Context: an optimization exercise on an open-source flow, tuned for small area. The choices shown serve that exercise and are no tape-out recipe. RTL that was checked went through simulation tests only; none was proved equivalent to the original. The series may have gaps, and a smaller design here may also do less where the tests do not look. Function not checked in runs 2 to 4 and 6: the RTL went through the layout flow alone.

==> run_1/pdn.png <==
The bar under the picture is 100 um long. Pins as bars on the die edge. Tap cells in gray.
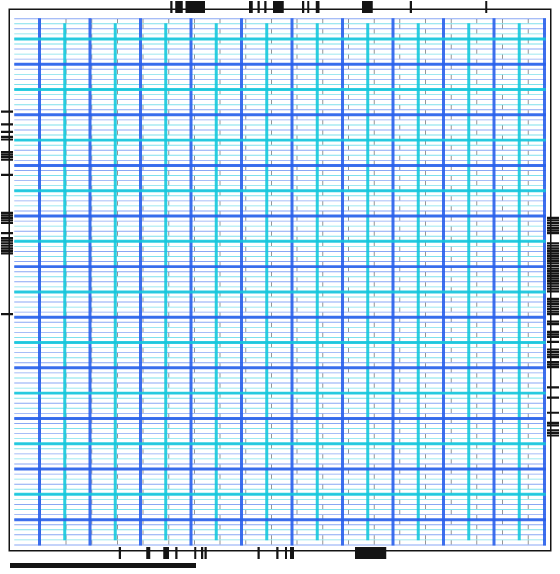
==> run_1/hierarchy.png <==
The bar under the picture is 100 um long.
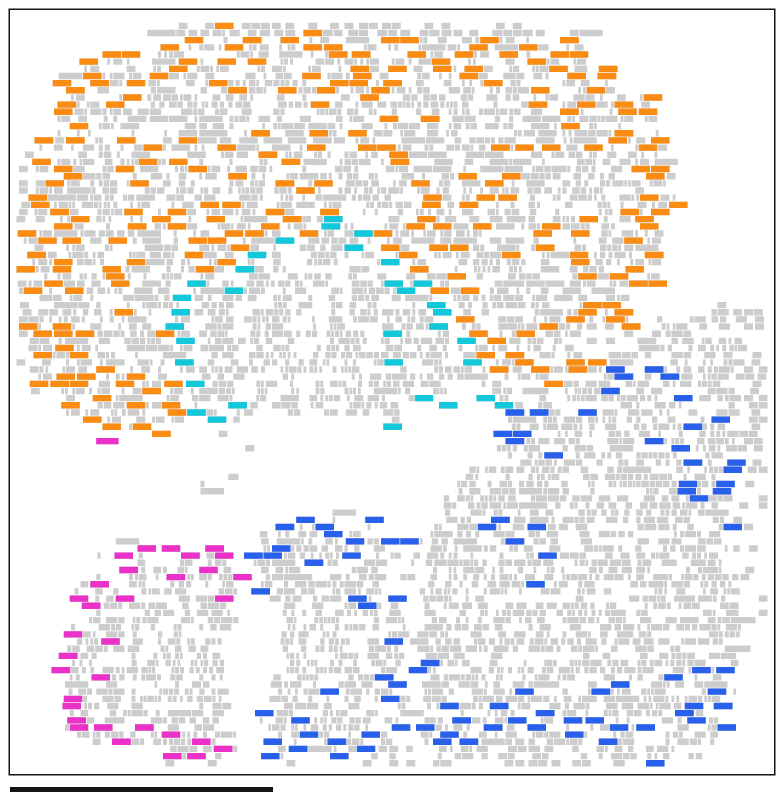
==> run_1/density.png <==
29 x 29 tiles, from dark purple (low) to yellow (high), 0 to 100% covered.
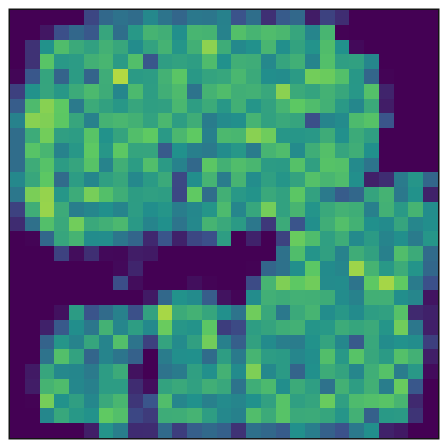
## flow/constraint.sdc

```tcl
create_clock -name core_clock -period 8.0 [get_ports {clk}]
set_input_delay 1.6000 -clock core_clock [delete_from_list [all_inputs] [get_ports {clk}]]
set_output_delay 1.6000 -clock core_clock [all_outputs]
set_load 0.01 [all_outputs]
```

## flow/run.sh

```bash
#!/bin/bash
# synth_recipe.tcl (not shown) runs the flow's synth.tcl, then flattens the netlist and writes it again
# the make line also repeats each setting of config.mk as NAME=value (left out here)
make -C /OpenROAD-flow-scripts/flow DESIGN_CONFIG=/design/flow/config.mk WORK_HOME=/design/flow/orfs CLKGATE_MAP_FILE= SYNTH_SCRIPT=/design/flow/synth_recipe.tcl finish
```

## flow/design.v

```verilog
`timescale 1ns / 1ps
module axis_extremum_finder #
(
    parameter integer                       AXIS_TDATA_WIDTH    = 32
)
(
    input  wire                             aclk,
    input  wire                             aresetn,
    input  wire [4:0]                       log_count,
    input  wire [2:0]                       shift,
    output wire [AXIS_TDATA_WIDTH/2-1:0]    lower_threshold,
    output wire [AXIS_TDATA_WIDTH/2-1:0]    upper_threshold,
    input  wire                             S_AXIS_tvalid,
    input  wire [AXIS_TDATA_WIDTH-1:0]      S_AXIS_tdata,
    output wire                             S_AXIS_tready
);
    localparam                              idle            = 1'b0, 
                                            measure         = 1'b1;
    logic  [AXIS_TDATA_WIDTH/2-1:0]         min,            min_next;
    logic  [AXIS_TDATA_WIDTH/2-1:0]         max,            max_next;
    logic  [AXIS_TDATA_WIDTH/2-1:0]         tmp_min,        tmp_min_next;
    logic  [AXIS_TDATA_WIDTH/2-1:0]         tmp_max,        tmp_max_next;
    logic  [31:0]                           count,          count_next;
    logic                                   state,          state_next;
    logic  [AXIS_TDATA_WIDTH/2-1:0]         tmp_center;
    logic  [AXIS_TDATA_WIDTH/2-1:0]         testreg;
    wire   [AXIS_TDATA_WIDTH/2-1:0]         signal_a;
    wire   [AXIS_TDATA_WIDTH/2-1:0]         signal_b; 
    wire   [31:0]                           max_count;
    assign S_AXIS_tready                    = aresetn;
    assign lower_threshold                  = min;
    assign upper_threshold                  = max;
    assign signal_a                         = S_AXIS_tdata[AXIS_TDATA_WIDTH/2-1:0];
    assign signal_b                         = S_AXIS_tdata[AXIS_TDATA_WIDTH-1:AXIS_TDATA_WIDTH/2];
    assign max_count                        = 1 << log_count;
    always_ff @(posedge aclk) begin
        if (~aresetn) begin
            min             <= {1'b0, {(AXIS_TDATA_WIDTH/2-1){1'b1}}};  
            max             <= {1'b1, {(AXIS_TDATA_WIDTH/2-1){1'b0}}};  
            tmp_min         <= {1'b0, {(AXIS_TDATA_WIDTH/2-1){1'b1}}};  
            tmp_max         <= {1'b1, {(AXIS_TDATA_WIDTH/2-1){1'b0}}};  
            count           <= 0;
            state           <= idle;
        end else begin
            min             <= min_next;
            max             <= max_next;
            tmp_min         <= tmp_min_next;
            tmp_max         <= tmp_max_next;
            count           <= count_next;
            state           <= state_next; 
        end
    end
    always_comb begin 
        min_next            = min;
        max_next            = max;
        tmp_min_next        = tmp_min;
        tmp_max_next        = tmp_max;
        count_next          = count;
        state_next          = state;
        tmp_center          = ($signed(tmp_max) + $signed(tmp_min)) >>> 1;
        case(state)
            idle: begin
                tmp_min_next        = {1'b0, {(AXIS_TDATA_WIDTH/2-1){1'b1}}};  
                tmp_max_next        = {1'b1, {(AXIS_TDATA_WIDTH/2-1){1'b0}}};  
                count_next          = 0;
                state_next          = measure;
            end
            measure: begin
                if ($signed(signal_a) < $signed(tmp_min))
                    tmp_min_next    = $signed(signal_a);
                if ($signed(signal_a) > $signed(tmp_max))
                    tmp_max_next    = $signed(signal_a);
                if (count >= max_count - 1) begin
                    min_next        = (($signed(tmp_min) - $signed(tmp_center)) >>> shift) + $signed(tmp_center);
                    max_next        = (($signed(tmp_max) - $signed(tmp_center)) >>> shift) + $signed(tmp_center);
                    state_next      = idle;
                end
                count_next = count + 1;
            end
        endcase
    end
endmodule
`timescale 1ns / 1ps
module axis_position_tracker #
(
    parameter integer                           S_AXIS_TDATA_WIDTH  = 32,
    parameter integer                           M_AXIS_TDATA_WIDTH  = 32
)
(
    input  wire                                 aclk,
    input  wire                                 aresetn,
    input  wire [(S_AXIS_TDATA_WIDTH/2)-1:0]    lower_threshold,
    input  wire [(S_AXIS_TDATA_WIDTH/2)-1:0]    upper_threshold,
    input  wire [4:0]                           log_scale,
    input  wire                                 S_AXIS_tvalid,
    input  wire [S_AXIS_TDATA_WIDTH-1:0]        S_AXIS_tdata,
    output wire                                 S_AXIS_tready,
    input  wire                                 M_AXIS_tready,
    output wire                                 M_AXIS_tvalid,
    output wire [M_AXIS_TDATA_WIDTH-1:0]        M_AXIS_tdata
);
    localparam                                  idle            = 2'b00, 
                                                low             = 2'b01, 
                                                high            = 2'b10;              
    logic  [M_AXIS_TDATA_WIDTH-1:0]             position,       position_next;
    logic  [1:0]                                state,          state_next;                
    logic  [S_AXIS_TDATA_WIDTH/2-1:0]           center;
    wire   [S_AXIS_TDATA_WIDTH/2-1:0]           signal_a;
    wire   [S_AXIS_TDATA_WIDTH/2-1:0]           signal_b;
    assign S_AXIS_tready                        = aresetn;
    assign M_AXIS_tvalid                        = aresetn;
    assign M_AXIS_tdata                         = position;
    assign signal_a                             = S_AXIS_tdata[(S_AXIS_TDATA_WIDTH/2)-1:0];
    assign signal_b                             = S_AXIS_tdata[S_AXIS_TDATA_WIDTH-1:S_AXIS_TDATA_WIDTH/2];
    always_ff @(posedge aclk) begin
        if (~aresetn) begin
            position        <= 0;
            state           <= idle;
        end else begin
            position        <= position_next;
            state           <= state_next;
        end
    end
    always_comb begin 
        position_next       = position;
        state_next          = state;
        center              = (($signed(upper_threshold) + $signed(lower_threshold)) >>> 1);
        case(state)
            idle: begin
                if ($signed(signal_a) < $signed(lower_threshold))
                    state_next = low;
            end
            low: begin
                if ($signed(signal_a) > $signed(upper_threshold))
                    state_next = high;
            end
            high: begin
                if ($signed(signal_a) < $signed(lower_threshold)) begin
                    if ($signed(signal_b) > $signed(center))
                        position_next = $signed(position) + $signed((1 << log_scale));
                    else
                        position_next = $signed(position) - $signed((1 << log_scale));
                    state_next = low;             
                end
            end
        endcase       
    end
endmodule
`timescale 1ns / 1ps
module axis_throttler #
(
    parameter integer                       AXIS_TDATA_WIDTH    = 32
)
(
    input  wire                             aclk,
    input  wire                             aresetn,
    input  wire [4:0]                       log_throttle,
    input  wire                             M_AXIS_tready,
    output wire                             M_AXIS_tvalid,
    output wire [AXIS_TDATA_WIDTH-1:0]      M_AXIS_tdata,
    output wire                             S_AXIS_tready,
    input  wire                             S_AXIS_tvalid,
    input  wire [AXIS_TDATA_WIDTH-1:0]      S_AXIS_tdata
);     
    logic [31:0]                            count,          count_next;
    logic                                   deny,           deny_next;
    wire  [31:0]                            max;
    assign      S_AXIS_tready               = M_AXIS_tready && ~deny;
    assign      M_AXIS_tvalid               = S_AXIS_tvalid && ~deny;
    assign      M_AXIS_tdata                = S_AXIS_tdata;
    assign      max                         = 1 << log_throttle;
    always_ff @(posedge aclk) begin
        if (~aresetn) begin
            count           <= 0;
            deny            <= 1'b0;
        end else begin
            count           <= count_next;
            deny            <= deny_next;
        end
    end
    always_comb begin 
        deny_next           = deny;
        count_next          = count;
        if (S_AXIS_tvalid) begin
            if (count >= max - 1) begin
                count_next      = 0;
                deny_next       = 1'b0;
            end else begin
                count_next      = count + 1;
                deny_next       = 1'b1;
            end
        end
    end
endmodule
`timescale 1ns / 1ps
module axis_differentiator #
(
    parameter integer                       AXIS_TDATA_WIDTH    = 32
)
(
    input  wire                             aclk,
    input  wire                             aresetn,
    input  wire                             enable,
    input  wire                             S_AXIS_tvalid,
    input  wire [AXIS_TDATA_WIDTH-1:0]      S_AXIS_tdata,
    output wire                             S_AXIS_tready,
    input  wire                             M_AXIS_tready,
    output wire                             M_AXIS_tvalid,
    output wire [AXIS_TDATA_WIDTH-1:0]      M_AXIS_tdata
);
    genvar                                  i;
    logic  signed [AXIS_TDATA_WIDTH-1:0]    shift1,                 shift1_next;
    logic  signed [AXIS_TDATA_WIDTH-1:0]    shift2,                 shift2_next;
    logic  signed [AXIS_TDATA_WIDTH-1:0]    shift3,                 shift3_next;
    logic  signed [AXIS_TDATA_WIDTH-1:0]    result,                 result_next;
    logic  signed [AXIS_TDATA_WIDTH-1:0]    shift_register[4:0],    shift_register_next[4:0];
    wire   signed [AXIS_TDATA_WIDTH:0]      sum1;                    
    wire   signed [AXIS_TDATA_WIDTH:0]      sum2;                    
    assign sum1             = shift_register[4] - shift_register[0];
    assign sum2             = shift_register[1] - shift_register[3];    
    assign M_AXIS_tdata     = enable ? result : S_AXIS_tdata;
    assign M_AXIS_tvalid    = S_AXIS_tvalid;
    assign S_AXIS_tready    = aresetn;
    for (i = 0; i < 5 ; i = i + 1) begin
        always_ff @(posedge aclk) begin
            if (~aresetn)
                shift_register[i] <= 0;
            else
                shift_register[i] <= shift_register_next[i];
        end       
    end
    always_ff @(posedge aclk) begin
        if (~aresetn) begin
            shift1    <= 0;
            shift2    <= 0;
            shift3    <= 0;
            result    <= 0;
        end else begin
            shift1 <= shift1_next;
            shift2 <= shift2_next;
            shift3 <= shift3_next;
            result <= result_next;
        end
    end     
    for (i = 1; i < 5 ; i = i + 1) begin
        always_comb begin  
            if (S_AXIS_tvalid)
                shift_register_next[i] = shift_register[i - 1];
            else
                shift_register_next[i] = shift_register[i];
        end
    end
    always_comb begin 
        shift1_next                 = shift1;
        shift2_next                 = shift2;
        shift3_next                 = shift3;
        result_next                 = result;
        shift_register_next[0]      = shift_register[0];
        if (S_AXIS_tvalid) begin
            shift_register_next[0]  = S_AXIS_tdata;
            shift1_next             = sum1 >>> 3;
            shift2_next             = sum1 >>> 4;
            shift3_next             = sum2 >>> 5;
            result_next             = shift1 + shift2 + sum2 - shift3;
        end
    end
endmodule
`timescale 1ns / 1ps
module vibrometer_tracker
(
    input  wire                             clk,
    input  wire                             aresetn,
    input  wire [4:0]                       log_count_extremum,
    input  wire [2:0]                       shift_extremum,
    input  wire [4:0]                       log_scale,
    input  wire                             filter_enable,
    input  wire [4:0]                       log_throttle,
    input  wire [31:0]                      raw_tdata,
    output wire [15:0]                      lower_threshold,
    output wire [15:0]                      upper_threshold,
    output wire [31:0]                      position_tdata,
    output wire                             filter_tvalid,
    output wire [31:0]                      filter_tdata
);
    wire                                    position_tvalid;
    wire                                    position_tready;
    wire                                    throttled_tvalid;
    wire   [31:0]                           throttled_tdata;
    wire                                    throttled_tready;
    wire                                    raw_tready_pt;
    wire                                    raw_tready_ef;
    axis_extremum_finder #(
        .AXIS_TDATA_WIDTH   (32)
    ) axis_extremum_finder (
        .aclk               (clk),
        .aresetn            (aresetn),
        .log_count          (log_count_extremum),
        .shift              (shift_extremum),
        .lower_threshold    (lower_threshold),
        .upper_threshold    (upper_threshold),
        .S_AXIS_tvalid      (1'b1),
        .S_AXIS_tdata       (raw_tdata),
        .S_AXIS_tready      (raw_tready_ef)
    );
    axis_position_tracker #(
        .S_AXIS_TDATA_WIDTH (32),
        .M_AXIS_TDATA_WIDTH (32)
    ) axis_position_tracker (
        .aclk               (clk),
        .aresetn            (aresetn),
        .lower_threshold    (lower_threshold),
        .upper_threshold    (upper_threshold),
        .log_scale          (log_scale),
        .S_AXIS_tvalid      (1'b1),
        .S_AXIS_tdata       (raw_tdata),
        .S_AXIS_tready      (raw_tready_pt),
        .M_AXIS_tready      (position_tready),
        .M_AXIS_tvalid      (position_tvalid),
        .M_AXIS_tdata       (position_tdata)
    );
    axis_throttler #(
        .AXIS_TDATA_WIDTH   (32)
    ) axis_throttler (
        .aclk               (clk),
        .aresetn            (aresetn),
        .log_throttle       (log_throttle),
        .M_AXIS_tready      (throttled_tready),
        .M_AXIS_tvalid      (throttled_tvalid),
        .M_AXIS_tdata       (throttled_tdata),
        .S_AXIS_tready      (position_tready),
        .S_AXIS_tvalid      (position_tvalid),
        .S_AXIS_tdata       (position_tdata)
    );
    axis_differentiator #(
        .AXIS_TDATA_WIDTH   (32)
    ) axis_differentiator (
        .aclk               (clk),
        .aresetn            (aresetn),
        .enable             (filter_enable),
        .S_AXIS_tvalid      (throttled_tvalid),
        .S_AXIS_tdata       (throttled_tdata),
        .S_AXIS_tready      (throttled_tready),
        .M_AXIS_tready      (1'b1),
        .M_AXIS_tvalid      (filter_tvalid),
        .M_AXIS_tdata       (filter_tdata)
    );
endmodule
```

## flow/config.mk

```make
export PLATFORM = sky130hd
export DESIGN_NAME = vibrometer_tracker
export DESIGN_NICKNAME = vibrometer_tracker
export VERILOG_FILES = /design/flow/design.v
export SDC_FILE = /design/flow/constraint.sdc
export NUM_CORES = 4
export LEC_CHECK = 0
export CAP_MARGIN = 20
export CORE_MARGIN = 2
export CORE_UTILIZATION = 40
export SLEW_MARGIN = 20
```

==> flow_metrics.tcl, run 1 <==
set metrics [dict create \
    yosys.cell_count.top_type "nor2_1" \
    crit_family "compound AO/OA/AOI/OAI gates" \
    die_h_um 290 \
    drv_cap 0 \
    multi_input_area_mm2 0.0229 \
    nets 4507 \
    grt_max_degree 179 \
    n_antenna_cell 0 \
    htreeDepth 2 \
    drive_gt1_frac 0.0600 \
    min_path_type "reg -> reg" \
    synth_ff_type "dfxtp_1" \
    dr.first_iter.drc_count 1822 \
    firstDrtPassIters 5 \
    finalSetupViolCount 0 \
    clk_pin_slew_ns 0.07 \
    tightestPinTransition_ns 1.07 \
    reg2reg_slack_ns 0.52 \
    clockBufferDepth 3 \
    initial_core_util 0.406 \
    syn_inst 3946 \
    dpl_cell_area_mm2 0.0353 \
    grtUsageTotal 0.214 \
    core_mm2 0.0808 \
    wl_um 91700 \
    cp.required_ns 8.53 \
    r2r_cells 35 \
    ys_seq_elements 414 \
    synth.distinct_cells 105 \
    synthTopCellsByArea "dfxtp_1 25%, ha_1 14%, mux2i_1 7.5%, nor2_1 5.4%, a21oi_1 4.5%" \
    status "no timing/DRC/antenna violations" \
    synth_edf_count 0 \
    ys.warnings.count 6 \
    insertion_delay_ns 0.63 \
    synth_common_cells "474 x nor2_1, 414 x dfxtp_1, 362 x ha_1" \
    grt_overflow 0 \
]
Notes on pdn.png above:
VDD -> cyan
VSS -> blue
tap cells = 1060
met1 rails = 105

Notes on hierarchy.png above:
axis_position_tracker -> cyan  # sequential cells 34, where center
axis_throttler -> magenta  # sequential cells 33, where lower left
axis_differentiator -> orange  # sequential cells 250
axis_extremum_finder -> blue  # sequential cells 97
die area: 0.0843 mm^2
Final Util: 0.459

Notes on density.png above:
tiles over 75% full = 4.0%
mean over tiles = 43%
fullest tile = 88%
nearly empty tiles = 16%
densest ninth of the die = top center

run 1: cell type report:
cell class | count | share of cell area
inverters | 269 | 0.0274
well taps | 1060 | 0.0357
repair buffers | 195 | 0.0499
multi-input cells | 3094 | 0.617
clock buffers | 74 | 0.0394
flip-flops and latches | 414 | 0.223
clock inverters | 18 | 0.00684
run 1: final timing paths:
kind,from,end
max,axis_extremum_finder.min[0],axis_position_tracker.position[31]
min,axis_differentiator.shift3[5],axis_differentiator.shift3[5]
max reg2reg,axis_extremum_finder.min[0],axis_position_tracker.position[31]
min reg2reg,axis_differentiator.shift3[5],axis_differentiator.shift3[5]
run 1: per-stage QoR:
step	worst slack, ns	instances
2_1_floorplan	1.23	3947
3_3_place_gp	0.388	5030
3_5_place_dp	0.282	5030
4_1_cts	0.211	5122
5_1_grt	-0.0125	5124
6_report	0.522	5124
run 1: routing by layer:
| layer | share of wire | track usage | wire length (um) |
|---|---|---|---|
| met4 | 0.029 | 0.0606 | 2630 |
| met3 | 0.045 | 0.0243 | 4120 |
| met5 | 0.00016 | 0 | 15 |
| met2 | 0.43 | 0.340 | 39900 |
| met1 | 0.49 | 0.305 | 45100 |
run 1: tightest hold or removal path: cells and delay by family (launching register included):
kind	cells	cell delay (ns)
compound gates	1	0.05
flops	1	0.30
simple gates	1	0.05
run 1: layout by cell type, fill, tap and decap left out, types with 10 or more instances in the layout:
master           Yosys  final
clkinv_2             0     10
ha_1               362    362
o21ai_0            174    174
xnor2_1            144    144
and2_1              28     28
or3_1               26     26
inv_1              267    266
nor3_1              65     64
o211ai_1            33     33
clkbuf_16            0     50
buf_4                1     44
fa_1                68     68
mux2_2              48     48
o311ai_0            16     16
a21boi_0            12     12
clkdlybuf4s50_1      0    147
nand3_1            102    102
o31a_1              15     15
o31ai_1             20     19
o21bai_1            20     20
nand4_1             32     32
clkbuf_8             0     12
and3_1              34     34
a21oi_1            296    294
a211oi_1            38     37
nand2_1            237    237
clkbuf_1           133     12
nor2b_1             49     49
a21o_1              97     97
nand3b_1            10     10
o21a_1              57     57
nand2b_1            42     42
dfxtp_1            414    413
o21ai_1             22     20
mux2i_1            245    244
nor2_1             474    473
xor2_1              93     93
a31oi_1             26     25
run 1: flip-flops by register name (all words and copies together), names as in the netlist:
register,count
axis_extremum_finder.state,1
axis_differentiator.shift_register,160
axis_extremum_finder.max,16
axis_throttler.deny,1
axis_extremum_finder.tmp_max,16
axis_position_tracker.state,2
axis_differentiator.result,32
axis_position_tracker.position,32
axis_differentiator.shift3,28
axis_extremum_finder.tmp_min,16
axis_differentiator.shift1,30
axis_throttler.count,32
axis_extremum_finder.min,16
axis_extremum_finder.count,32
run 1: timing repair:
item / in CTS / in global routing
resized for setup: 0 / 6
endpoints found under the hold margin: 0 / 0
buffers inserted: 0 / 2
hold buffers: 0 / 0
endpoints found under the setup margin: 0 / 7
run 1: logic make-up (layout without fill, tap and decap cells):
family                     Yosys count  count (layout)  synth area share
other                                1               2          0.000114
buffers and inverters              439             556            0.0508
DFF                                414             414             0.253
adders and majority gates          430             430             0.180
AOI/OAI and AO/OA                  969             969             0.195
and+or+nand+nor                   1157            1157             0.163
xor gates and xnor gates           242             242            0.0663
muxes                              294             294            0.0920
==> run_1/cell_classes.png <==
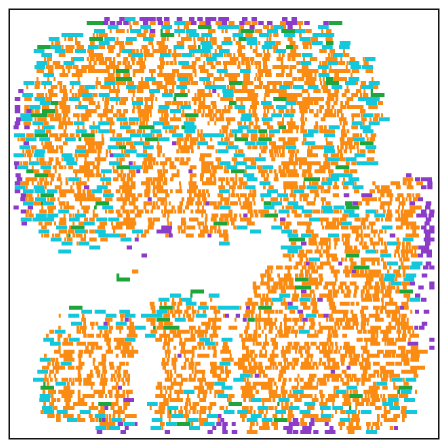

--- run 2 (changed files replaced; the others as in run 1) ---
==> flow/design.v <==
`timescale 1ns / 1ps
module axis_extremum_finder
(
    input  wire                             aclk,
    input  wire                             aresetn,
    input  wire [4:0]                       log_count,
    input  wire [2:0]                       shift,
    output logic [15:0]                     lower_threshold,
    output logic [15:0]                     upper_threshold,
    input  wire [15:0]                      signal_a
);
    logic                                   measure;
    logic  [15:0]                           tmp_min, tmp_max;
    logic  [30:0]                           count;
    wire   [31:0]                           inc;
    wire                                    last;
    wire   [15:0]                           sum, center, d_min, d_max, new_min, new_max;
    wire   [15:0]                           sh_min, sh_max;
    vt_add #(.W(32)) u_inc (.a({1'b0, count}), .b(32'd0), .cin(1'b1), .s(inc));
    assign last = |(inc & (32'hFFFFFFFF << log_count));
    vt_add #(.W(16)) u_sum  (.a(tmp_max), .b(tmp_min),  .cin(1'b0), .s(sum));
    assign center = {sum[15], sum[15:1]};
    vt_add #(.W(16)) u_dmin (.a(tmp_min), .b(~center), .cin(1'b1), .s(d_min));
    vt_add #(.W(16)) u_dmax (.a(tmp_max), .b(~center), .cin(1'b1), .s(d_max));
    assign sh_min = $signed(d_min) >>> shift;
    assign sh_max = $signed(d_max) >>> shift;
    vt_add #(.W(16)) u_nmin (.a(sh_min),  .b(center),  .cin(1'b0), .s(new_min));
    vt_add #(.W(16)) u_nmax (.a(sh_max),  .b(center),  .cin(1'b0), .s(new_max));
    always_ff @(posedge aclk) begin
        if (~aresetn) begin
            lower_threshold <= 16'h7FFF;
            upper_threshold <= 16'h8000;
            measure         <= 1'b0;
        end else begin
            if (measure && last) begin
                lower_threshold <= new_min;
                upper_threshold <= new_max;
            end
            measure         <= ~(measure & last);
        end
    end
    always_ff @(posedge aclk) begin
        if (~measure) begin
            tmp_min         <= 16'h7FFF;
            tmp_max         <= 16'h8000;
            count           <= 31'd0;
        end else begin
            if ($signed(signal_a) < $signed(tmp_min))
                tmp_min     <= signal_a;
            if ($signed(signal_a) > $signed(tmp_max))
                tmp_max     <= signal_a;
            count           <= inc[30:0];
        end
    end
endmodule
`timescale 1ns / 1ps
module axis_position_tracker
(
    input  wire                             aclk,
    input  wire                             aresetn,
    input  wire [15:0]                      lower_threshold,
    input  wire [15:0]                      upper_threshold,
    input  wire [4:0]                       log_scale,
    input  wire [15:0]                      signal_a,
    input  wire [15:0]                      signal_b,
    output logic [31:0]                     position
);
    localparam                              idle            = 2'b00,
                                            low             = 2'b01,
                                            high            = 2'b10;
    logic  [1:0]                            state;
    wire   [15:0]                           sum, center;
    wire                                    below, above, forward, step;
    wire   [31:0]                           y, run, flip, from_l;
    vt_add #(.W(16)) u_sum (.a(upper_threshold), .b(lower_threshold), .cin(1'b0), .s(sum));
    assign center  = {sum[15], sum[15:1]};
    assign below   = $signed(signal_a) < $signed(lower_threshold);
    assign above   = $signed(signal_a) > $signed(upper_threshold);
    assign forward = $signed(signal_b) > $signed(center);
    assign step    = (state == high) & below;
    assign from_l  = 32'hFFFFFFFF << log_scale;
    assign y       = (position ^ {32{~forward}}) | ~from_l;
    vt_prefix_and #(.W(32)) u_run (.x(y), .y(run));
    assign flip    = {32{step}} & from_l & run;
    always_ff @(posedge aclk) begin
        if (~aresetn) begin
            position        <= 32'd0;
            state           <= idle;
        end else begin
            position        <= position ^ flip;
            case (state)
                idle:    if (below) state <= low;
                low:     if (above) state <= high;
                high:    if (below) state <= low;
                default: ;
            endcase
        end
    end
endmodule
`timescale 1ns / 1ps
module axis_throttler
(
    input  wire                             aclk,
    input  wire                             aresetn,
    input  wire [4:0]                       log_throttle,
    output logic                            deny
);
    logic [30:0]                            count;
    wire  [31:0]                            inc;
    wire                                    last;
    vt_add #(.W(32)) u_inc (.a({1'b0, count}), .b(32'd0), .cin(1'b1), .s(inc));
    assign last = |(inc & (32'hFFFFFFFF << log_throttle));
    always_ff @(posedge aclk) begin
        count <= (aresetn & ~last) ? inc[30:0] : 31'd0;
        deny  <= aresetn & ~last;
    end
endmodule
`timescale 1ns / 1ps
module axis_differentiator
(
    input  wire                             aclk,
    input  wire                             aresetn,
    input  wire                             enable,
    input  wire                             load,        
    input  wire                             hold,        
    input  wire [31:0]                      din,
    output wire [31:0]                      dout
);
    logic  [31:0]                           x0, x1, x2, x3, x4, part, result;
    wire   [32:0]                           sum1, sum2;
    wire   [31:0]                           a, b, c, cs_s, cs_c, part_next, result_next;
    vt_add #(.W(33)) u_sum1 (.a({x4[31], x4}), .b(~{x0[31], x0}), .cin(1'b1), .s(sum1));
    vt_add #(.W(33)) u_sum2 (.a({x1[31], x1}), .b(~{x3[31], x3}), .cin(1'b1), .s(sum2));
    assign a      = {{2{sum1[32]}}, sum1[32:3]};
    assign b      = {{3{sum1[32]}}, sum1[32:4]};
    assign c      = ~{{4{sum2[32]}}, sum2[32:5]};
    assign cs_s   = a ^ b ^ c;
    assign cs_c   = (a & b) | (a & c) | (b & c);
    vt_add #(.W(32)) u_part (.a(cs_s), .b({cs_c[30:0], 1'b1}), .cin(1'b0), .s(part_next));
    vt_add #(.W(32)) u_res  (.a(part), .b(sum2[31:0]), .cin(1'b0), .s(result_next));
    assign dout = enable ? result : din;
    always_ff @(posedge aclk) begin
        x0     <= ({32{load}} & din)         | ({32{hold}} & x0);
        x1     <= ({32{load}} & x0)          | ({32{hold}} & x1);
        x2     <= ({32{load}} & x1)          | ({32{hold}} & x2);
        x3     <= ({32{load}} & x2)          | ({32{hold}} & x3);
        x4     <= ({32{load}} & x3)          | ({32{hold}} & x4);
        part   <= ({32{load}} & part_next)   | ({32{hold}} & part);
        result <= ({32{load}} & result_next) | ({32{hold}} & result);
    end
endmodule
`timescale 1ns / 1ps
module vibrometer_tracker
(
    input  wire                             clk,
    input  wire                             aresetn,
    input  wire [4:0]                       log_count_extremum,
    input  wire [2:0]                       shift_extremum,
    input  wire [4:0]                       log_scale,
    input  wire                             filter_enable,
    input  wire [4:0]                       log_throttle,
    input  wire [31:0]                      raw_tdata,
    output wire [15:0]                      lower_threshold,
    output wire [15:0]                      upper_threshold,
    output wire [31:0]                      position_tdata,
    output wire                             filter_tvalid,
    output wire [31:0]                      filter_tdata
);
    wire                                    deny;
    axis_extremum_finder axis_extremum_finder (
        .aclk               (clk),
        .aresetn            (aresetn),
        .log_count          (log_count_extremum),
        .shift              (shift_extremum),
        .lower_threshold    (lower_threshold),
        .upper_threshold    (upper_threshold),
        .signal_a           (raw_tdata[15:0])
    );
    axis_position_tracker axis_position_tracker (
        .aclk               (clk),
        .aresetn            (aresetn),
        .lower_threshold    (lower_threshold),
        .upper_threshold    (upper_threshold),
        .log_scale          (log_scale),
        .signal_a           (raw_tdata[15:0]),
        .signal_b           (raw_tdata[31:16]),
        .position           (position_tdata)
    );
    axis_throttler axis_throttler (
        .aclk               (clk),
        .aresetn            (aresetn),
        .log_throttle       (log_throttle),
        .deny               (deny)
    );
    assign filter_tvalid = aresetn & ~deny;
    axis_differentiator axis_differentiator (
        .aclk               (clk),
        .aresetn            (aresetn),
        .enable             (filter_enable),
        .load               (filter_tvalid),
        .hold               (aresetn & deny),
        .din                (position_tdata),
        .dout               (filter_tdata)
    );
endmodule
module vt_add #
(
    parameter integer                       W = 32
)
(
    input  wire [W-1:0]                     a,
    input  wire [W-1:0]                     b,
    input  wire                             cin,
    output wire [W-1:0]                     s
);
    localparam integer                      LG = $clog2(W);
    wire   [W-1:0]                          p, g, gin;
    assign p   = a ^ b;
    assign g   = a & b;
    assign gin = {g[W-1:1], g[0] | (p[0] & cin)};
    genvar k, i;
    for (k = 0; k < 2 * LG; k = k + 1) begin : level
        localparam integer D = (k < LG) ? (1 << k) : (1 << (2 * LG - 1 - k));
        wire [W-1:0] gi, pi, go, po;
        if (k == 0) begin : first
            assign gi = gin;
            assign pi = p;
        end else begin : next
            assign gi = level[k-1].go;
            assign pi = level[k-1].po;
        end
        for (i = 0; i < W; i = i + 1) begin : bit_
            if ((k <  LG && i >= 2 * D - 1 && (i - (2 * D - 1)) % (2 * D) == 0) ||
                (k >= LG && i >= 3 * D - 1 && (i - (3 * D - 1)) % (2 * D) == 0)) begin : op
                assign go[i] = gi[i] | (pi[i] & gi[i - D]);
                assign po[i] = pi[i] & pi[i - D];
            end else begin : pass
                assign go[i] = gi[i];
                assign po[i] = pi[i];
            end
        end
    end
    assign s = p ^ {level[2*LG-1].go[W-2:0], cin};
endmodule
module vt_prefix_and #
(
    parameter integer                       W = 32
)
(
    input  wire [W-1:0]                     x,
    output wire [W-1:0]                     y
);
    localparam integer                      LG = $clog2(W);
    genvar k, i;
    for (k = 0; k < 2 * LG; k = k + 1) begin : level
        localparam integer D = (k < LG) ? (1 << k) : (1 << (2 * LG - 1 - k));
        wire [W-1:0] qi, qo;
        if (k == 0) begin : first
            assign qi = x;
        end else begin : next
            assign qi = level[k-1].qo;
        end
        for (i = 0; i < W; i = i + 1) begin : bit_
            if ((k <  LG && i >= 2 * D - 1 && (i - (2 * D - 1)) % (2 * D) == 0) ||
                (k >= LG && i >= 3 * D - 1 && (i - (3 * D - 1)) % (2 * D) == 0)) begin : op
                assign qo[i] = qi[i] & qi[i - D];
            end else begin : pass
                assign qo[i] = qi[i];
            end
        end
    end
    assign y = {level[2*LG-1].qo[W-2:0], 1'b1};
endmodule
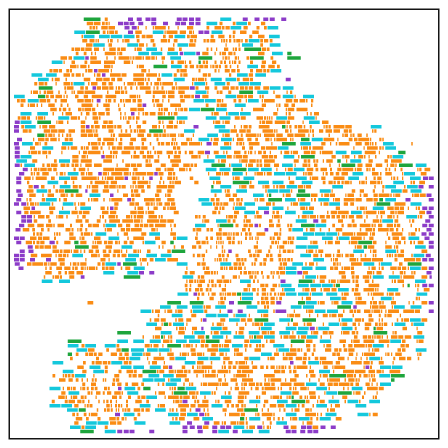
(run_2/cell_classes.png)
all other logic -> orange  # cells 2732, share of their area 65%
flip-flops -> cyan  # cells 386, share of their area 25%
clock drivers and dummy loads -> green  # cells 86, share of their area 5.2%
other buffers and delay cells -> purple  # cells 181, share of their area 5.5%

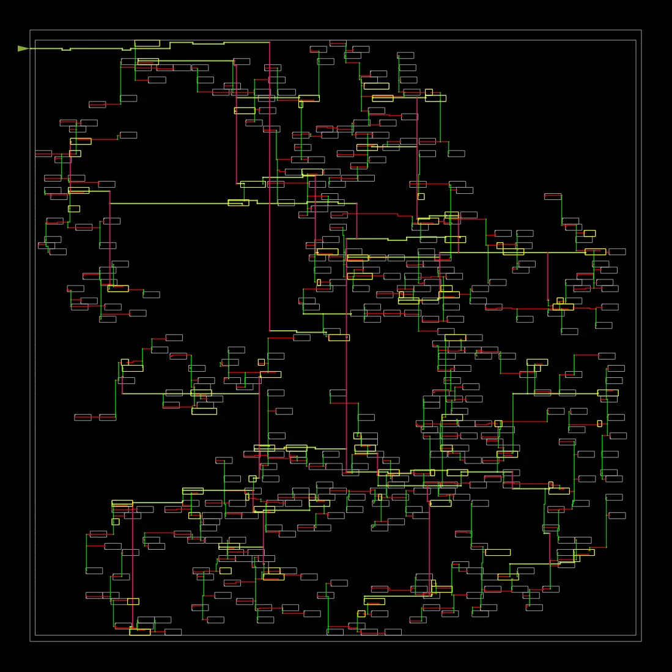
(run_2/final_clocks.png)
clk_skew: 0.0299 ns
Skew-Pair Late Insertion Delay: 0.61 ns

==> flow_metrics.tcl, run 2 <==
set metrics [dict create \
    grt_pass1_wl_um 115000 \
    multi_input_area_mm2 0.0193 \
    die_w_um 271 \
    yosys.cell_count.top_type "nor2_1" \
    place_hpwl_um 54800 \
    numPortBuffers 149 \
    wl_um 71800 \
    grt_pass1_vias 21670 \
    synthTopCellsByArea "dfxtp_1 27%, ha_1 13%, fa_1 9.2%, mux2i_1 9.1%, nor2_1 5.4%" \
    grt_overflow 0 \
    ys.warnings.count 4 \
    async_flop_share 0 \
    antenna_left 0 \
    cp-end-kind "flip-flop" \
    drive_gt1_frac 0.0614 \
    dr.first_iter.drc_count 1138 \
    die_h_um 271 \
    final_common_cell "nor2_1" \
    cp.required_ns 8.43 \
    syn_inst 3251 \
    cts_inserted_buffers 47 \
    slew_headroom 0.290 \
    antenna_found_initial 2 \
    gp_congestion 0.849 \
    pre_cts_ws_ns 0.168 \
    clockBufferDepth 3 \
    synth.distinct_cells 72 \
    fin_area_mm2 0.0327 \
    mostFrequentLayoutCells "407 x nor2_1, 382 x dfxtp_1, 305 x inv_1, 305 x ha_1, 258 x mux2i_1" \
    max_freq_mhz 132 \
    htreeDepth 2 \
    arrival_ns 7.99 \
    fillerInstances 6823 \
    synth_ff_type "dfxtp_1" \
    ys_seq_elements 386 \
    dp.cells 4238 \
    clk_pin_slew_ns 0.06 \
    slowest_delay_ns 0.49 \
    cts_hold_buf 0 \
    status "no timing/DRC/antenna violations" \
    tightestPinTransition_ns 1.06 \
    syn-cell-area_mm2 0.0285 \
    synth_common_cells "407 x nor2_1, 386 x dfxtp_1, 307 x ha_1" \
    finalSetupViolCount 0 \
    nets 3839 \
    grt_max_degree 169 \
    firstDrtPassIters 5 \
    grtUsageTotal 0.193 \
    start_kind "flip-flop" \
    area_delta_synth_final_pct 14.7 \
    dpl_cell_area_mm2 0.0309 \
    drv_cap 0 \
    final_util 0.466 \
    core_mm2 0.0703 \
    fin_crit_ns 7.55 \
    yosysSeqAreaShare 0.271 \
    initial_core_util 0.406 \
    min_path_type "reg -> reg" \
    seqCellArea_mm2 0.00773 \
    layout_setup_ws_ns 0.445 \
    setup_tns_ns 0 \
    synth_edf_count 0 \
]
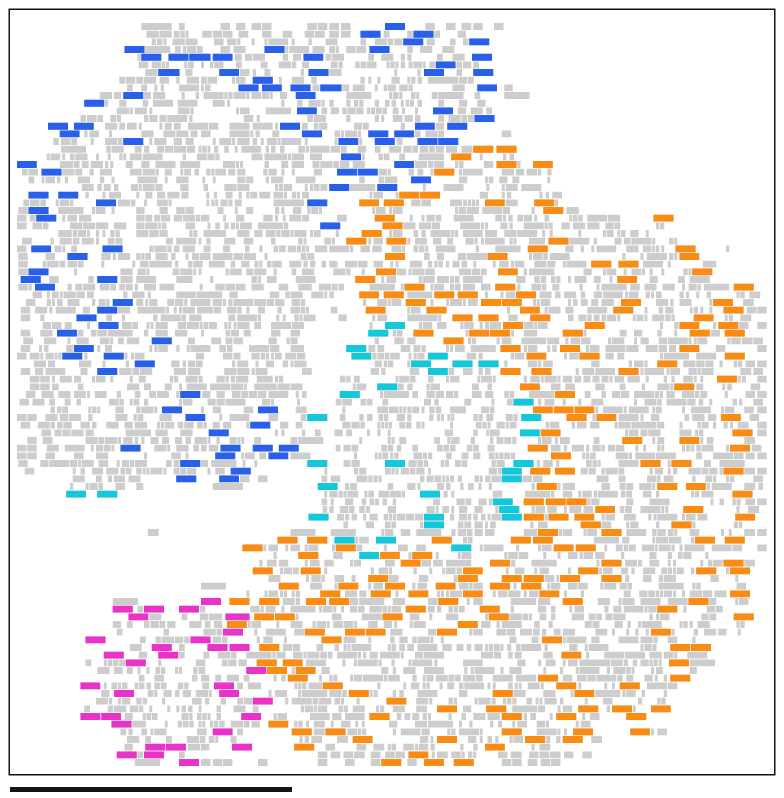
(run_2/hierarchy.png)
The bar under the picture is 100 um long.
axis_throttler -> magenta  # sequential cells 32, where lower left
axis_differentiator -> orange  # sequential cells 224
axis_extremum_finder -> blue  # sequential cells 96
axis_position_tracker -> cyan  # sequential cells 34, where center
die area: 0.0735 mm^2
final non-filler cell total: 4327

run 2: worst paths after layout:
| kind | cells past startpoint | end | slack (ns) | start |
|---|---|---|---|---|
| min | 1 | axis_throttler.count[0] | 0.45 | axis_throttler.count[0] |
| max | 34 | axis_extremum_finder.upper_threshold[15] | 0.45 | axis_extremum_finder.tmp_max[1] |
| min reg2reg | 1 | axis_throttler.count[0] | 0.45 | axis_throttler.count[0] |
| max reg2reg | 34 | axis_extremum_finder.upper_threshold[15] | 0.45 | axis_extremum_finder.tmp_max[1] |
run 2: critical path: cells and delay by family (launching register included):
family	cells	cell delay, ns
xor gates and xnor gates	3	0.50
buffers and inverters	1	0.08
DFF	1	0.35
AOI/OAI and AO/OA	17	2.74
and+or+nand+nor	5	0.48
adders and majority gates	8	3.23
run 2: kinds of logic after synthesis:
logic type / synth area share
AOI/OAI and AO/OA: 0.129
xor gates and xnor gates: 0.0528
adders and majority gates: 0.229
buffers and inverters: 0.0583
DFF: 0.271
muxes: 0.109
and+or+nand+nor: 0.152
run 2: timing repair:
| action | 4_1_cts | 5_1_grt |
|---|---|---|
| gates resized for setup | 0 | 27 |
| endpoints found under the setup margin | 0 | 7 |
| buffers inserted | 0 | 1 |
run 2: layout make-up:
cell class                      count  area share
Sequential cell                   386       0.236
Tap cell                          940      0.0359
Antenna cell                        2    0.000153
Inverter                          308      0.0356
Multi-Input combinational cell   2424       0.589
Clock buffer                       59      0.0401
Clock inverter                     27      0.0104
Timing Repair Buffer              181      0.0528
run 2: layer usage:
metal / share of wire / GRT usage
met5: 0.000098 / 0
met4: 0.022 / 0.0486
met3: 0.047 / 0.0347
met2: 0.45 / 0.314
met1: 0.48 / 0.263
==> run_2/density.png <==
27 x 27 tiles, from dark purple (low) to yellow (high), 0 to 100% covered.
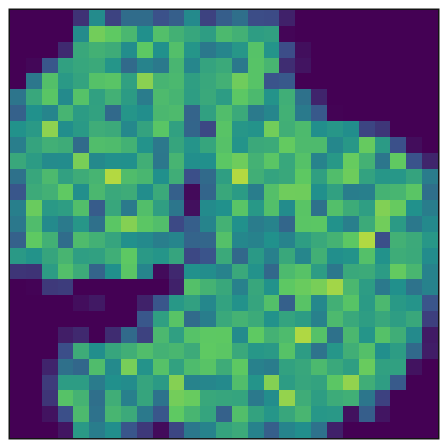

==> run 3, diff against run 2 <==
--- a/flow/design.v
+++ b/flow/design.v
@@ -18,4 +18,6 @@
     wire   [15:0]                           sh_min, sh_max;
-    vt_add #(.W(32)) u_inc (.a({1'b0, count}), .b(32'd0), .cin(1'b1), .s(inc));
-    assign last = |(inc & (32'hFFFFFFFF << log_count));
+    wire   [30:0]                           upper;
+    assign upper = 31'h7FFFFFFF << log_count;
+    assign last  = (|(count & upper)) | (&(count | upper));
+    assign inc   = count + 32'd1;
     vt_add #(.W(16)) u_sum  (.a(tmp_max), .b(tmp_min),  .cin(1'b0), .s(sum));
@@ -105,3 +107,4 @@
     input  wire [4:0]                       log_throttle,
-    output logic                            deny
+    output logic                            deny,
+    output logic                            pass_        
 );
@@ -110,4 +113,6 @@
     wire                                    last;
-    vt_add #(.W(32)) u_inc (.a({1'b0, count}), .b(32'd0), .cin(1'b1), .s(inc));
-    assign last = |(inc & (32'hFFFFFFFF << log_throttle));
+    wire  [30:0]                            upper;
+    assign upper = 31'h7FFFFFFF << log_throttle;
+    assign last  = (|(count & upper)) | (&(count | upper));
+    assign inc   = count + 32'd1;
     always_ff @(posedge aclk) begin
@@ -115,2 +120,3 @@
         deny  <= aresetn & ~last;
+        pass_ <= ~aresetn | last;
     end
@@ -168,3 +174,3 @@
 );
-    wire                                    deny;
+    wire                                    deny, pass_;
     axis_extremum_finder axis_extremum_finder (
@@ -192,3 +198,4 @@
         .log_throttle       (log_throttle),
-        .deny               (deny)
+        .deny               (deny),
+        .pass_              (pass_)
     );
@@ -199,3 +206,3 @@
         .enable             (filter_enable),
-        .load               (filter_tvalid),
+        .load               (aresetn & pass_),
         .hold               (aresetn & deny),
--- a/flow/config.mk
+++ b/flow/config.mk
@@ -10,2 +10,4 @@
 export CORE_UTILIZATION = 40
+export CTS_BUF_LIST = sky130_fd_sc_hd__clkbuf_4 sky130_fd_sc_hd__clkbuf_8
+export CTS_CLUSTER_SIZE = 24
 export SLEW_MARGIN = 20
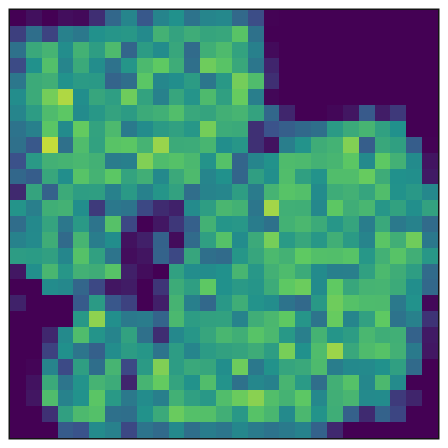
(run_3/density.png)
27 x 27 tiles, from dark purple (low) to yellow (high), 0 to 100% covered.
tiles over 75% full = 4.1%
nearly empty tiles = 15%
mean over tiles = 43%
fullest tile = 91%
emptiest ninth of the die = upper right

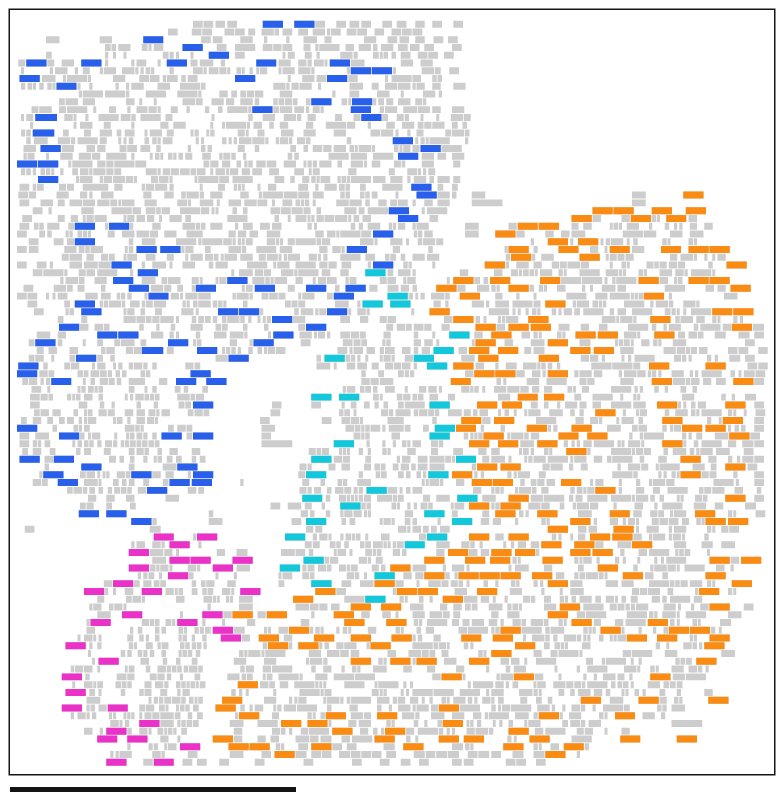
(run_3/hierarchy.png)
The bar under the picture is 100 um long.
axis_throttler -> magenta  # sequential cells 33, where lower left
axis_position_tracker -> cyan  # sequential cells 34
axis_differentiator -> orange  # sequential cells 224
axis_extremum_finder -> blue  # sequential cells 96

==> flow_metrics.tcl, run 3 <==
set metrics [dict create \
    status "no timing/DRC/antenna violations" \
    die_area_mm2 0.0715 \
    finalNonFillerCells 4323 \
    syn-cell-area_mm2 0.0278 \
    r2r-start "axis_extremum_finder.tmp_max[1]" \
    drive_gt1_frac 0.0761 \
    final_util 0.463 \
    gp_congestion 0.915 \
    tightestPinTransition_ns 1.01 \
    die_h_um 267 \
    htreeDepth 3 \
    yosysSeqAreaShare 0.279 \
    die_w_um 267 \
    numPortBuffers 149 \
    root_buffer "clkbuf_8" \
    slowest_delay_ns 0.59 \
    finalSetupViolCount 0 \
    final_common_cell "dfxtp_1" \
    syn_inst 3222 \
    grt_pass1_vias 21903 \
    initial_core_util 0.404 \
    r2r_cells 35 \
    drv_cap 0 \
    layout_setup_ws_ns 0.419 \
    dr.first_iter.drc_count 1408 \
    place_hpwl_um 56900 \
    min_path_type "reg -> reg" \
    area_delta_synth_final_pct 14.6 \
    clockBufferDepth 3 \
    clk_pin_slew_ns 0.06 \
    reg2reg_slack_ns 0.42 \
    mostFrequentLayoutCells "384 x dfxtp_1, 324 x nand2_1, 302 x inv_1, 277 x o21ai_0, 276 x ha_1" \
    firstDrtPassIters 7 \
    cp-end-kind "flip-flop" \
    finClkSkew_ns 0.0406 \
    crit_start "axis_extremum_finder.tmp_max[1]" \
    ys_seq_elements 387 \
    antenna_found_initial 7 \
    crit_end "axis_extremum_finder.lower_threshold[15]" \
    fin_crit_ns 7.58 \
    fillerInstances 6905 \
    synth_ff_type "dfxtp_1" \
    grtUsageTotal 0.212 \
    dp.cells 4178 \
    grt_max_degree 203 \
    antenna_left 0 \
    ys.warnings.count 4 \
    start_kind "flip-flop" \
    async_flop_share 0 \
    grt_overflow 0 \
    max_freq_mhz 132 \
    wl_um 76000 \
    yosys.cell_count.top_type "dfxtp_1" \
    slew_headroom 0.323 \
    cp.required_ns 8.51 \
    pre_cts_ws_ns 0.191 \
]
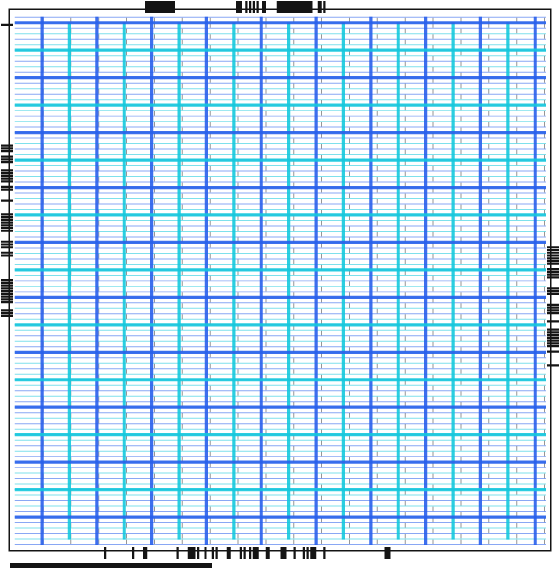
(run_3/pdn.png)
The bar under the picture is 100 um long. Pins as bars on the die edge. Tap cells in gray.
VSS -> blue
VDD -> cyan
signal pins = 150
rows = 96
met1 rails = 97
tap cells = 931

[run 3: cell families (layout without fill, tap and decap cells)]
kind of cell | Yosys count | count (layout) | share of synthesized area
mux | 100 | 100 | 0.0378
other cells | 0 | 3 | 0
compound gates | 848 | 848 | 0.196
flops | 387 | 387 | 0.279
simple gates | 816 | 816 | 0.138
xor+xnor | 204 | 204 | 0.0644
buf+inv | 454 | 621 | 0.0629
fa+ha+maj | 413 | 413 | 0.221
[run 3: per-stage QoR]
stage	cell area [um^2]	TNS (ns)
after floorplan	27800	0
after global placement	30000	0
after detailed placement	30000	0
after CTS	31700	0
after global routing	31800	-0.0260
final	31800	0
[run 3: worst min-delay path by stage]
stage,start,cells past startpoint,slack [ns],to
after CTS,axis_differentiator.x2[23],1,0.43,axis_differentiator.x3[23]
after global placement,axis_differentiator.result[3],2,0.43,axis_differentiator.result[3]
after floorplan,axis_differentiator.result[13],2,0.42,axis_differentiator.result[13]
final,axis_differentiator.x2[22],1,0.45,axis_differentiator.x3[22]
after detailed placement,axis_differentiator.result[31],2,0.44,axis_differentiator.result[31]
after global routing,axis_differentiator.x2[25],1,0.45,axis_differentiator.x3[25]
[run 3: per-layer routing]
metal  vias up  share of wire  global-route usage  routed length (um)
met3       133          0.065              0.0534                4960
met1     10847           0.47               0.290               35800
met2       526           0.44               0.327               33200
met5         -        0.00061                   0                  46
met4         8          0.026              0.0642                1940
li1      11435              -                   -                   -
[run 3: cell type report]
type / count / area [um^2] / share of cell area
Clock buffer: 118 / 1470 / 0.0462
Antenna cell: 3 / 7.51 / 0.000236
Sequential cell: 387 / 7750 / 0.244
Multi-Input combinational cell: 2381 / 18400 / 0.577
Timing Repair Buffer: 176 / 1690 / 0.0532
Tap cell: 931 / 1160 / 0.0366
Clock inverter: 22 / 215 / 0.00677
Inverter: 305 / 1140 / 0.0360
[run 3: critical path: cells and delay by family (launching register included)]
| family | cells | cell delay (ns) |
|---|---|---|
| fa+ha+maj | 8 | 3.18 |
| xor+xnor | 3 | 0.47 |
| simple gates | 8 | 0.82 |
| flops | 1 | 0.37 |
| mux | 2 | 0.37 |
| compound gates | 13 | 2.10 |
| buf+inv | 1 | 0.09 |
[run 3: what timing repair did]
action / in CTS / in global routing
setup endpoints to repair: 0 / 9
hold buffers: 0 / 0
resized for setup: 0 / 17
buffers inserted: 0 / 2
==> run_3/final_clocks.png <==
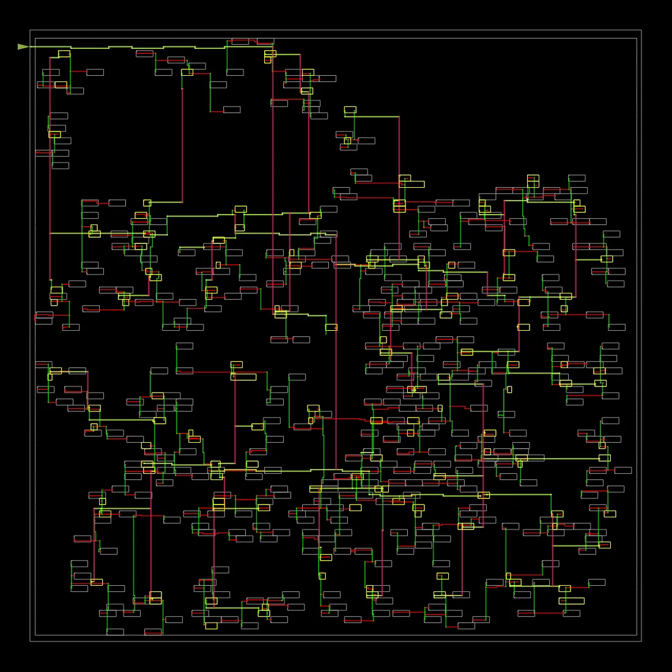

==> run 4, diff against run 3 <==
--- a/flow/config.mk
+++ b/flow/config.mk
@@ -10,4 +10,2 @@
 export CORE_UTILIZATION = 40
-export CTS_BUF_LIST = sky130_fd_sc_hd__clkbuf_4 sky130_fd_sc_hd__clkbuf_8
-export CTS_CLUSTER_SIZE = 24
 export SLEW_MARGIN = 20
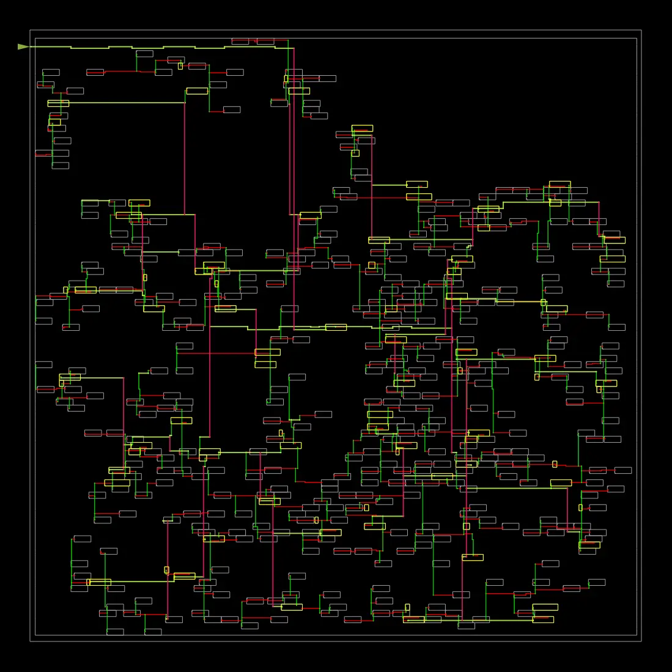
(run_4/final_clocks.png)
clk sinks: 387
CTS buffer count: 48

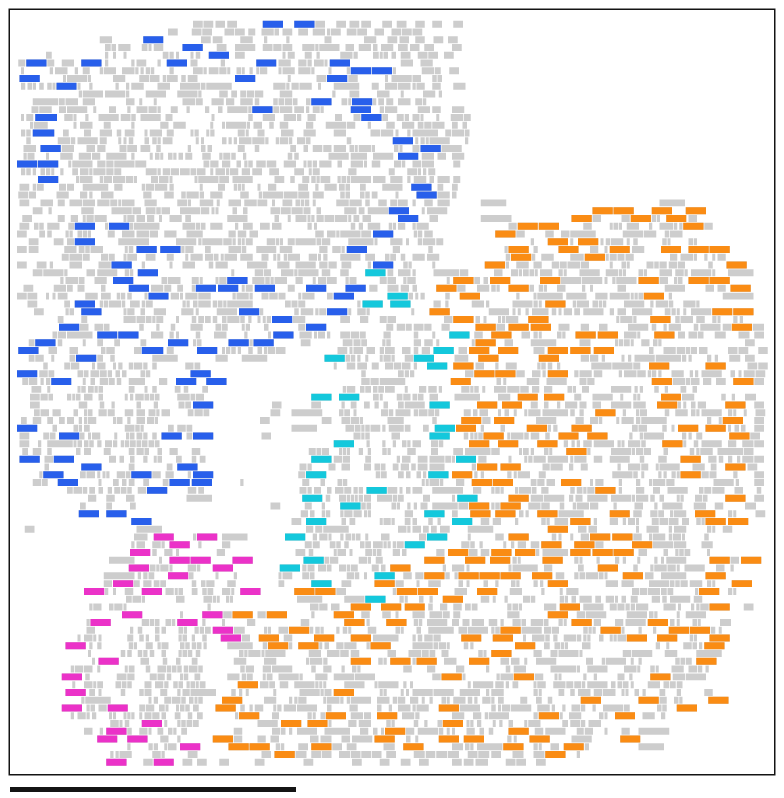
(run_4/hierarchy.png)
The bar under the picture is 100 um long.
axis_extremum_finder -> blue  # sequential cells 96
axis_position_tracker -> cyan  # sequential cells 34
axis_differentiator -> orange  # sequential cells 224
axis_throttler -> magenta  # sequential cells 33, where lower left

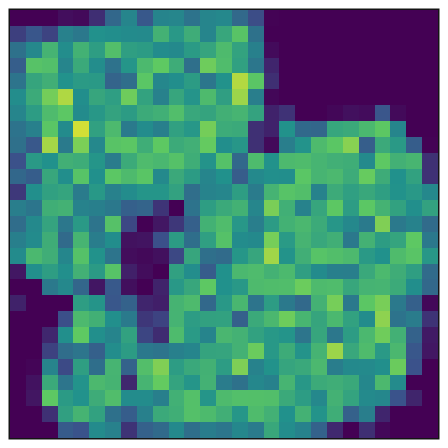
(run_4/density.png)
27 x 27 tiles, from dark purple (low) to yellow (high), 0 to 100% covered.
nearly empty tiles = 15%
fullest tile = 93%
mean over tiles = 43%
emptiest ninth of the die = upper right
initial core utilization: 0.404
Final Util: 0.462
core area: 0.0687 mm^2

==> flow_metrics.tcl, run 4 <==
set metrics [dict create \
    fin_crit_ns 7.54 \
    mostFrequentLayoutCells "384 x dfxtp_1, 324 x nand2_1, 302 x inv_1, 277 x o21ai_0, 276 x ha_1" \
    grt_max_degree 203 \
    syn_inst 3222 \
    ios 150 \
    whs_endpoint "axis_differentiator.x3[26]" \
    holdPathStages 1 \
    max_freq_mhz 133 \
    clockBufferDepth 3 \
    cts_tree "done" \
    antenna_found_initial 6 \
    async_flop_share 0 \
    setup_tns_ns 0 \
    slowest_delay_ns 0.59 \
    cp.required_ns 8.45 \
    insertion_delay_ns 0.61 \
    nets 3760 \
    numPortBuffers 149 \
    worstReg2RegEnd "axis_extremum_finder.lower_threshold[15]" \
    gp_congestion 0.915 \
    r2r-start "axis_extremum_finder.tmp_max[1]" \
    finClkSkew_ns 0.0296 \
    multi_input_area_mm2 0.0184 \
    die_area_mm2 0.0715 \
    hold_violations 0 \
    drive_gt1_frac 0.0588 \
    htreeDepth 2 \
    die_h_um 267 \
    syn-cell-area_mm2 0.0278 \
    grtUsageTotal 0.209 \
    min_path_type "reg -> reg" \
    avgSynthCellArea_um2 8.62 \
    tightestPinTransition_ns 1.02 \
    synth_common_cells "387 x dfxtp_1, 325 x nand2_1, 303 x inv_1" \
    rows 96 \
    fillerInstances 6886 \
    grt_overflow 0 \
    finalSetupViolCount 0 \
    critical_path.slowest_cell "fa_1" \
    start_kind "flip-flop" \
    dr.first_iter.drc_count 1460 \
    grt_pass1_vias 21680 \
    cp-end-kind "flip-flop" \
    root_buffer "clkbuf_16" \
    synth_ff_type "dfxtp_1" \
    synthTopCellsByArea "dfxtp_1 28%, ha_1 12%, fa_1 9.4%, o21ai_0 5.0%, nand2_1 4.4%" \
    avgViaCountPerCell 5.33 \
    synth.distinct_cells 76 \
    yosys.cell_count.top_type "dfxtp_1" \
    firstDrtPassIters 6 \
    rsz0062_at_grt "yes" \
    ys_seq_elements 387 \
    seqCellArea_mm2 0.00775 \
    grt_pass1_wl_um 119000 \
    route.detailed.drc 0 \
    arrival_ns 8.00 \
    min_period_over_period 0.943 \
    final_common_cell "dfxtp_1" \
    antenna_left 0 \
    area_delta_synth_final_pct 14.4 \
    cp_max_fo 3 \
    reg2reg_slack_ns 0.46 \
    wl_um 75500 \
    ys.warnings.count 4 \
    r2r_cells 35 \
    yosysSeqAreaShare 0.279 \
    min_from "axis_differentiator.x2[26]" \
    slew_violations 0 \
    clk_pin_slew_ns 0.06 \
    place_hpwl_um 56900 \
    status "no timing/DRC/antenna violations" \
    whs_ns 0.440 \
    slew_headroom 0.320 \
    die_w_um 267 \
    synth_edf_count 0 \
    drv_cap 0 \
]
-- run 4: worst max-delay path by stage --
| stage | from | endpoint | slack (ns) | cells after the start |
|---|---|---|---|---|
| 5_1_grt | axis_extremum_finder.tmp_max[1] | axis_extremum_finder.lower_threshold[15] | -0.01 | 35 |
| 4_1_cts | axis_extremum_finder.tmp_max[2] | axis_extremum_finder.lower_threshold[15] | 0.17 | 36 |
| 2_1_floorplan | axis_extremum_finder.tmp_max[1] | axis_extremum_finder.lower_threshold[15] | 0.88 | 35 |
| 3_3_place_gp | axis_extremum_finder.tmp_max[1] | axis_extremum_finder.lower_threshold[15] | 0.29 | 35 |
| 6_report | axis_extremum_finder.tmp_max[1] | axis_extremum_finder.lower_threshold[15] | 0.46 | 35 |
| 3_5_place_dp | axis_extremum_finder.tmp_max[2] | axis_extremum_finder.lower_threshold[15] | 0.19 | 36 |
-- run 4: per-stage QoR --
stage	util	setup WS, ns	std cells	area [um^2]
2_1_floorplan	-	0.881	3222	27800
3_3_place_gp	0.437	0.294	4178	30000
3_5_place_dp	0.437	0.191	4178	30000
4_1_cts	0.461	0.168	4264	31700
5_1_grt	0.462	-0.0117	4266	31800
6_report	0.462	0.457	4268	31800
-- run 4: timing repair --
item,4_1_cts,5_1_grt
gates resized for setup,0,17
hold buffers,0,0
buffers inserted,0,2
setup endpoints to repair,0,9
-- run 4: cell families (layout without fill, tap and decap cells) --
kind of cell,after synthesis,in the layout,synth area share
and+or+nand+nor,816,816,0.138
AOI/OAI and AO/OA,848,848,0.196
muxes,100,100,0.0378
xor gates and xnor gates,204,204,0.0644
DFF,387,387,0.279
buffers and inverters,454,567,0.0629
other,0,2,0
adders and majority gates,413,413,0.221
-- run 4: final cells by class --
type	instances	share of cell area
clock buffer	62	0.0414
timing repair buffer	176	0.0533
antenna	2	0.000158
multi-input combinational	2381	0.578
sequential	387	0.244
tap	931	0.0367
clock inverter	24	0.0105
inverter	305	0.0360
-- run 4: routing by layer --
metal	vias up	track usage	part of all wire
met4	8	0.0565	0.024
met2	495	0.326	0.44
met3	120	0.0483	0.063
met5	-	0	0.00061
li1	11364	-	-
met1	10761	0.290	0.48
-- run 4: worst max-delay path, delay by kind of cell (launching register included) --
kind / cells / cell delay, ns
and+or+nand+nor: 8 / 0.82
buffers and inverters: 1 / 0.10
AOI/OAI and AO/OA: 13 / 2.08
DFF: 1 / 0.37
muxes: 2 / 0.37
adders and majority gates: 8 / 3.18
xor gates and xnor gates: 3 / 0.47
==> run 5, diff against run 4 <==
--- a/flow/design.v
+++ b/flow/design.v
@@ -222,3 +222,3 @@
 );
-    localparam integer                      LG = $clog2(W);
+    localparam integer                      LG = (W > 32) ? 6 : (W > 16) ? 5 : (W > 8) ? 4 : (W > 4) ? 3 : (W > 2) ? 2 : 1;
     wire   [W-1:0]                          p, g, gin;
@@ -259,3 +259,3 @@
 );
-    localparam integer                      LG = $clog2(W);
+    localparam integer                      LG = (W > 32) ? 6 : (W > 16) ? 5 : (W > 8) ? 4 : (W > 4) ? 3 : (W > 2) ? 2 : 1;
     genvar k, i;
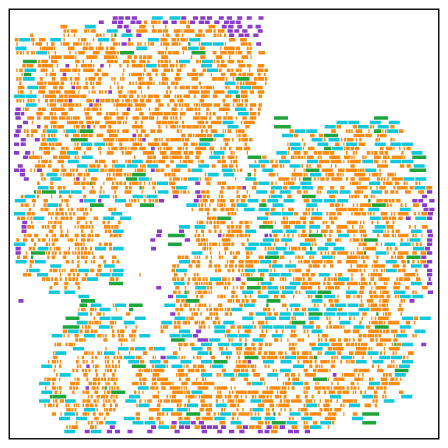
(run_5/cell_classes.png)
flip-flops -> cyan  # cells 387, share of their area 25%
clock drivers and dummy loads -> green  # cells 86, share of their area 5.4%
all other logic -> orange  # cells 2686, share of their area 64%
other buffers and delay cells -> purple  # cells 176, share of their area 5.5%

==> flow_metrics.tcl, run 5 <==
set metrics [dict create \
    top_layer "met5" \
    async_flop_share 0 \
    finalSetupViolCount 0 \
    clk_pin_slew_ns 0.06 \
    status "no timing/DRC/antenna violations" \
    yosys.cell_count.top_type "dfxtp_1" \
    cts.sinks 387 \
    fin_crit_ns 7.54 \
    mostFrequentLayoutCells "384 x dfxtp_1, 324 x nand2_1, 302 x inv_1, 277 x o21ai_0, 276 x ha_1" \
    synthTopCellsByArea "dfxtp_1 28%, ha_1 12%, fa_1 9.4%, o21ai_0 5.0%, nand2_1 4.4%" \
    synth_common_cells "387 x dfxtp_1, 325 x nand2_1, 303 x inv_1" \
    fillerInstances 6886 \
    antenna_found_initial 6 \
    wl_um 75500 \
    avgViaCountPerCell 5.33 \
    finalNonFillerCells 4268 \
    critical_path.slowest_cell "fa_1" \
    cp_max_fo 3 \
    routed-via-count 22748 \
    grt_pass1_vias 21680 \
    firstDrtPassIters 6 \
    route.detailed.drc 0 \
    drv_cap 0 \
    htreeDepth 2 \
    wl_met3_um 4720 \
    slew_violations 0 \
    grt_max_degree 203 \
    core_mm2 0.0687 \
    synth_area_leader_cell "dfxtp_1" \
    whs_ns 0.440 \
    min_period_over_period 0.943 \
    syn-cell-area_mm2 0.0278 \
    rows 96 \
    initial_core_util 0.404 \
    fin_area_mm2 0.0318 \
    area_delta_synth_final_pct 14.4 \
    finClkSkew_ns 0.0296 \
    rsz0062_at_grt "yes" \
    cp.required_ns 8.45 \
    crit_start "axis_extremum_finder.tmp_max[1]" \
    cts_hold_buf 0 \
    root_buffer "clkbuf_16" \
    avgSynthCellArea_um2 8.62 \
    grt_pass1_wl_um 119000 \
    ios 150 \
    wl_met1_um 36000 \
    clockBufferDepth 3 \
    synth_edf_count 0 \
    dpl_cell_area_mm2 0.0300 \
    holdPathStages 1 \
    place_hpwl_um 56900 \
    arrival_ns 8.00 \
    min_from "axis_differentiator.x2[26]" \
    final_common_cell "dfxtp_1" \
    gp_congestion 0.915 \
    min_path_type "reg -> reg" \
    r2r-start "axis_extremum_finder.tmp_max[1]" \
    ys.warnings.count 4 \
    critPathKind "reg -> reg" \
    numPortBuffers 149 \
    nets 3760 \
    max_freq_mhz 133 \
    start_kind "flip-flop" \
    insertion_delay_ns 0.61 \
    yosysSeqAreaShare 0.279 \
    cp-end-kind "flip-flop" \
    antenna_left 0 \
    dp.cells 4178 \
    drive_gt1_frac 0.0588 \
    tightestPinTransition_ns 1.02 \
    grtUsageTotal 0.209 \
    die_w_um 267 \
    layout_setup_ws_ns 0.457 \
    routed-wl-met2_um 32900 \
    slew_headroom 0.320 \
    slowest_delay_ns 0.59 \
    r2r_cells 35 \
    hold_violations 0 \
    seqCellArea_mm2 0.00775 \
    pre_cts_ws_ns 0.191 \
    multi_input_area_mm2 0.0184 \
    grt_overflow 0 \
    syn_inst 3222 \
    synth.distinct_cells 76 \
    cts_tree "done" \
    cts_inserted_buffers 48 \
    ys_seq_elements 387 \
    die_h_um 267 \
    synth_ff_type "dfxtp_1" \
    dr.first_iter.drc_count 1460 \
    die_area_mm2 0.0715 \
]
## run 5: cell counts after synthesis
Identical to the previous run, type by type.
## run 5: metrics by stage
step / utilization / setup TNS (ns)
floorplan: - / 0
global placement: 0.437 / 0
detailed placement: 0.437 / 0
CTS: 0.461 / 0
global route: 0.462 / -0.0117
finish: 0.462 / 0
## run 5: path summary, 6_finish.rpt
kind / end / slack (ns)
worst min-delay path: axis_differentiator.x3[26] / 0.44
worst min register to register: axis_differentiator.x3[26] / 0.44
worst max register to register: axis_extremum_finder.lower_threshold[15] / 0.46
worst max-delay path: axis_extremum_finder.lower_threshold[15] / 0.46
## run 5: layout make-up
cell class              count  area share
multi-input cells        2381       0.578
repair buffers            176      0.0533
clock buffers              62      0.0414
inverters                 305      0.0360
diodes                      2    0.000158
well taps                 931      0.0367
flip-flops and latches    387       0.244
clock inverters            24      0.0105
## run 5: logic make-up after synthesis
group | synth area share
xor+xnor | 0.0644
compound gates | 0.196
flops | 0.279
fa+ha+maj | 0.221
mux | 0.0378
buf+inv | 0.0629
simple gates | 0.138
## run 5: repair_timing
| action | 4_1_cts | 5_1_grt |
|---|---|---|
| buffers inserted | 0 | 2 |
| resized for setup | 0 | 17 |
| endpoints found under the setup margin | 0 | 9 |
| endpoints found under the hold margin | 0 | 0 |
## run 5: worst max-delay path, delay by kind of cell, from the launching register on
kind	cells	cell delay, ns
flops	1	0.37
compound gates	13	2.08
mux	2	0.37
xor+xnor	3	0.47
buf+inv	1	0.10
simple gates	8	0.82
fa+ha+maj	8	3.18
## run 5: per-layer routing
layer,up-vias,track usage
li1,11364,-
met1,10761,0.290
met2,495,0.326
met3,120,0.0483
met4,8,0.0565
met5,-,0
==> run 6, diff against run 5 <==
--- a/flow/design.v
+++ b/flow/design.v
@@ -222,3 +222,3 @@
 );
-    localparam integer                      LG = (W > 32) ? 6 : (W > 16) ? 5 : (W > 8) ? 4 : (W > 4) ? 3 : (W > 2) ? 2 : 1;
+    localparam integer                      LG = $clog2(W);
     wire   [W-1:0]                          p, g, gin;
@@ -259,3 +259,3 @@
 );
-    localparam integer                      LG = (W > 32) ? 6 : (W > 16) ? 5 : (W > 8) ? 4 : (W > 4) ? 3 : (W > 2) ? 2 : 1;
+    localparam integer                      LG = $clog2(W);
     genvar k, i;
==> flow/flow/run.sh (new file) <==
#!/bin/bash
# Standard layout (standard.sh: standard synthesis, floorplan, power grid, placement,
# CTS, routing) with two knobs changed:
#  - port buffers use the smallest plain buffer instead of the default pick
#  - clock tree synthesis inserts no dummy loads
set -euo pipefail
export BUFFER_PORTS_ARGS="-buffer_cell sky130_fd_sc_hd__buf_1"
export CTS_ARGS="-sink_clustering_enable -repair_clock_nets -dont_use_dummy_load"
bash standard.sh finish > standard_flow.log 2>&1
==> flow/standard.sh (new file) <==
#!/bin/bash
# synth_recipe.tcl (not shown) runs the flow's synth.tcl, then flattens the netlist and writes it again
# the make line also repeats each setting of config.mk as NAME=value (left out here)
make -C /OpenROAD-flow-scripts/flow DESIGN_CONFIG=/design/flow/config.mk WORK_HOME=/design/flow/orfs CLKGATE_MAP_FILE= SYNTH_SCRIPT=/design/flow/synth_recipe.tcl "${@:-finish}"
removed: flow/run.sh
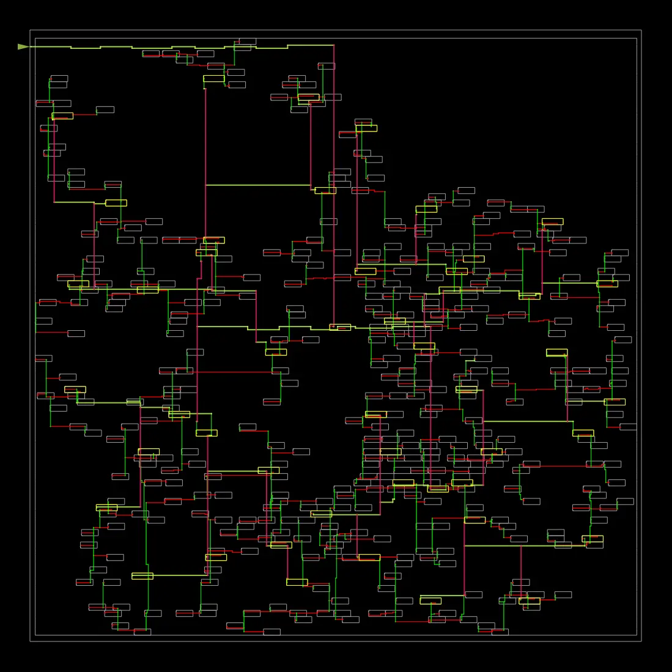
(run_6/final_clocks.png)
Skew-Pair Late Insertion Delay: 0.62 ns
FFs & Latches: 387
clock buffers: 48

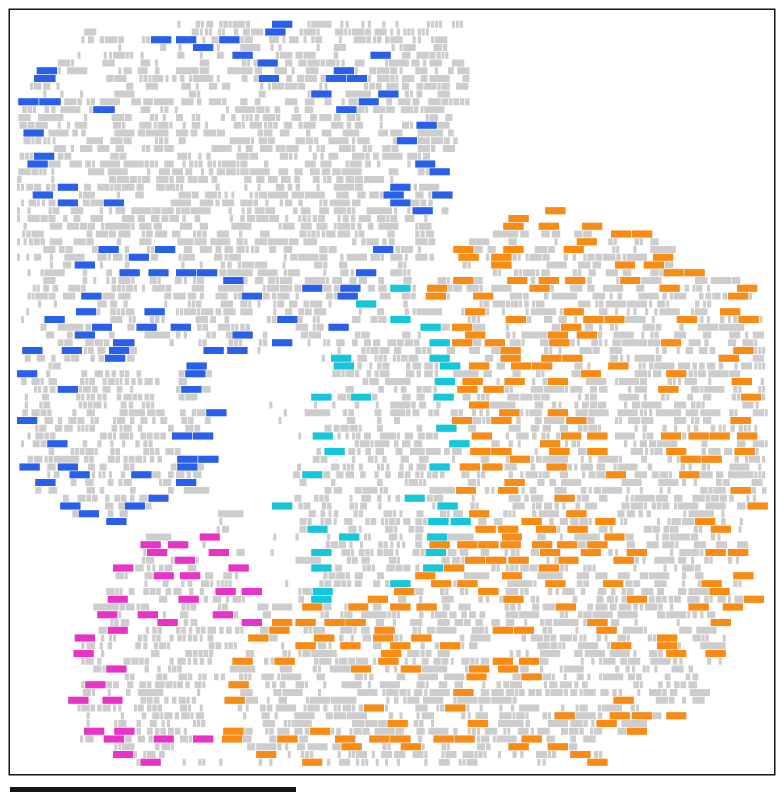
(run_6/hierarchy.png)
The bar under the picture is 100 um long.
axis_differentiator -> orange  # sequential cells 224
axis_throttler -> magenta  # sequential cells 33, where lower left
axis_position_tracker -> cyan  # sequential cells 34
axis_extremum_finder -> blue  # sequential cells 96

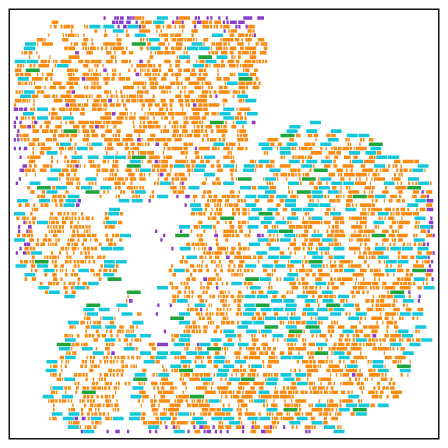
(run_6/cell_classes.png)
cells driving clock nets -> green  # cells 48, share of their area 4.1%
flip-flops -> cyan  # cells 387, share of their area 26%
all other logic -> orange  # cells 2686, share of their area 66%
other buffers and delay cells -> purple  # cells 191, share of their area 3.0%
Seq/total area: 0.254
Site Rows: 96
final instance area: 0.0305 mm^2

==> flow_metrics.tcl, run 6 <==
set metrics [dict create \
    antenna_left 0 \
    numPortBuffers 149 \
    synth_area_leader_cell "dfxtp_1" \
    finalSetupViolCount 0 \
    critPathKind "reg -> reg" \
    grt_max_degree 199 \
    avgSynthCellArea_um2 8.62 \
    synthTopCellsByArea "dfxtp_1 28%, ha_1 12%, fa_1 9.4%, o21ai_0 5.0%, nand2_1 4.4%" \
    n_antenna_cell 0 \
    tightestPinTransition_ns 1.02 \
    syn_inst 3222 \
    synth_ff_type "dfxtp_1" \
    area_delta_synth_final_pct 9.97 \
    clk_pin_slew_ns 0.05 \
    cts_hold_buf 0 \
    yosys.cell_count.top_type "dfxtp_1" \
    synth.distinct_cells 76 \
    die_area_mm2 0.0715 \
    holdPathStages 1 \
    antenna_found_initial 8 \
    drv_cap 0 \
    dr.first_iter.drc_count 1688 \
    layout_setup_ws_ns 0.539 \
    grt_overflow 0 \
    cts_inserted_buffers 48 \
    status "no timing/DRC/antenna violations" \
    route.detailed.drc 0 \
    crit_family "adder cells" \
    min_path_type "reg -> reg" \
    r2r_cells 34 \
    grt_pass1_wl_um 118000 \
    drive_gt1_frac 0.0568 \
    slew_violations 0 \
    root_buffer "clkbuf_16" \
    die_w_um 267 \
    grt_pass1_vias 21208 \
    min_from "axis_differentiator.x2[29]" \
    reg2reg_slack_ns 0.54 \
    r2r-start "axis_extremum_finder.tmp_max[1]" \
    wl_um 74600 \
    place_hpwl_um 56800 \
    final_common_cell "dfxtp_1" \
    rsz0062_at_grt "no" \
    arrival_ns 7.89 \
    cp.required_ns 8.43 \
    clockBufferDepth 3 \
    min_period_over_period 0.933 \
    gp_congestion 0.920 \
    htreeDepth 2 \
    core_mm2 0.0687 \
    routed-via-count 22550 \
    synth_edf_count 0 \
    cp-end-kind "flip-flop" \
    nets 3775 \
]
-- run 6: cell type report --
cell class / count / area, um^2 / share of cell area
clock buffer: 48 / 1200 / 0.0393
inverter: 305 / 1140 / 0.0375
multi-input combinational: 2381 / 18400 / 0.602
sequential: 387 / 7750 / 0.254
tap: 931 / 1160 / 0.0382
timing repair buffer: 191 / 893 / 0.0293
-- run 6: timing repair --
item / CTS / global route
endpoints found under the setup margin: 0 / 9
gates resized for setup: 0 / 21
setup buffers: 0 / 2
-- run 6: worst max path at each step --
| stage | from | end | slack (ns) | cells past startpoint |
|---|---|---|---|---|
| after CTS | axis_extremum_finder.tmp_max[1] | axis_extremum_finder.lower_threshold[15] | 0.18 | 34 |
| final | axis_extremum_finder.tmp_max[1] | axis_extremum_finder.lower_threshold[15] | 0.54 | 34 |
| after global routing | axis_extremum_finder.tmp_min[1] | axis_extremum_finder.upper_threshold[15] | 0.03 | 35 |
| after global placement | axis_extremum_finder.tmp_max[1] | axis_extremum_finder.lower_threshold[15] | 0.30 | 34 |
| after floorplan | axis_extremum_finder.tmp_max[1] | axis_extremum_finder.lower_threshold[15] | 0.88 | 35 |
| after detailed placement | axis_extremum_finder.tmp_max[1] | axis_extremum_finder.lower_threshold[15] | 0.24 | 34 |
-- run 6: kinds of logic after synthesis --
| kind of cell | synth area share |
|---|---|
| fa+ha+maj | 0.221 |
| simple gates | 0.138 |
| compound gates | 0.196 |
| flops | 0.279 |
| xor+xnor | 0.0644 |
| buf+inv | 0.0629 |
| mux | 0.0378 |
-- run 6: routing by layer --
| metal | global-route usage | part of all wire |
|---|---|---|
| met1 | 0.298 | 0.49 |
| met2 | 0.319 | 0.43 |
| met3 | 0.0357 | 0.056 |
| met4 | 0.0566 | 0.024 |
| met5 | 0 | 0.00046 |
-- run 6: per-stage QoR --
step	area, um^2	utilization	hold WS (ns)	std cells
after floorplan	27800	-	0.420	3222
after global placement	29200	0.425	0.432	4192
after detailed placement	29200	0.425	0.436	4193
after CTS	30400	0.443	0.421	4241
after global routing	30500	0.444	0.445	4243
final	30500	0.444	0.416	4243
-- run 6: worst register-to-register path, delay by kind of cell, from the launching register on --
kind | cells | cell delay (ns)
buffers and inverters | 1 | 0.08
AND/OR/NAND/NOR | 8 | 0.85
adder cells (fa/ha/maj) | 8 | 3.35
AO/OA/AOI/OAI | 13 | 2.13
flip-flops | 1 | 0.36
multiplexers | 2 | 0.31
XOR/XNOR | 2 | 0.28
==> run_6/density.png <==
27 x 27 tiles, from dark purple (low) to yellow (high), 0 to 100% covered.
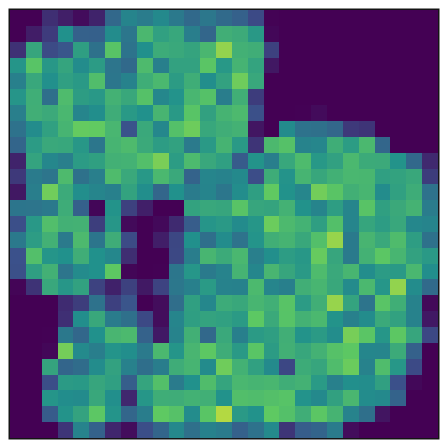

==> run 7, diff against run 6 <==
--- a/flow/design.v
+++ b/flow/design.v
@@ -13,4 +13,3 @@
     logic  [15:0]                           tmp_min, tmp_max;
-    logic  [30:0]                           count;
-    wire   [31:0]                           inc;
+    logic  [31:0]                           count1;      
     wire                                    last;
@@ -18,14 +17,18 @@
     wire   [15:0]                           sh_min, sh_max;
-    wire   [30:0]                           upper;
-    assign upper = 31'h7FFFFFFF << log_count;
-    assign last  = (|(count & upper)) | (&(count | upper));
-    assign inc   = count + 32'd1;
+    assign last = |(count1 & (32'hFFFFFFFF << log_count));
     vt_add #(.W(16)) u_sum  (.a(tmp_max), .b(tmp_min),  .cin(1'b0), .s(sum));
     assign center = {sum[15], sum[15:1]};
-    vt_add #(.W(16)) u_dmin (.a(tmp_min), .b(~center), .cin(1'b1), .s(d_min));
     vt_add #(.W(16)) u_dmax (.a(tmp_max), .b(~center), .cin(1'b1), .s(d_max));
-    assign sh_min = $signed(d_min) >>> shift;
     assign sh_max = $signed(d_max) >>> shift;
-    vt_add #(.W(16)) u_nmin (.a(sh_min),  .b(center),  .cin(1'b0), .s(new_min));
     vt_add #(.W(16)) u_nmax (.a(sh_max),  .b(center),  .cin(1'b0), .s(new_max));
+    wire   [15:0]                           top;
+    wire   [6:0]                            below;
+    wire                                    carry, wrap;
+    assign top    = ~(16'hFFFF >> shift);
+    assign below  = ~(7'h7F << shift);
+    assign carry  = sum[0] ? ((d_max[6:0] & below & 7'h7E) == 7'd0) : ((d_max[6:0] & below) == 7'd0);
+    assign wrap   = (d_max == 16'h8000) | (sum[0] & (d_max == 16'h8001));
+    assign sh_min = ~sh_max | ({16{wrap}} & top);
+    vt_add #(.W(16)) u_nmin (.a(sh_min),  .b(center),  .cin(carry), .s(d_min));
+    assign new_min = (shift == 3'd0) ? tmp_min : d_min;
     always_ff @(posedge aclk) begin
@@ -47,3 +50,3 @@
             tmp_max         <= 16'h8000;
-            count           <= 31'd0;
+            count1          <= 32'd1;
         end else begin
@@ -53,3 +56,3 @@
                 tmp_max     <= signal_a;
-            count           <= inc[30:0];
+            count1          <= count1 + 32'd1;
         end
@@ -110,13 +113,9 @@
 );
-    logic [30:0]                            count;
-    wire  [31:0]                            inc;
+    logic [31:0]                            count1;
     wire                                    last;
-    wire  [30:0]                            upper;
-    assign upper = 31'h7FFFFFFF << log_throttle;
-    assign last  = (|(count & upper)) | (&(count | upper));
-    assign inc   = count + 32'd1;
-    always_ff @(posedge aclk) begin
-        count <= (aresetn & ~last) ? inc[30:0] : 31'd0;
-        deny  <= aresetn & ~last;
-        pass_ <= ~aresetn | last;
+    assign last = |(count1 & (32'hFFFFFFFF << log_throttle));
+    always_ff @(posedge aclk) begin
+        count1 <= (aresetn & ~last) ? count1 + 32'd1 : 32'd1;
+        deny   <= aresetn & ~last;
+        pass_  <= ~aresetn | last;
     end
@@ -222,3 +221,3 @@
 );
-    localparam integer                      LG = $clog2(W);
+    localparam integer                      LG = (W > 32) ? 6 : (W > 16) ? 5 : (W > 8) ? 4 : (W > 4) ? 3 : (W > 2) ? 2 : 1;
     wire   [W-1:0]                          p, g, gin;
@@ -259,3 +258,3 @@
 );
-    localparam integer                      LG = $clog2(W);
+    localparam integer                      LG = (W > 32) ? 6 : (W > 16) ? 5 : (W > 8) ? 4 : (W > 4) ? 3 : (W > 2) ? 2 : 1;
     genvar k, i;
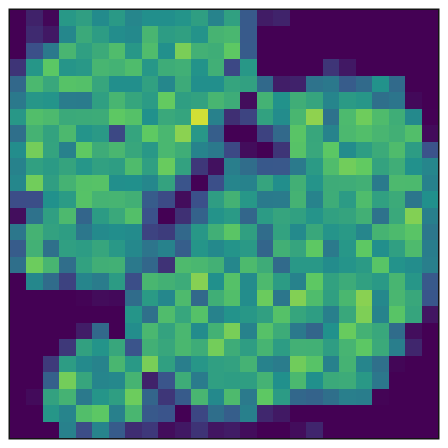
(run_7/density.png)
26 x 26 tiles, from dark purple (low) to yellow (high), 0 to 100% covered.
densest ninth of the die = middle right
fullest tile = 93%
mean over tiles = 42%
tiles over 75% full = 3.8%
nearly empty tiles = 17%
initial core utilization: 0.402
core area: 0.0655 mm^2

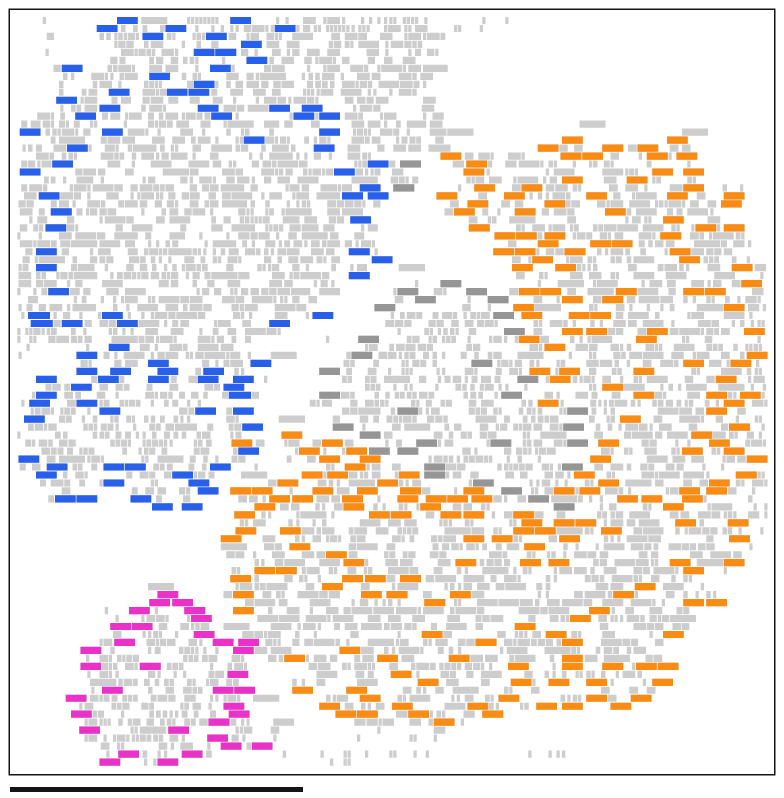
(run_7/hierarchy.png)
The bar under the picture is 100 um long.
axis_throttler -> magenta  # sequential cells 34, where lower left
axis_differentiator -> orange  # sequential cells 224
axis_extremum_finder -> blue  # sequential cells 97

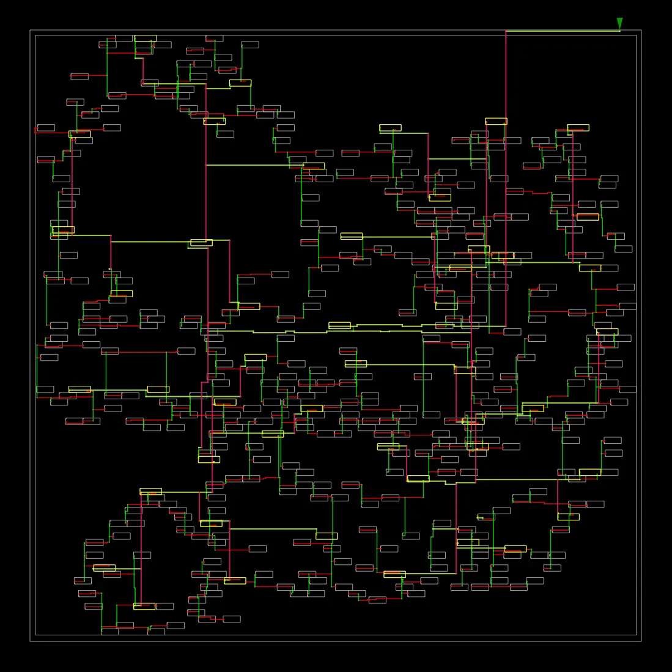
(run_7/final_clocks.png)
FFs & Latches: 389
CTS buffer count: 47

==> flow_metrics.tcl, run 7 <==
set metrics [dict create \
    status "no timing/DRC/antenna violations" \
    area_delta_synth_final_pct 11.6 \
    cts_tree "done" \
    seqCellArea_mm2 0.00779 \
    slowest_delay_ns 0.55 \
    critPathKind "reg -> reg" \
    htreeDepth 2 \
    final_common_cell "dfxtp_1" \
    antenna_found_initial 1 \
    place_hpwl_um 52500 \
    mostFrequentLayoutCells "386 x dfxtp_1, 301 x nand2_1, 267 x inv_1, 258 x ha_1, 248 x o21ai_0" \
    rows 94 \
    insertion_delay_ns 0.59 \
    critical_path.slowest_cell "or4_4" \
    critPathBufInv 3 \
    r2r_cells 35 \
    finalNonFillerCells 3987 \
    final_util 0.449 \
    die_h_um 261 \
    max_freq_mhz 132 \
    grt_max_degree 225 \
    start_kind "flip-flop" \
    cp_max_fo 2 \
    fin_area_mm2 0.0294 \
    grtUsageTotal 0.204 \
    whs_endpoint "axis_extremum_finder.count1[0]" \
    antenna_left 0 \
    yosys.cell_count.top_type "dfxtp_1" \
    synthTopCellsByArea "dfxtp_1 30%, ha_1 12%, fa_1 9.9%, o21ai_0 4.9%, nand2_1 4.3%" \
    slew_headroom 0.215 \
    holdPathStages 1 \
    grt_pass1_vias 20095 \
    avgSynthCellArea_um2 8.82 \
    finalSetupViolCount 0 \
    dpl_cell_area_mm2 0.0280 \
    avgViaCountPerCell 5.29 \
    fillerInstances 6469 \
    clockBufferDepth 3 \
    gp_congestion 0.909 \
    worstReg2RegEnd "axis_extremum_finder.lower_threshold[15]" \
    r2r-start "axis_extremum_finder.tmp_max[0]" \
    die_area_mm2 0.0679 \
    hold_violations 0 \
    syn-cell-area_mm2 0.0263 \
    finClkSkew_ns 0.0424 \
    cts.sinks 389 \
    yosysSeqAreaShare 0.296 \
    root_buffer "clkbuf_16" \
    grt_pass1_wl_um 111000 \
    clk_pin_slew_ns 0.06 \
    ys_seq_elements 389 \
    die_w_um 261 \
    fin_crit_ns 7.57 \
    cp.required_ns 8.46 \
    ys.warnings.count 4 \
    min_period_over_period 0.946 \
    synth_ff_type "dfxtp_1" \
    numPortBuffers 149 \
    setup_tns_ns 0 \
    synth.distinct_cells 81 \
    syn_inst 2988 \
    min_path_type "reg -> reg" \
    grt_overflow 0 \
    firstDrtPassIters 5 \
    arrival_ns 8.03 \
    ios 150 \
    wl_um 69500 \
    synth_common_cells "389 x dfxtp_1, 303 x nand2_1, 268 x inv_1" \
    routed-via-count 21093 \
    route.detailed.drc 0 \
    async_flop_share 0 \
    dr.first_iter.drc_count 1129 \
    cp-end-kind "flip-flop" \
    drive_gt1_frac 0.0695 \
    slew_violations 0 \
    nets 3569 \
    tightestPinTransition_ns 1.18 \
    synth_edf_count 0 \
]
==> run 7: worst register-to-register path: cells and delay by family (launching register included) <==
kind	cells	cell delay [ns]
AND/OR/NAND/NOR	6	1.41
flip-flops	1	0.32
AO/OA/AOI/OAI	15	2.51
adder cells (fa/ha/maj)	8	2.54
XOR/XNOR	3	0.50
buffers and inverters	3	0.18
==> run 7: worst max-delay path by stage <==
stage,from,end,cells after the start
floorplan,axis_extremum_finder.tmp_min[0],axis_extremum_finder.lower_threshold[15],35
global placement,axis_extremum_finder.tmp_max[0],axis_extremum_finder.upper_threshold[15],37
detailed placement,axis_extremum_finder.tmp_max[0],axis_extremum_finder.lower_threshold[15],37
CTS,axis_extremum_finder.tmp_max[0],axis_extremum_finder.upper_threshold[15],37
global route,axis_extremum_finder.tmp_max[0],axis_extremum_finder.lower_threshold[15],37
finish,axis_extremum_finder.tmp_max[0],axis_extremum_finder.lower_threshold[15],35
==> run 7: layout make-up <==
cell class	count	area share
flip-flops and latches	389	0.265
clock buffers	47	0.0400
multi-input cells	2200	0.587
diodes	1	0.0000851
well taps	864	0.0368
inverters	272	0.0347
repair buffers	214	0.0363
==> run 7: repair_timing <==
| action | in CTS | in global routing |
|---|---|---|
| gates resized for setup | 10 | 39 |
| setup buffers | 2 | 1 |
| endpoints found under the setup margin | 4 | 8 |
| hold buffers | 0 | 0 |
| pin swaps | 6 | 30 |
==> run 7: metrics by stage <==
| step | setup WS [ns] | hold slack [ns] |
|---|---|---|
| 6_report | 0.428 | 0.449 |
| 5_1_grt | -0.00956 | 0.463 |
| 4_1_cts | 0.0171 | 0.451 |
| 3_5_place_dp | -0.233 | 0.437 |
| 3_3_place_gp | -0.0993 | 0.426 |
| 2_1_floorplan | 0.00884 | 0.396 |
==> run 7: logic make-up after synthesis <==
kind of cell	after synthesis	synth area share
AOI/OAI and AO/OA	761	0.188
and+or+nand+nor	783	0.141
DFF	389	0.296
muxes	67	0.0286
adders and majority gates	395	0.224
xor gates and xnor gates	194	0.0648
buffers and inverters	399	0.0577
==> run 7: metal layers <==
metal  global-route usage  vias up  part of all wire
met5                    0        -                 0
met4               0.0616        0             0.026
met3               0.0331      106             0.049
met2                0.327      381              0.45
met1                0.281    10015              0.47
li1                     -    10591                 -
==> run_7/cell_classes.png <==
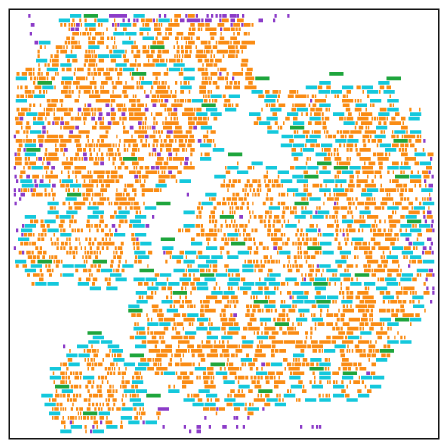

==> run 8, diff against run 7 <==
==> flow/flow/run.sh (replaced) <==
#!/bin/bash
# Standard layout (standard.sh: standard synthesis, floorplan, power grid, placement,
# CTS, routing) with two knobs changed:
#  - port buffers use the smallest plain buffer instead of the default pick
#  - clock tree synthesis inserts no dummy loads and uses smaller clock buffers
set -euo pipefail
export BUFFER_PORTS_ARGS="-buffer_cell sky130_fd_sc_hd__buf_1"
export CTS_ARGS="-sink_clustering_enable -repair_clock_nets -dont_use_dummy_load -buf_list {sky130_fd_sc_hd__clkbuf_4 sky130_fd_sc_hd__clkbuf_8}"
bash standard.sh finish > standard_flow.log 2>&1
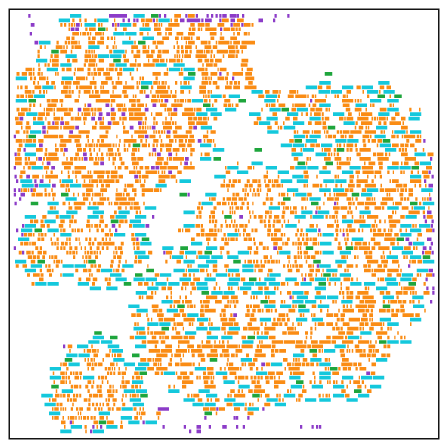
(run_8/cell_classes.png)
cells driving clock nets -> green  # cells 76, share of their area 3.7%
all other logic -> orange  # cells 2472, share of their area 65%
flip-flops -> cyan  # cells 389, share of their area 28%
other buffers and delay cells -> purple  # cells 214, share of their area 3.8%
Site Rows: 94
Seq/total area: 0.266

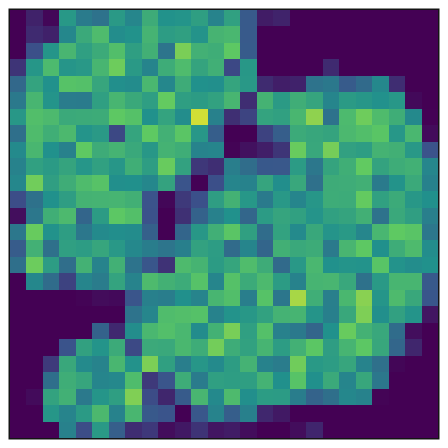
(run_8/density.png)
26 x 26 tiles, from dark purple (low) to yellow (high), 0 to 100% covered.
tiles over 75% full = 3.6%
mean over tiles = 42%
fullest tile = 93%
nearly empty tiles = 18%
densest ninth of the die = middle right
Final Util: 0.446

==> flow_metrics.tcl, run 8 <==
set metrics [dict create \
    ys.warnings.count 4 \
    gp_congestion 0.909 \
    synth_ff_type "dfxtp_1" \
    finalSetupViolCount 0 \
    drv_cap 0 \
    clk_pin_slew_ns 0.05 \
    synth_area_leader_cell "dfxtp_1" \
    antenna_found_initial 1 \
    cp.required_ns 8.56 \
    slew_headroom 0.222 \
    critical_path.slowest_cell "mux4_2" \
    finalNonFillerCells 4016 \
    wl_um 69900 \
    dr.first_iter.drc_count 1147 \
    synth_common_cells "389 x dfxtp_1, 303 x nand2_1, 268 x inv_1" \
    drive_gt1_frac 0.0771 \
    cts_tree "done" \
    status "no timing/DRC/antenna violations" \
    r2r_cells 35 \
    fin_crit_ns 7.61 \
    rsz0062_at_grt "yes" \
    cts.sinks 389 \
    ios 150 \
    synth.distinct_cells 81 \
    root_buffer "clkbuf_8" \
    cts_inserted_buffers 76 \
    final_common_cell "dfxtp_1" \
    ys_seq_elements 389 \
    die_w_um 261 \
    grt_max_degree 225 \
    core_mm2 0.0655 \
    min_path_type "reg -> reg" \
    max_freq_mhz 131 \
    start_kind "flip-flop" \
    syn-cell-area_mm2 0.0263 \
    synth_edf_count 0 \
    slowest_delay_ns 0.50 \
    htreeDepth 3 \
    die_area_mm2 0.0679 \
    firstDrtPassIters 5 \
    setup_tns_ns 0 \
    grtUsageTotal 0.205 \
    synthTopCellsByArea "dfxtp_1 30%, ha_1 12%, fa_1 9.9%, o21ai_0 4.9%, nand2_1 4.3%" \
    yosys.cell_count.top_type "dfxtp_1" \
    avgSynthCellArea_um2 8.82 \
    numPortBuffers 149 \
    antenna_left 0 \
    grt_pass1_vias 20244 \
    route.detailed.drc 0 \
    area_delta_synth_final_pct 11.0 \
    clockBufferDepth 3 \
    arrival_ns 8.17 \
    whs_ns 0.449 \
    die_h_um 261 \
    fillerInstances 6523 \
    cts_hold_buf 0 \
    place_hpwl_um 52500 \
    dp.cells 3936 \
    hold_violations 0 \
    tightestPinTransition_ns 1.17 \
    nets 3598 \
    syn_inst 2988 \
    insertion_delay_ns 0.65 \
    async_flop_share 0 \
    finClkSkew_ns 0.0603 \
    holdPathStages 2 \
    mostFrequentLayoutCells "386 x dfxtp_1, 302 x nand2_1, 268 x inv_1, 259 x ha_1, 250 x o21ai_0" \
    critPathKind "reg -> reg" \
    initial_core_util 0.402 \
    grt_overflow 0 \
    cp-end-kind "flip-flop" \
    min_period_over_period 0.951 \
]
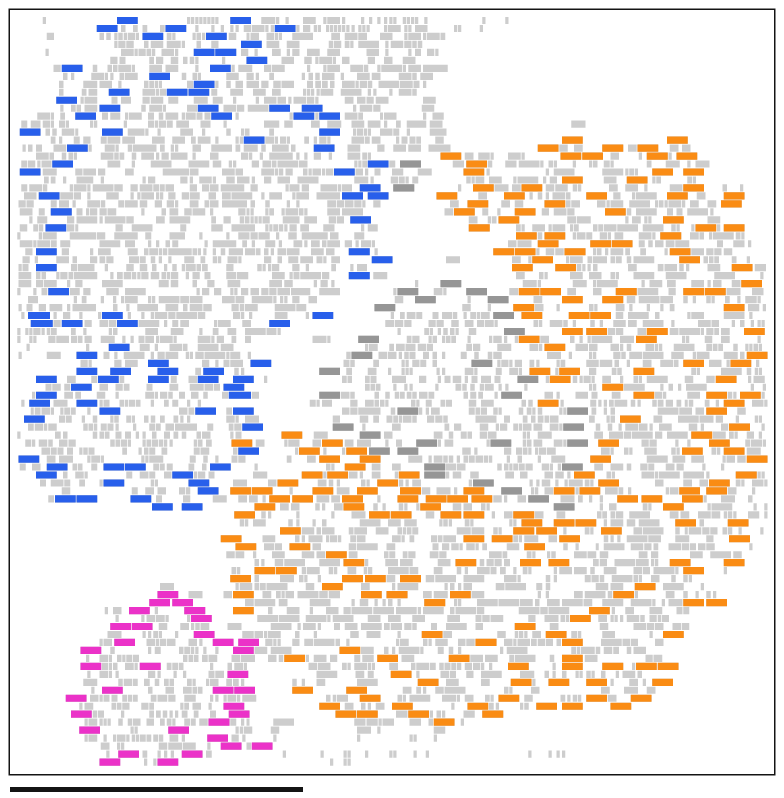
(run_8/hierarchy.png)
The bar under the picture is 100 um long.
axis_extremum_finder -> blue  # sequential cells 97
axis_throttler -> magenta  # sequential cells 34, where lower left
axis_differentiator -> orange  # sequential cells 224

==> run 8: logic make-up (layout without fill, tap and decap cells) <==
| kind of cell | Yosys count | count (layout) | synth area share |
|---|---|---|---|
| AOI/OAI and AO/OA | 761 | 761 | 0.188 |
| xor gates and xnor gates | 194 | 194 | 0.0648 |
| muxes | 67 | 67 | 0.0286 |
| other | 0 | 1 | 0 |
| and+or+nand+nor | 783 | 783 | 0.141 |
| buffers and inverters | 399 | 562 | 0.0577 |
| DFF | 389 | 389 | 0.296 |
| adders and majority gates | 395 | 395 | 0.224 |
==> run 8: final timing paths <==
check	from	end	slack, ns
setup / recovery	axis_extremum_finder.tmp_max[0]	axis_extremum_finder.lower_threshold[15]	0.39
hold / removal	axis_differentiator.result[4]	axis_differentiator.result[4]	0.45
setup reg to reg	axis_extremum_finder.tmp_max[0]	axis_extremum_finder.lower_threshold[15]	0.39
hold reg to reg	axis_differentiator.result[4]	axis_differentiator.result[4]	0.45
==> run 8: layout make-up <==
| cell class | count | area (um^2) | area share |
|---|---|---|---|
| multi-input combinational | 2200 | 17200 | 0.590 |
| clock buffer | 76 | 1050 | 0.0358 |
| timing repair buffer | 214 | 1060 | 0.0363 |
| inverter | 272 | 1020 | 0.0349 |
| antenna | 1 | 2.50 | 0.0000856 |
| tap | 864 | 1080 | 0.0370 |
| sequential | 389 | 7790 | 0.266 |
==> run 8: what timing repair did <==
item / 4_1_cts / 5_1_grt
buffers inserted: 2 / 1
pin swaps: 2 / 25
gates resized for setup: 8 / 34
endpoints found under the hold margin: 0 / 0
endpoints found under the setup margin: 3 / 8
==> run 8: metrics by stage <==
step           cell area, um^2  utilization  setup WS [ns]
5_1_grt                  29200        0.446        -0.0494
4_1_cts                  29100        0.444         0.0140
6_report                 29200        0.446          0.390
3_3_place_gp             28000        0.428        -0.0993
3_5_place_dp             28000        0.428         -0.233
2_1_floorplan            26400            -        0.00884
==> run 8: routing by layer <==
metal  vias up  track usage  wire (um)
met5         -            0          0
met4         0       0.0638       1520
met3       103       0.0387       3630
met2       439        0.327      31800
met1     10044        0.281      32900
li1      10638            -          -
==> run 8: critical path: cells and delay by family, from the launching register on <==
family	cells	cell delay (ns)
mux	2	0.80
xor+xnor	4	0.67
fa+ha+maj	8	2.57
simple gates	6	0.68
compound gates	12	2.25
flops	1	0.32
buf+inv	3	0.25
==> run_8/final_clocks.png <==
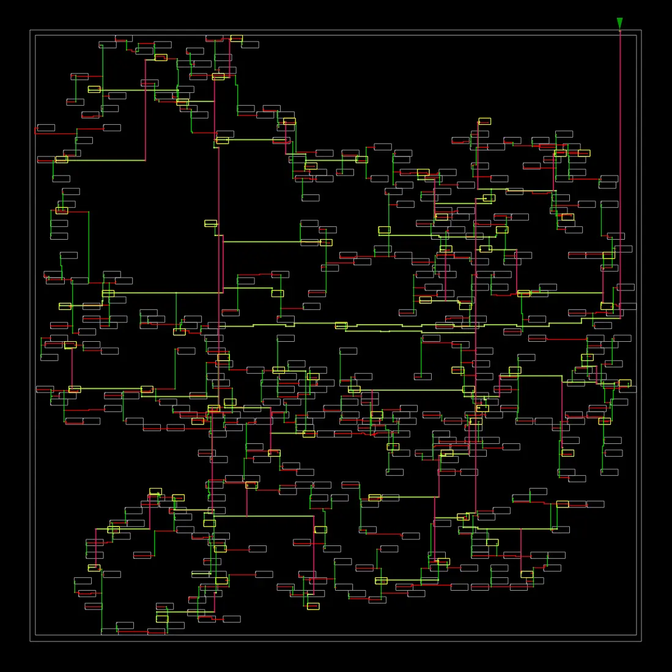

==> run 9, diff against run 8 <==
==> flow/flow/run.sh (replaced) <==
#!/bin/bash
# Standard layout (standard.sh) with these changes:
#  - synthesis maps the logic with the area-oriented ABC script flow/abc_map.script
#    (same Yosys script otherwise, so registers, their names and cells are unchanged)
#  - port buffers use the smallest plain buffer instead of the default pick
#  - clock tree synthesis inserts no dummy loads and uses smaller clock buffers
set -euo pipefail
W=$PWD
rm -rf "$W/scripts_abc"
cp -r "$FLOW_HOME/scripts" "$W/scripts_abc"
cp "$W/flow/abc_map.script" "$W/scripts_abc/abc_speed.script"
export BUFFER_PORTS_ARGS="-buffer_cell sky130_fd_sc_hd__buf_1"
export CTS_ARGS="-sink_clustering_enable -repair_clock_nets -dont_use_dummy_load -buf_list {sky130_fd_sc_hd__clkbuf_4 sky130_fd_sc_hd__clkbuf_8}"
bash standard.sh SCRIPTS_DIR="$W/scripts_abc" synth > synth_flow.log 2>&1
bash standard.sh finish > standard_flow.log 2>&1
==> flow/flow/abc_map.script (new file) <==
strash
dch
map -a
mfs2
strash
dch
map -a
topo
stime -c
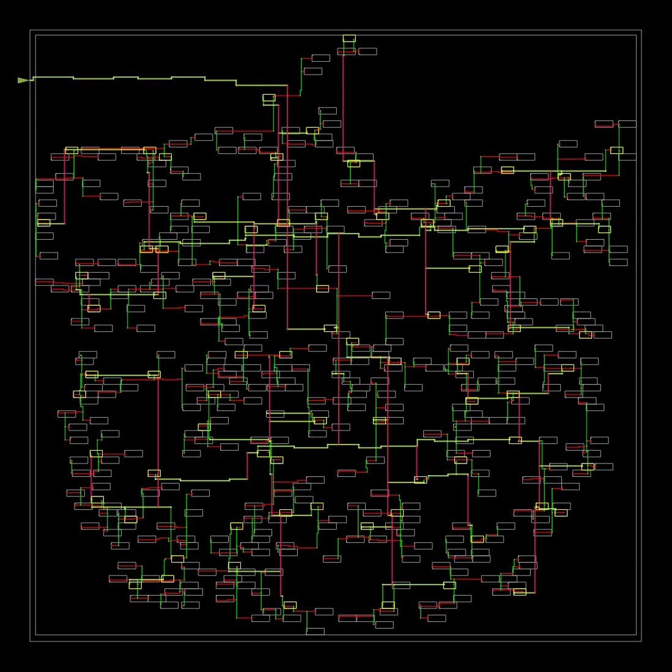
(run_9/final_clocks.png)
clk_skew: 0.0688 ns
Skew-Pair Late Insertion Delay: 0.66 ns

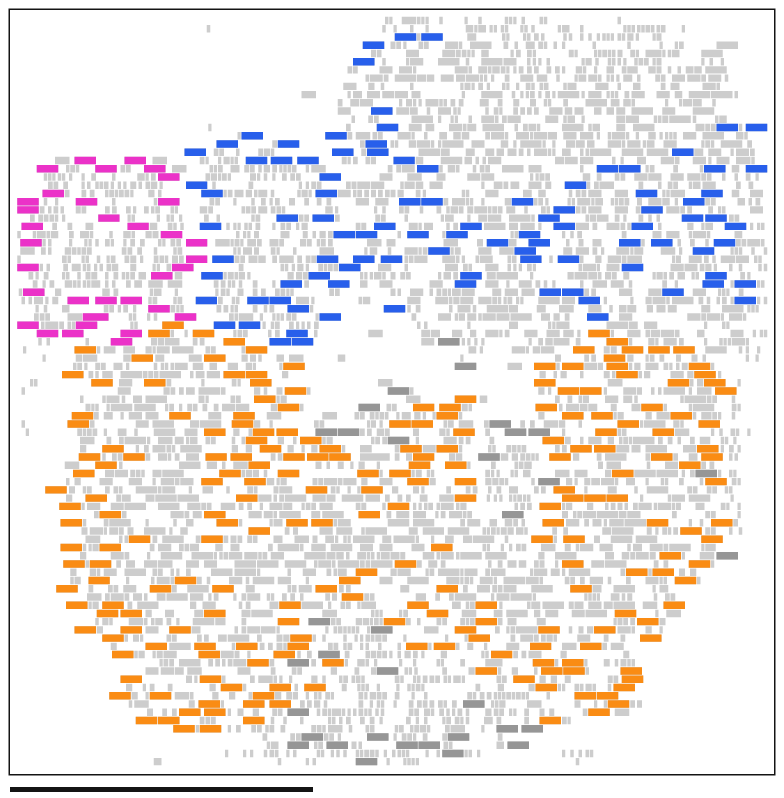
(run_9/hierarchy.png)
The bar under the picture is 100 um long.
axis_differentiator -> orange  # sequential cells 224
axis_throttler -> magenta  # sequential cells 34
axis_extremum_finder -> blue  # sequential cells 97, where a band across the top
not colored = 34

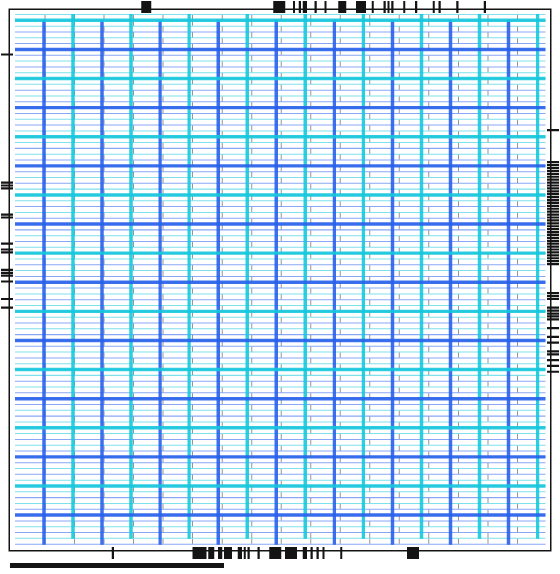
(run_9/pdn.png)
The bar under the picture is 100 um long. Pins as bars on the die edge. Tap cells in gray.
VSS -> blue
VDD -> cyan
met4 straps = 18
signal pins = 150
chip width: 252 um
core area: 0.0614 mm^2
Die H: 252 um

==> flow_metrics.tcl, run 9 <==
set metrics [dict create \
    avgViaCountPerCell 5.26 \
    grt_max_degree 95 \
    routed-via-count 21417 \
    r2r-start "axis_extremum_finder.tmp_max[0]" \
    grt_pass1_wl_um 109000 \
    finalSetupViolCount 0 \
    avgSynthCellArea_um2 8.17 \
    route.detailed.drc 0 \
    tightestPinTransition_ns 1.06 \
    syn-cell-area_mm2 0.0247 \
    r2r_cells 40 \
    htreeDepth 3 \
    dp.cells 3988 \
    cts.sinks 389 \
    cp.required_ns 8.47 \
    status "no timing/DRC/antenna violations" \
    critPathKind "reg -> reg" \
    nets 3729 \
    slowest_delay_ns 0.56 \
    synth_edf_count 0 \
    crit_end "axis_extremum_finder.upper_threshold[15]" \
    yosys.cell_count.top_type "clkinv_1" \
    ys_seq_elements 389 \
    use_met3 0.0369 \
    cp-end-kind "flip-flop" \
    rows 91 \
    gp_congestion 0.926 \
    area_delta_synth_final_pct 12.6 \
    async_flop_share 0 \
    met2_usage 0.342 \
    drv_cap 0 \
    fin_crit_ns 7.49 \
    mostFrequentLayoutCells "512 x clkinv_1, 388 x dfxtp_1, 302 x nand2_1, 277 x o21ai_0, 262 x ha_1" \
    fillerInstances 6263 \
    antenna_found_initial 1 \
    critical_path.slowest_cell "fa_1" \
    ys.warnings.count 4 \
    place_hpwl_um 51300 \
    whs_ns 0.422 \
    synth_common_cells "515 x clkinv_1, 389 x dfxtp_1, 305 x nand2_1" \
    syn_inst 3019 \
    cp_max_fo 3 \
    grt-busiest-layer "met2" \
    arrival_ns 7.96 \
    use_met1 0.289 \
    max_freq_mhz 134 \
    dr.first_iter.drc_count 1216 \
    layout_setup_ws_ns 0.510 \
    slew_headroom 0.293 \
    min_path_type "reg -> reg" \
]
-- run 9: cell count changes after synthesis, sizes merged, moves of 49 or more --
cell    before  now
a21o        76   13
nand3       70  146
inv        271    0
a21oi      130  258
nor3        22   71
a22o       106    1
o22ai       14  136
clkinv       1  515
clkbuf     107    0
xnor2       94   43
-- run 9: metrics by stage --
| step | area [um^2] | util |
|---|---|---|
| after floorplan | 24700 | - |
| after global placement | 26500 | 0.431 |
| after detailed placement | 26500 | 0.431 |
| after CTS | 27500 | 0.449 |
| after global routing | 27800 | 0.453 |
| final | 27800 | 0.453 |
-- run 9: how the worst min path moves through the flow --
stage / from / cells after the start / end
floorplan: axis_extremum_finder.count1[0] / 1 / axis_extremum_finder.count1[0]
detailed placement: axis_extremum_finder.count1[0] / 1 / axis_extremum_finder.count1[0]
global route: axis_differentiator.x2[23] / 2 / axis_differentiator.x3[23]
CTS: axis_differentiator.x2[23] / 2 / axis_differentiator.x3[23]
global placement: axis_extremum_finder.count1[0] / 1 / axis_extremum_finder.count1[0]
finish: axis_differentiator.x2[23] / 2 / axis_differentiator.x3[23]
-- run 9: cells by family after synthesis --
group                      synth area share
adders and majority gates             0.238
muxes                              0.000406
DFF                                   0.316
buffers and inverters                0.0784
and+or+nand+nor                       0.141
AOI/OAI and AO/OA                     0.191
xor gates and xnor gates             0.0348
-- run 9: final cells by class --
class / count / area, um^2 / area share
multi-input cells: 2115 / 15200 / 0.546
flip-flops and latches: 389 / 7790 / 0.280
repair buffers: 186 / 842 / 0.0303
well taps: 790 / 988 / 0.0356
clock buffers: 77 / 1060 / 0.0381
inverters: 515 / 1930 / 0.0696
-- run 9: repair_timing --
| action | 4_1_cts | 5_1_grt |
|---|---|---|
| setup endpoints to repair | 0 | 31 |
| setup buffers | 0 | 7 |
| resized for setup | 0 | 62 |
-- run 9: worst max-delay path, delay by kind of cell, from the launching register on --
kind	cells	cell delay [ns]
flops	1	0.33
simple gates	6	0.73
fa+ha+maj	7	2.49
compound gates	18	2.83
buf+inv	7	0.62
xor+xnor	2	0.35
-- run 9: routing by layer --
layer / part of all wire / wire length, um
met1: 0.47 / 31900
met2: 0.45 / 30600
met3: 0.048 / 3250
met4: 0.028 / 1930
met5: 0.00019 / 13
==> run_9/density.png <==
25 x 25 tiles, from dark purple (low) to yellow (high), 0 to 100% covered.
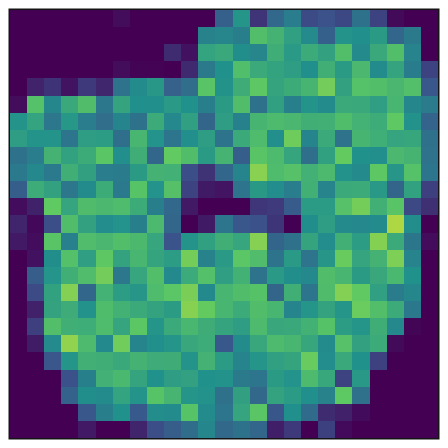

==> run 10, diff against run 9 <==
--- a/flow/design.v
+++ b/flow/design.v
@@ -17,2 +17,7 @@
     wire   [15:0]                           sh_min, sh_max;
+    wire   [31:0]                           inc;
+    wire                                    a_lt_min, a_gt_max;
+    vt_inc #(.W(32)) u_inc (.a(count1), .s(inc));
+    vt_lt  #(.W(16)) u_ltmin (.a(signal_a), .b(tmp_min), .lt(a_lt_min));
+    vt_lt  #(.W(16)) u_gtmax (.a(tmp_max), .b(signal_a), .lt(a_gt_max));
     assign last = |(count1 & (32'hFFFFFFFF << log_count));
@@ -52,7 +57,7 @@
         end else begin
-            if ($signed(signal_a) < $signed(tmp_min))
+            if (a_lt_min)
                 tmp_min     <= signal_a;
-            if ($signed(signal_a) > $signed(tmp_max))
+            if (a_gt_max)
                 tmp_max     <= signal_a;
-            count1          <= count1 + 32'd1;
+            count1          <= inc;
         end
@@ -115,5 +120,7 @@
     wire                                    last;
+    wire  [31:0]                            inc;
+    vt_inc #(.W(32)) u_inc (.a(count1), .s(inc));
     assign last = |(count1 & (32'hFFFFFFFF << log_throttle));
     always_ff @(posedge aclk) begin
-        count1 <= (aresetn & ~last) ? count1 + 32'd1 : 32'd1;
+        count1 <= (aresetn & ~last) ? inc : 32'd1;
         deny   <= aresetn & ~last;
@@ -279 +286,37 @@
 endmodule
+module vt_inc #
+(
+    parameter integer                       W = 32
+)
+(
+    input  wire [W-1:0]                     a,
+    output wire [W-1:0]                     s
+);
+    wire   [W-1:0]                          c;
+    assign c[0] = 1'b1;
+    genvar i;
+    for (i = 1; i < W; i = i + 1) begin : carry
+        assign c[i] = c[i-1] & a[i-1];
+    end
+    assign s = a ^ c;
+endmodule
+module vt_lt #
+(
+    parameter integer                       W = 16
+)
+(
+    input  wire [W-1:0]                     a,
+    input  wire [W-1:0]                     b,
+    output wire                             lt
+);
+    wire   [W:0]                            c;       
+    wire   [W-1:0]                          aa, bb;
+    assign aa = {~a[W-1], a[W-2:0]};
+    assign bb = {~b[W-1], b[W-2:0]};
+    assign c[0] = 1'b0;
+    genvar i;
+    for (i = 0; i < W; i = i + 1) begin : borrow
+        assign c[i+1] = (~aa[i] & bb[i]) | (~(aa[i] ^ bb[i]) & c[i]);
+    end
+    assign lt = c[W];
+endmodule
==> flow/flow/run.sh (replaced) <==
#!/bin/bash
# Standard layout (standard.sh) with these changes:
#  - synthesis maps the logic with the area-oriented ABC script flow/abc_map.script and
#    leaves adders to ABC instead of extracting full/half adder cells (ADDER_MAP_FILE
#    empty); the Yosys script is otherwise the standard one, so the registers, their
#    names and their cells are unchanged
#  - port buffers use the smallest plain buffer instead of the default pick
#  - clock tree synthesis inserts no dummy loads and uses smaller clock buffers
set -euo pipefail
W=$PWD
rm -rf "$W/scripts_abc"
cp -r "$FLOW_HOME/scripts" "$W/scripts_abc"
cp "$W/flow/abc_map.script" "$W/scripts_abc/abc_speed.script"
export BUFFER_PORTS_ARGS="-buffer_cell sky130_fd_sc_hd__buf_1"
export CTS_ARGS="-sink_clustering_enable -repair_clock_nets -dont_use_dummy_load -buf_list {sky130_fd_sc_hd__clkbuf_4 sky130_fd_sc_hd__clkbuf_8}"
bash standard.sh SCRIPTS_DIR="$W/scripts_abc" ADDER_MAP_FILE= synth > synth_flow.log 2>&1
bash standard.sh finish > standard_flow.log 2>&1
==> flow/flow/abc_map.script (replaced) <==
strash
dch
map -a
mfs2 -a
strash
dch
map -a
mfs2 -a
strash
dch
map -a
topo
stime -c
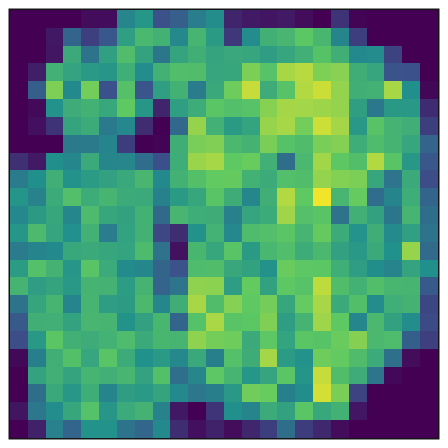
(run_10/density.png)
24 x 24 tiles, from dark purple (low) to yellow (high), 0 to 100% covered.
fullest tile = 98%
emptiest ninth of the die = upper left
tiles over 75% full = 13%
core area: 0.0562 mm^2
initial core utilization: 0.402
Final Util: 0.544

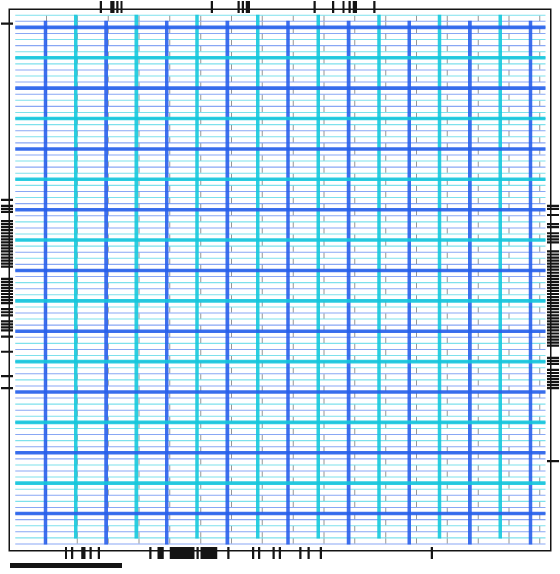
(run_10/pdn.png)
The bar under the picture is 50 um long. Pins as bars on the die edge. Tap cells in gray.
VDD -> cyan
VSS -> blue
met1 rails = 88
signal pins = 150
tap cells = 756
rows = 87
Die H: 242 um
chip width: 242 um

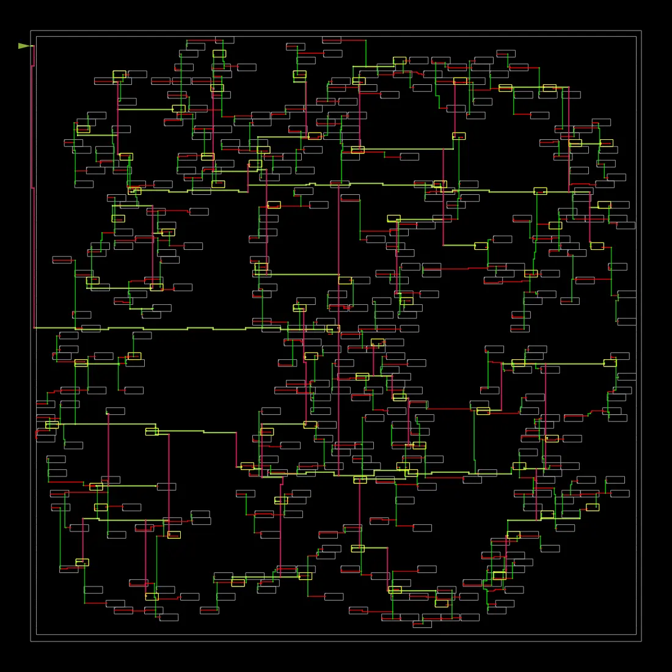
(run_10/final_clocks.png)
clk_skew: 0.0467 ns
clk sinks: 389
clock buffers: 75

==> flow_metrics.tcl, run 10 <==
set metrics [dict create \
    dr.first_iter.drc_count 1321 \
    syn_inst 3510 \
    path_common_cell "nor2_4" \
    cts_hold_buf 0 \
    clk_pin_slew_ns 0.05 \
    grt_pass1_vias 22952 \
    rows 87 \
    final_common_cell "clkinv_1" \
    synth_ff_type "dfxtp_1" \
    rsz0062_at_grt "yes" \
    insertion_delay_ns 0.64 \
    slew_violations 0 \
    grt_pass1_wl_um 115000 \
    yosys.cell_count.top_type "clkinv_1" \
    routed-via-count 25285 \
    min_period_over_period 0.961 \
    cts_inserted_buffers 75 \
    arrival_ns 8.17 \
    avgViaCountPerCell 5.05 \
    start_kind "flip-flop" \
    dp.cells 4806 \
    synth_edf_count 0 \
    grtUsageTotal 0.238 \
    dpl_cell_area_mm2 0.0271 \
    wire_per_inst_um 14.7 \
    htreeDepth 3 \
    async_flop_share 0 \
    tightestPinTransition_ns 1.10 \
    cp_max_fo 3 \
    cp-end-kind "flip-flop" \
    drv_cap 0 \
    slew_headroom 0.264 \
    root_buffer "clkbuf_8" \
    area_delta_synth_final_pct 35.3 \
    gp_congestion 0.920 \
    finalNonFillerCells 5007 \
    drive_gt1_frac 0.238 \
    yosysSeqAreaShare 0.345 \
    antenna_left 0 \
    yosys.area.top_type_share 0.345 \
    antenna_found_initial 5 \
    critical_path.slowest_cell "dfxtp_4" \
    wl_um 73400 \
    cts_tree "done" \
    ios 150 \
    seqCellArea_mm2 0.00780 \
    fin_crit_ns 7.69 \
    ys.warnings.count 4 \
    max_freq_mhz 130 \
    multi_input_area_mm2 0.0140 \
    die_area_mm2 0.0584 \
    slowest_delay_ns 0.36 \
    syn-cell-area_mm2 0.0226 \
    grt_max_degree 98 \
    hold_violations 0 \
    setup_tns_ns 0 \
    fillerInstances 5608 \
    fin_area_mm2 0.0306 \
    route.detailed.drc 0 \
    firstDrtPassIters 6 \
    status "no timing/DRC/antenna violations" \
    mostFrequentLayoutCells "554 x clkinv_1, 521 x nand2_1, 513 x nor2_1, 504 x buf_4, 381 x dfxtp_1" \
    cp.required_ns 8.48 \
    synthTopCellsByArea "dfxtp_1 34%, clkinv_1 10%, nor2_1 10%, nand2_1 9.6%, o21ai_0 7.4%" \
    numPortBuffers 149 \
    grt_overflow 0 \
    synth_area_leader_cell "dfxtp_1" \
    avgSynthCellArea_um2 6.44 \
    finalSetupViolCount 0 \
    clockBufferDepth 3 \
    synth.distinct_cells 44 \
    synth_common_cells "615 x clkinv_1, 604 x nor2_1, 581 x nand2_1" \
    nets 4304 \
    critPathKind "reg -> reg" \
    min_path_type "reg -> reg" \
    place_hpwl_um 52000 \
    ys_seq_elements 389 \
]
[run 10: cell count changes after synthesis, moves of 33 or more]
cell	delta
nor2_1	+402
nand2_1	+276
ha_1	-262
fa_1	-130
clkinv_1	+100
o22ai_1	+72
nand3_1	-48
o21ai_0	+44
xor2_1	+33
[run 10: routing by layer]
metal	part of all wire	global-route usage	up-vias
met2	0.46	0.392	576
met3	0.058	0.0474	161
met1	0.45	0.314	11393
met4	0.029	0.0726	6
met5	0.00060	0	-
li1	-	-	13149
[run 10: what timing repair did]
action	in CTS	in global routing
gates resized for setup	137	367
setup endpoints to repair	15	44
buffers inserted	80	52
pin swaps	71	166
[run 10: through the flow]
stage	hold slack, ns	setup slack (ns)
final	0.421	0.308
after global routing	0.444	-0.230
after CTS	0.429	-0.100
after detailed placement	0.415	-0.857
after global placement	0.412	-0.668
after floorplan	0.381	0.0341
[run 10: cell type report]
cell class,instances,share of cell area
Antenna cell,2,0.000164
Inverter,615,0.0766
Tap cell,756,0.0309
Multi-Input combinational cell,2506,0.457
Clock buffer,75,0.0338
Sequential cell,389,0.255
Timing Repair Buffer,664,0.146
[run 10: path summary, 6_finish.rpt]
path,to,start,depth (start not counted),slack (ns)
worst max register to register,axis_differentiator.part[30],axis_differentiator.x1[1],67,0.31
worst min register to register,axis_extremum_finder.count1[0],axis_extremum_finder.count1[0],1,0.42
worst max-delay path,axis_differentiator.part[30],axis_differentiator.x1[1],67,0.31
worst min-delay path,axis_extremum_finder.count1[0],axis_extremum_finder.count1[0],1,0.42
[run 10: logic make-up after synthesis]
logic type / Yosys count / synth area share
XOR/XNOR: 158 / 0.0612
AND/OR/NAND/NOR: 1416 / 0.254
AO/OA/AOI/OAI: 926 / 0.236
flip-flops: 389 / 0.345
adder cells (fa/ha/maj): 6 / 0.00266
buffers and inverters: 615 / 0.102
[run 10: worst max-delay path, delay by kind of cell, from the launching register on]
family / cells / cell delay [ns]
AO/OA/AOI/OAI: 20 / 2.24
flip-flops: 1 / 0.36
XOR/XNOR: 3 / 0.54
adder cells (fa/ha/maj): 1 / 0.27
AND/OR/NAND/NOR: 35 / 3.56
buffers and inverters: 8 / 0.59

[what the ideal ports hide]
Ports are ideal in the flow. The routed layouts listed here were re-timed in OpenROAD.
Step 1, drivers: a clkbuf_16 drives clk and a buf_2 each remaining input, both assumed.
Step 2 moves the port delays by t, midway between the first and last clock arrival at a register: inputs arrive t later, outputs are due t later. That takes back most of the time a late clock gives input paths.
Three values: ideal ports, drivers, drivers and shift; two values: the first two.
| run | t (ns) | setup slack, ns | hold WS [ns] | latest minus earliest clock arrival (ns) | pins driven straight from the clock port |
|---|---|---|---|---|---|
| run 1 | 0.674 | 0.522 / 0.522 / 0.522 | 0.452 / 0.452 / 0.452 | 0.031 / 0.031 | 1 |
| run 2 | 0.659 | 0.445 / 0.445 / 0.445 | 0.450 / 0.450 / 0.450 | 0.030 / 0.030 | 1 |
| run 3 | 0.726 | 0.419 / 0.419 / 0.419 | 0.446 / 0.446 / 0.446 | 0.041 / 0.041 | 1 |
| run 4 | 0.655 | 0.457 / 0.457 / 0.457 | 0.440 / 0.440 / 0.440 | 0.029 / 0.029 | 1 |
| run 5 | 0.655 | 0.457 / 0.457 / 0.457 | 0.440 / 0.440 / 0.440 | 0.029 / 0.029 | 1 |
| run 6 | 0.645 | 0.539 / 0.539 / 0.539 | 0.416 / 0.416 / 0.416 | 0.081 / 0.081 | 1 |
| run 7 | 0.629 | 0.428 / 0.428 / 0.428 | 0.449 / 0.449 / 0.449 | 0.045 / 0.045 | 1 |
| run 8 | 0.682 | 0.390 / 0.390 / 0.390 | 0.449 / 0.449 / 0.449 | 0.068 / 0.068 | 1 |
| run 9 | 0.673 | 0.510 / 0.510 / 0.510 | 0.422 / 0.422 / 0.422 | 0.080 / 0.081 | 1 |
| run 10 | 0.675 | 0.308 / 0.308 / 0.308 | 0.421 / 0.421 / 0.421 | 0.047 / 0.047 | 1 |
After both steps every run listed still meets setup and hold.
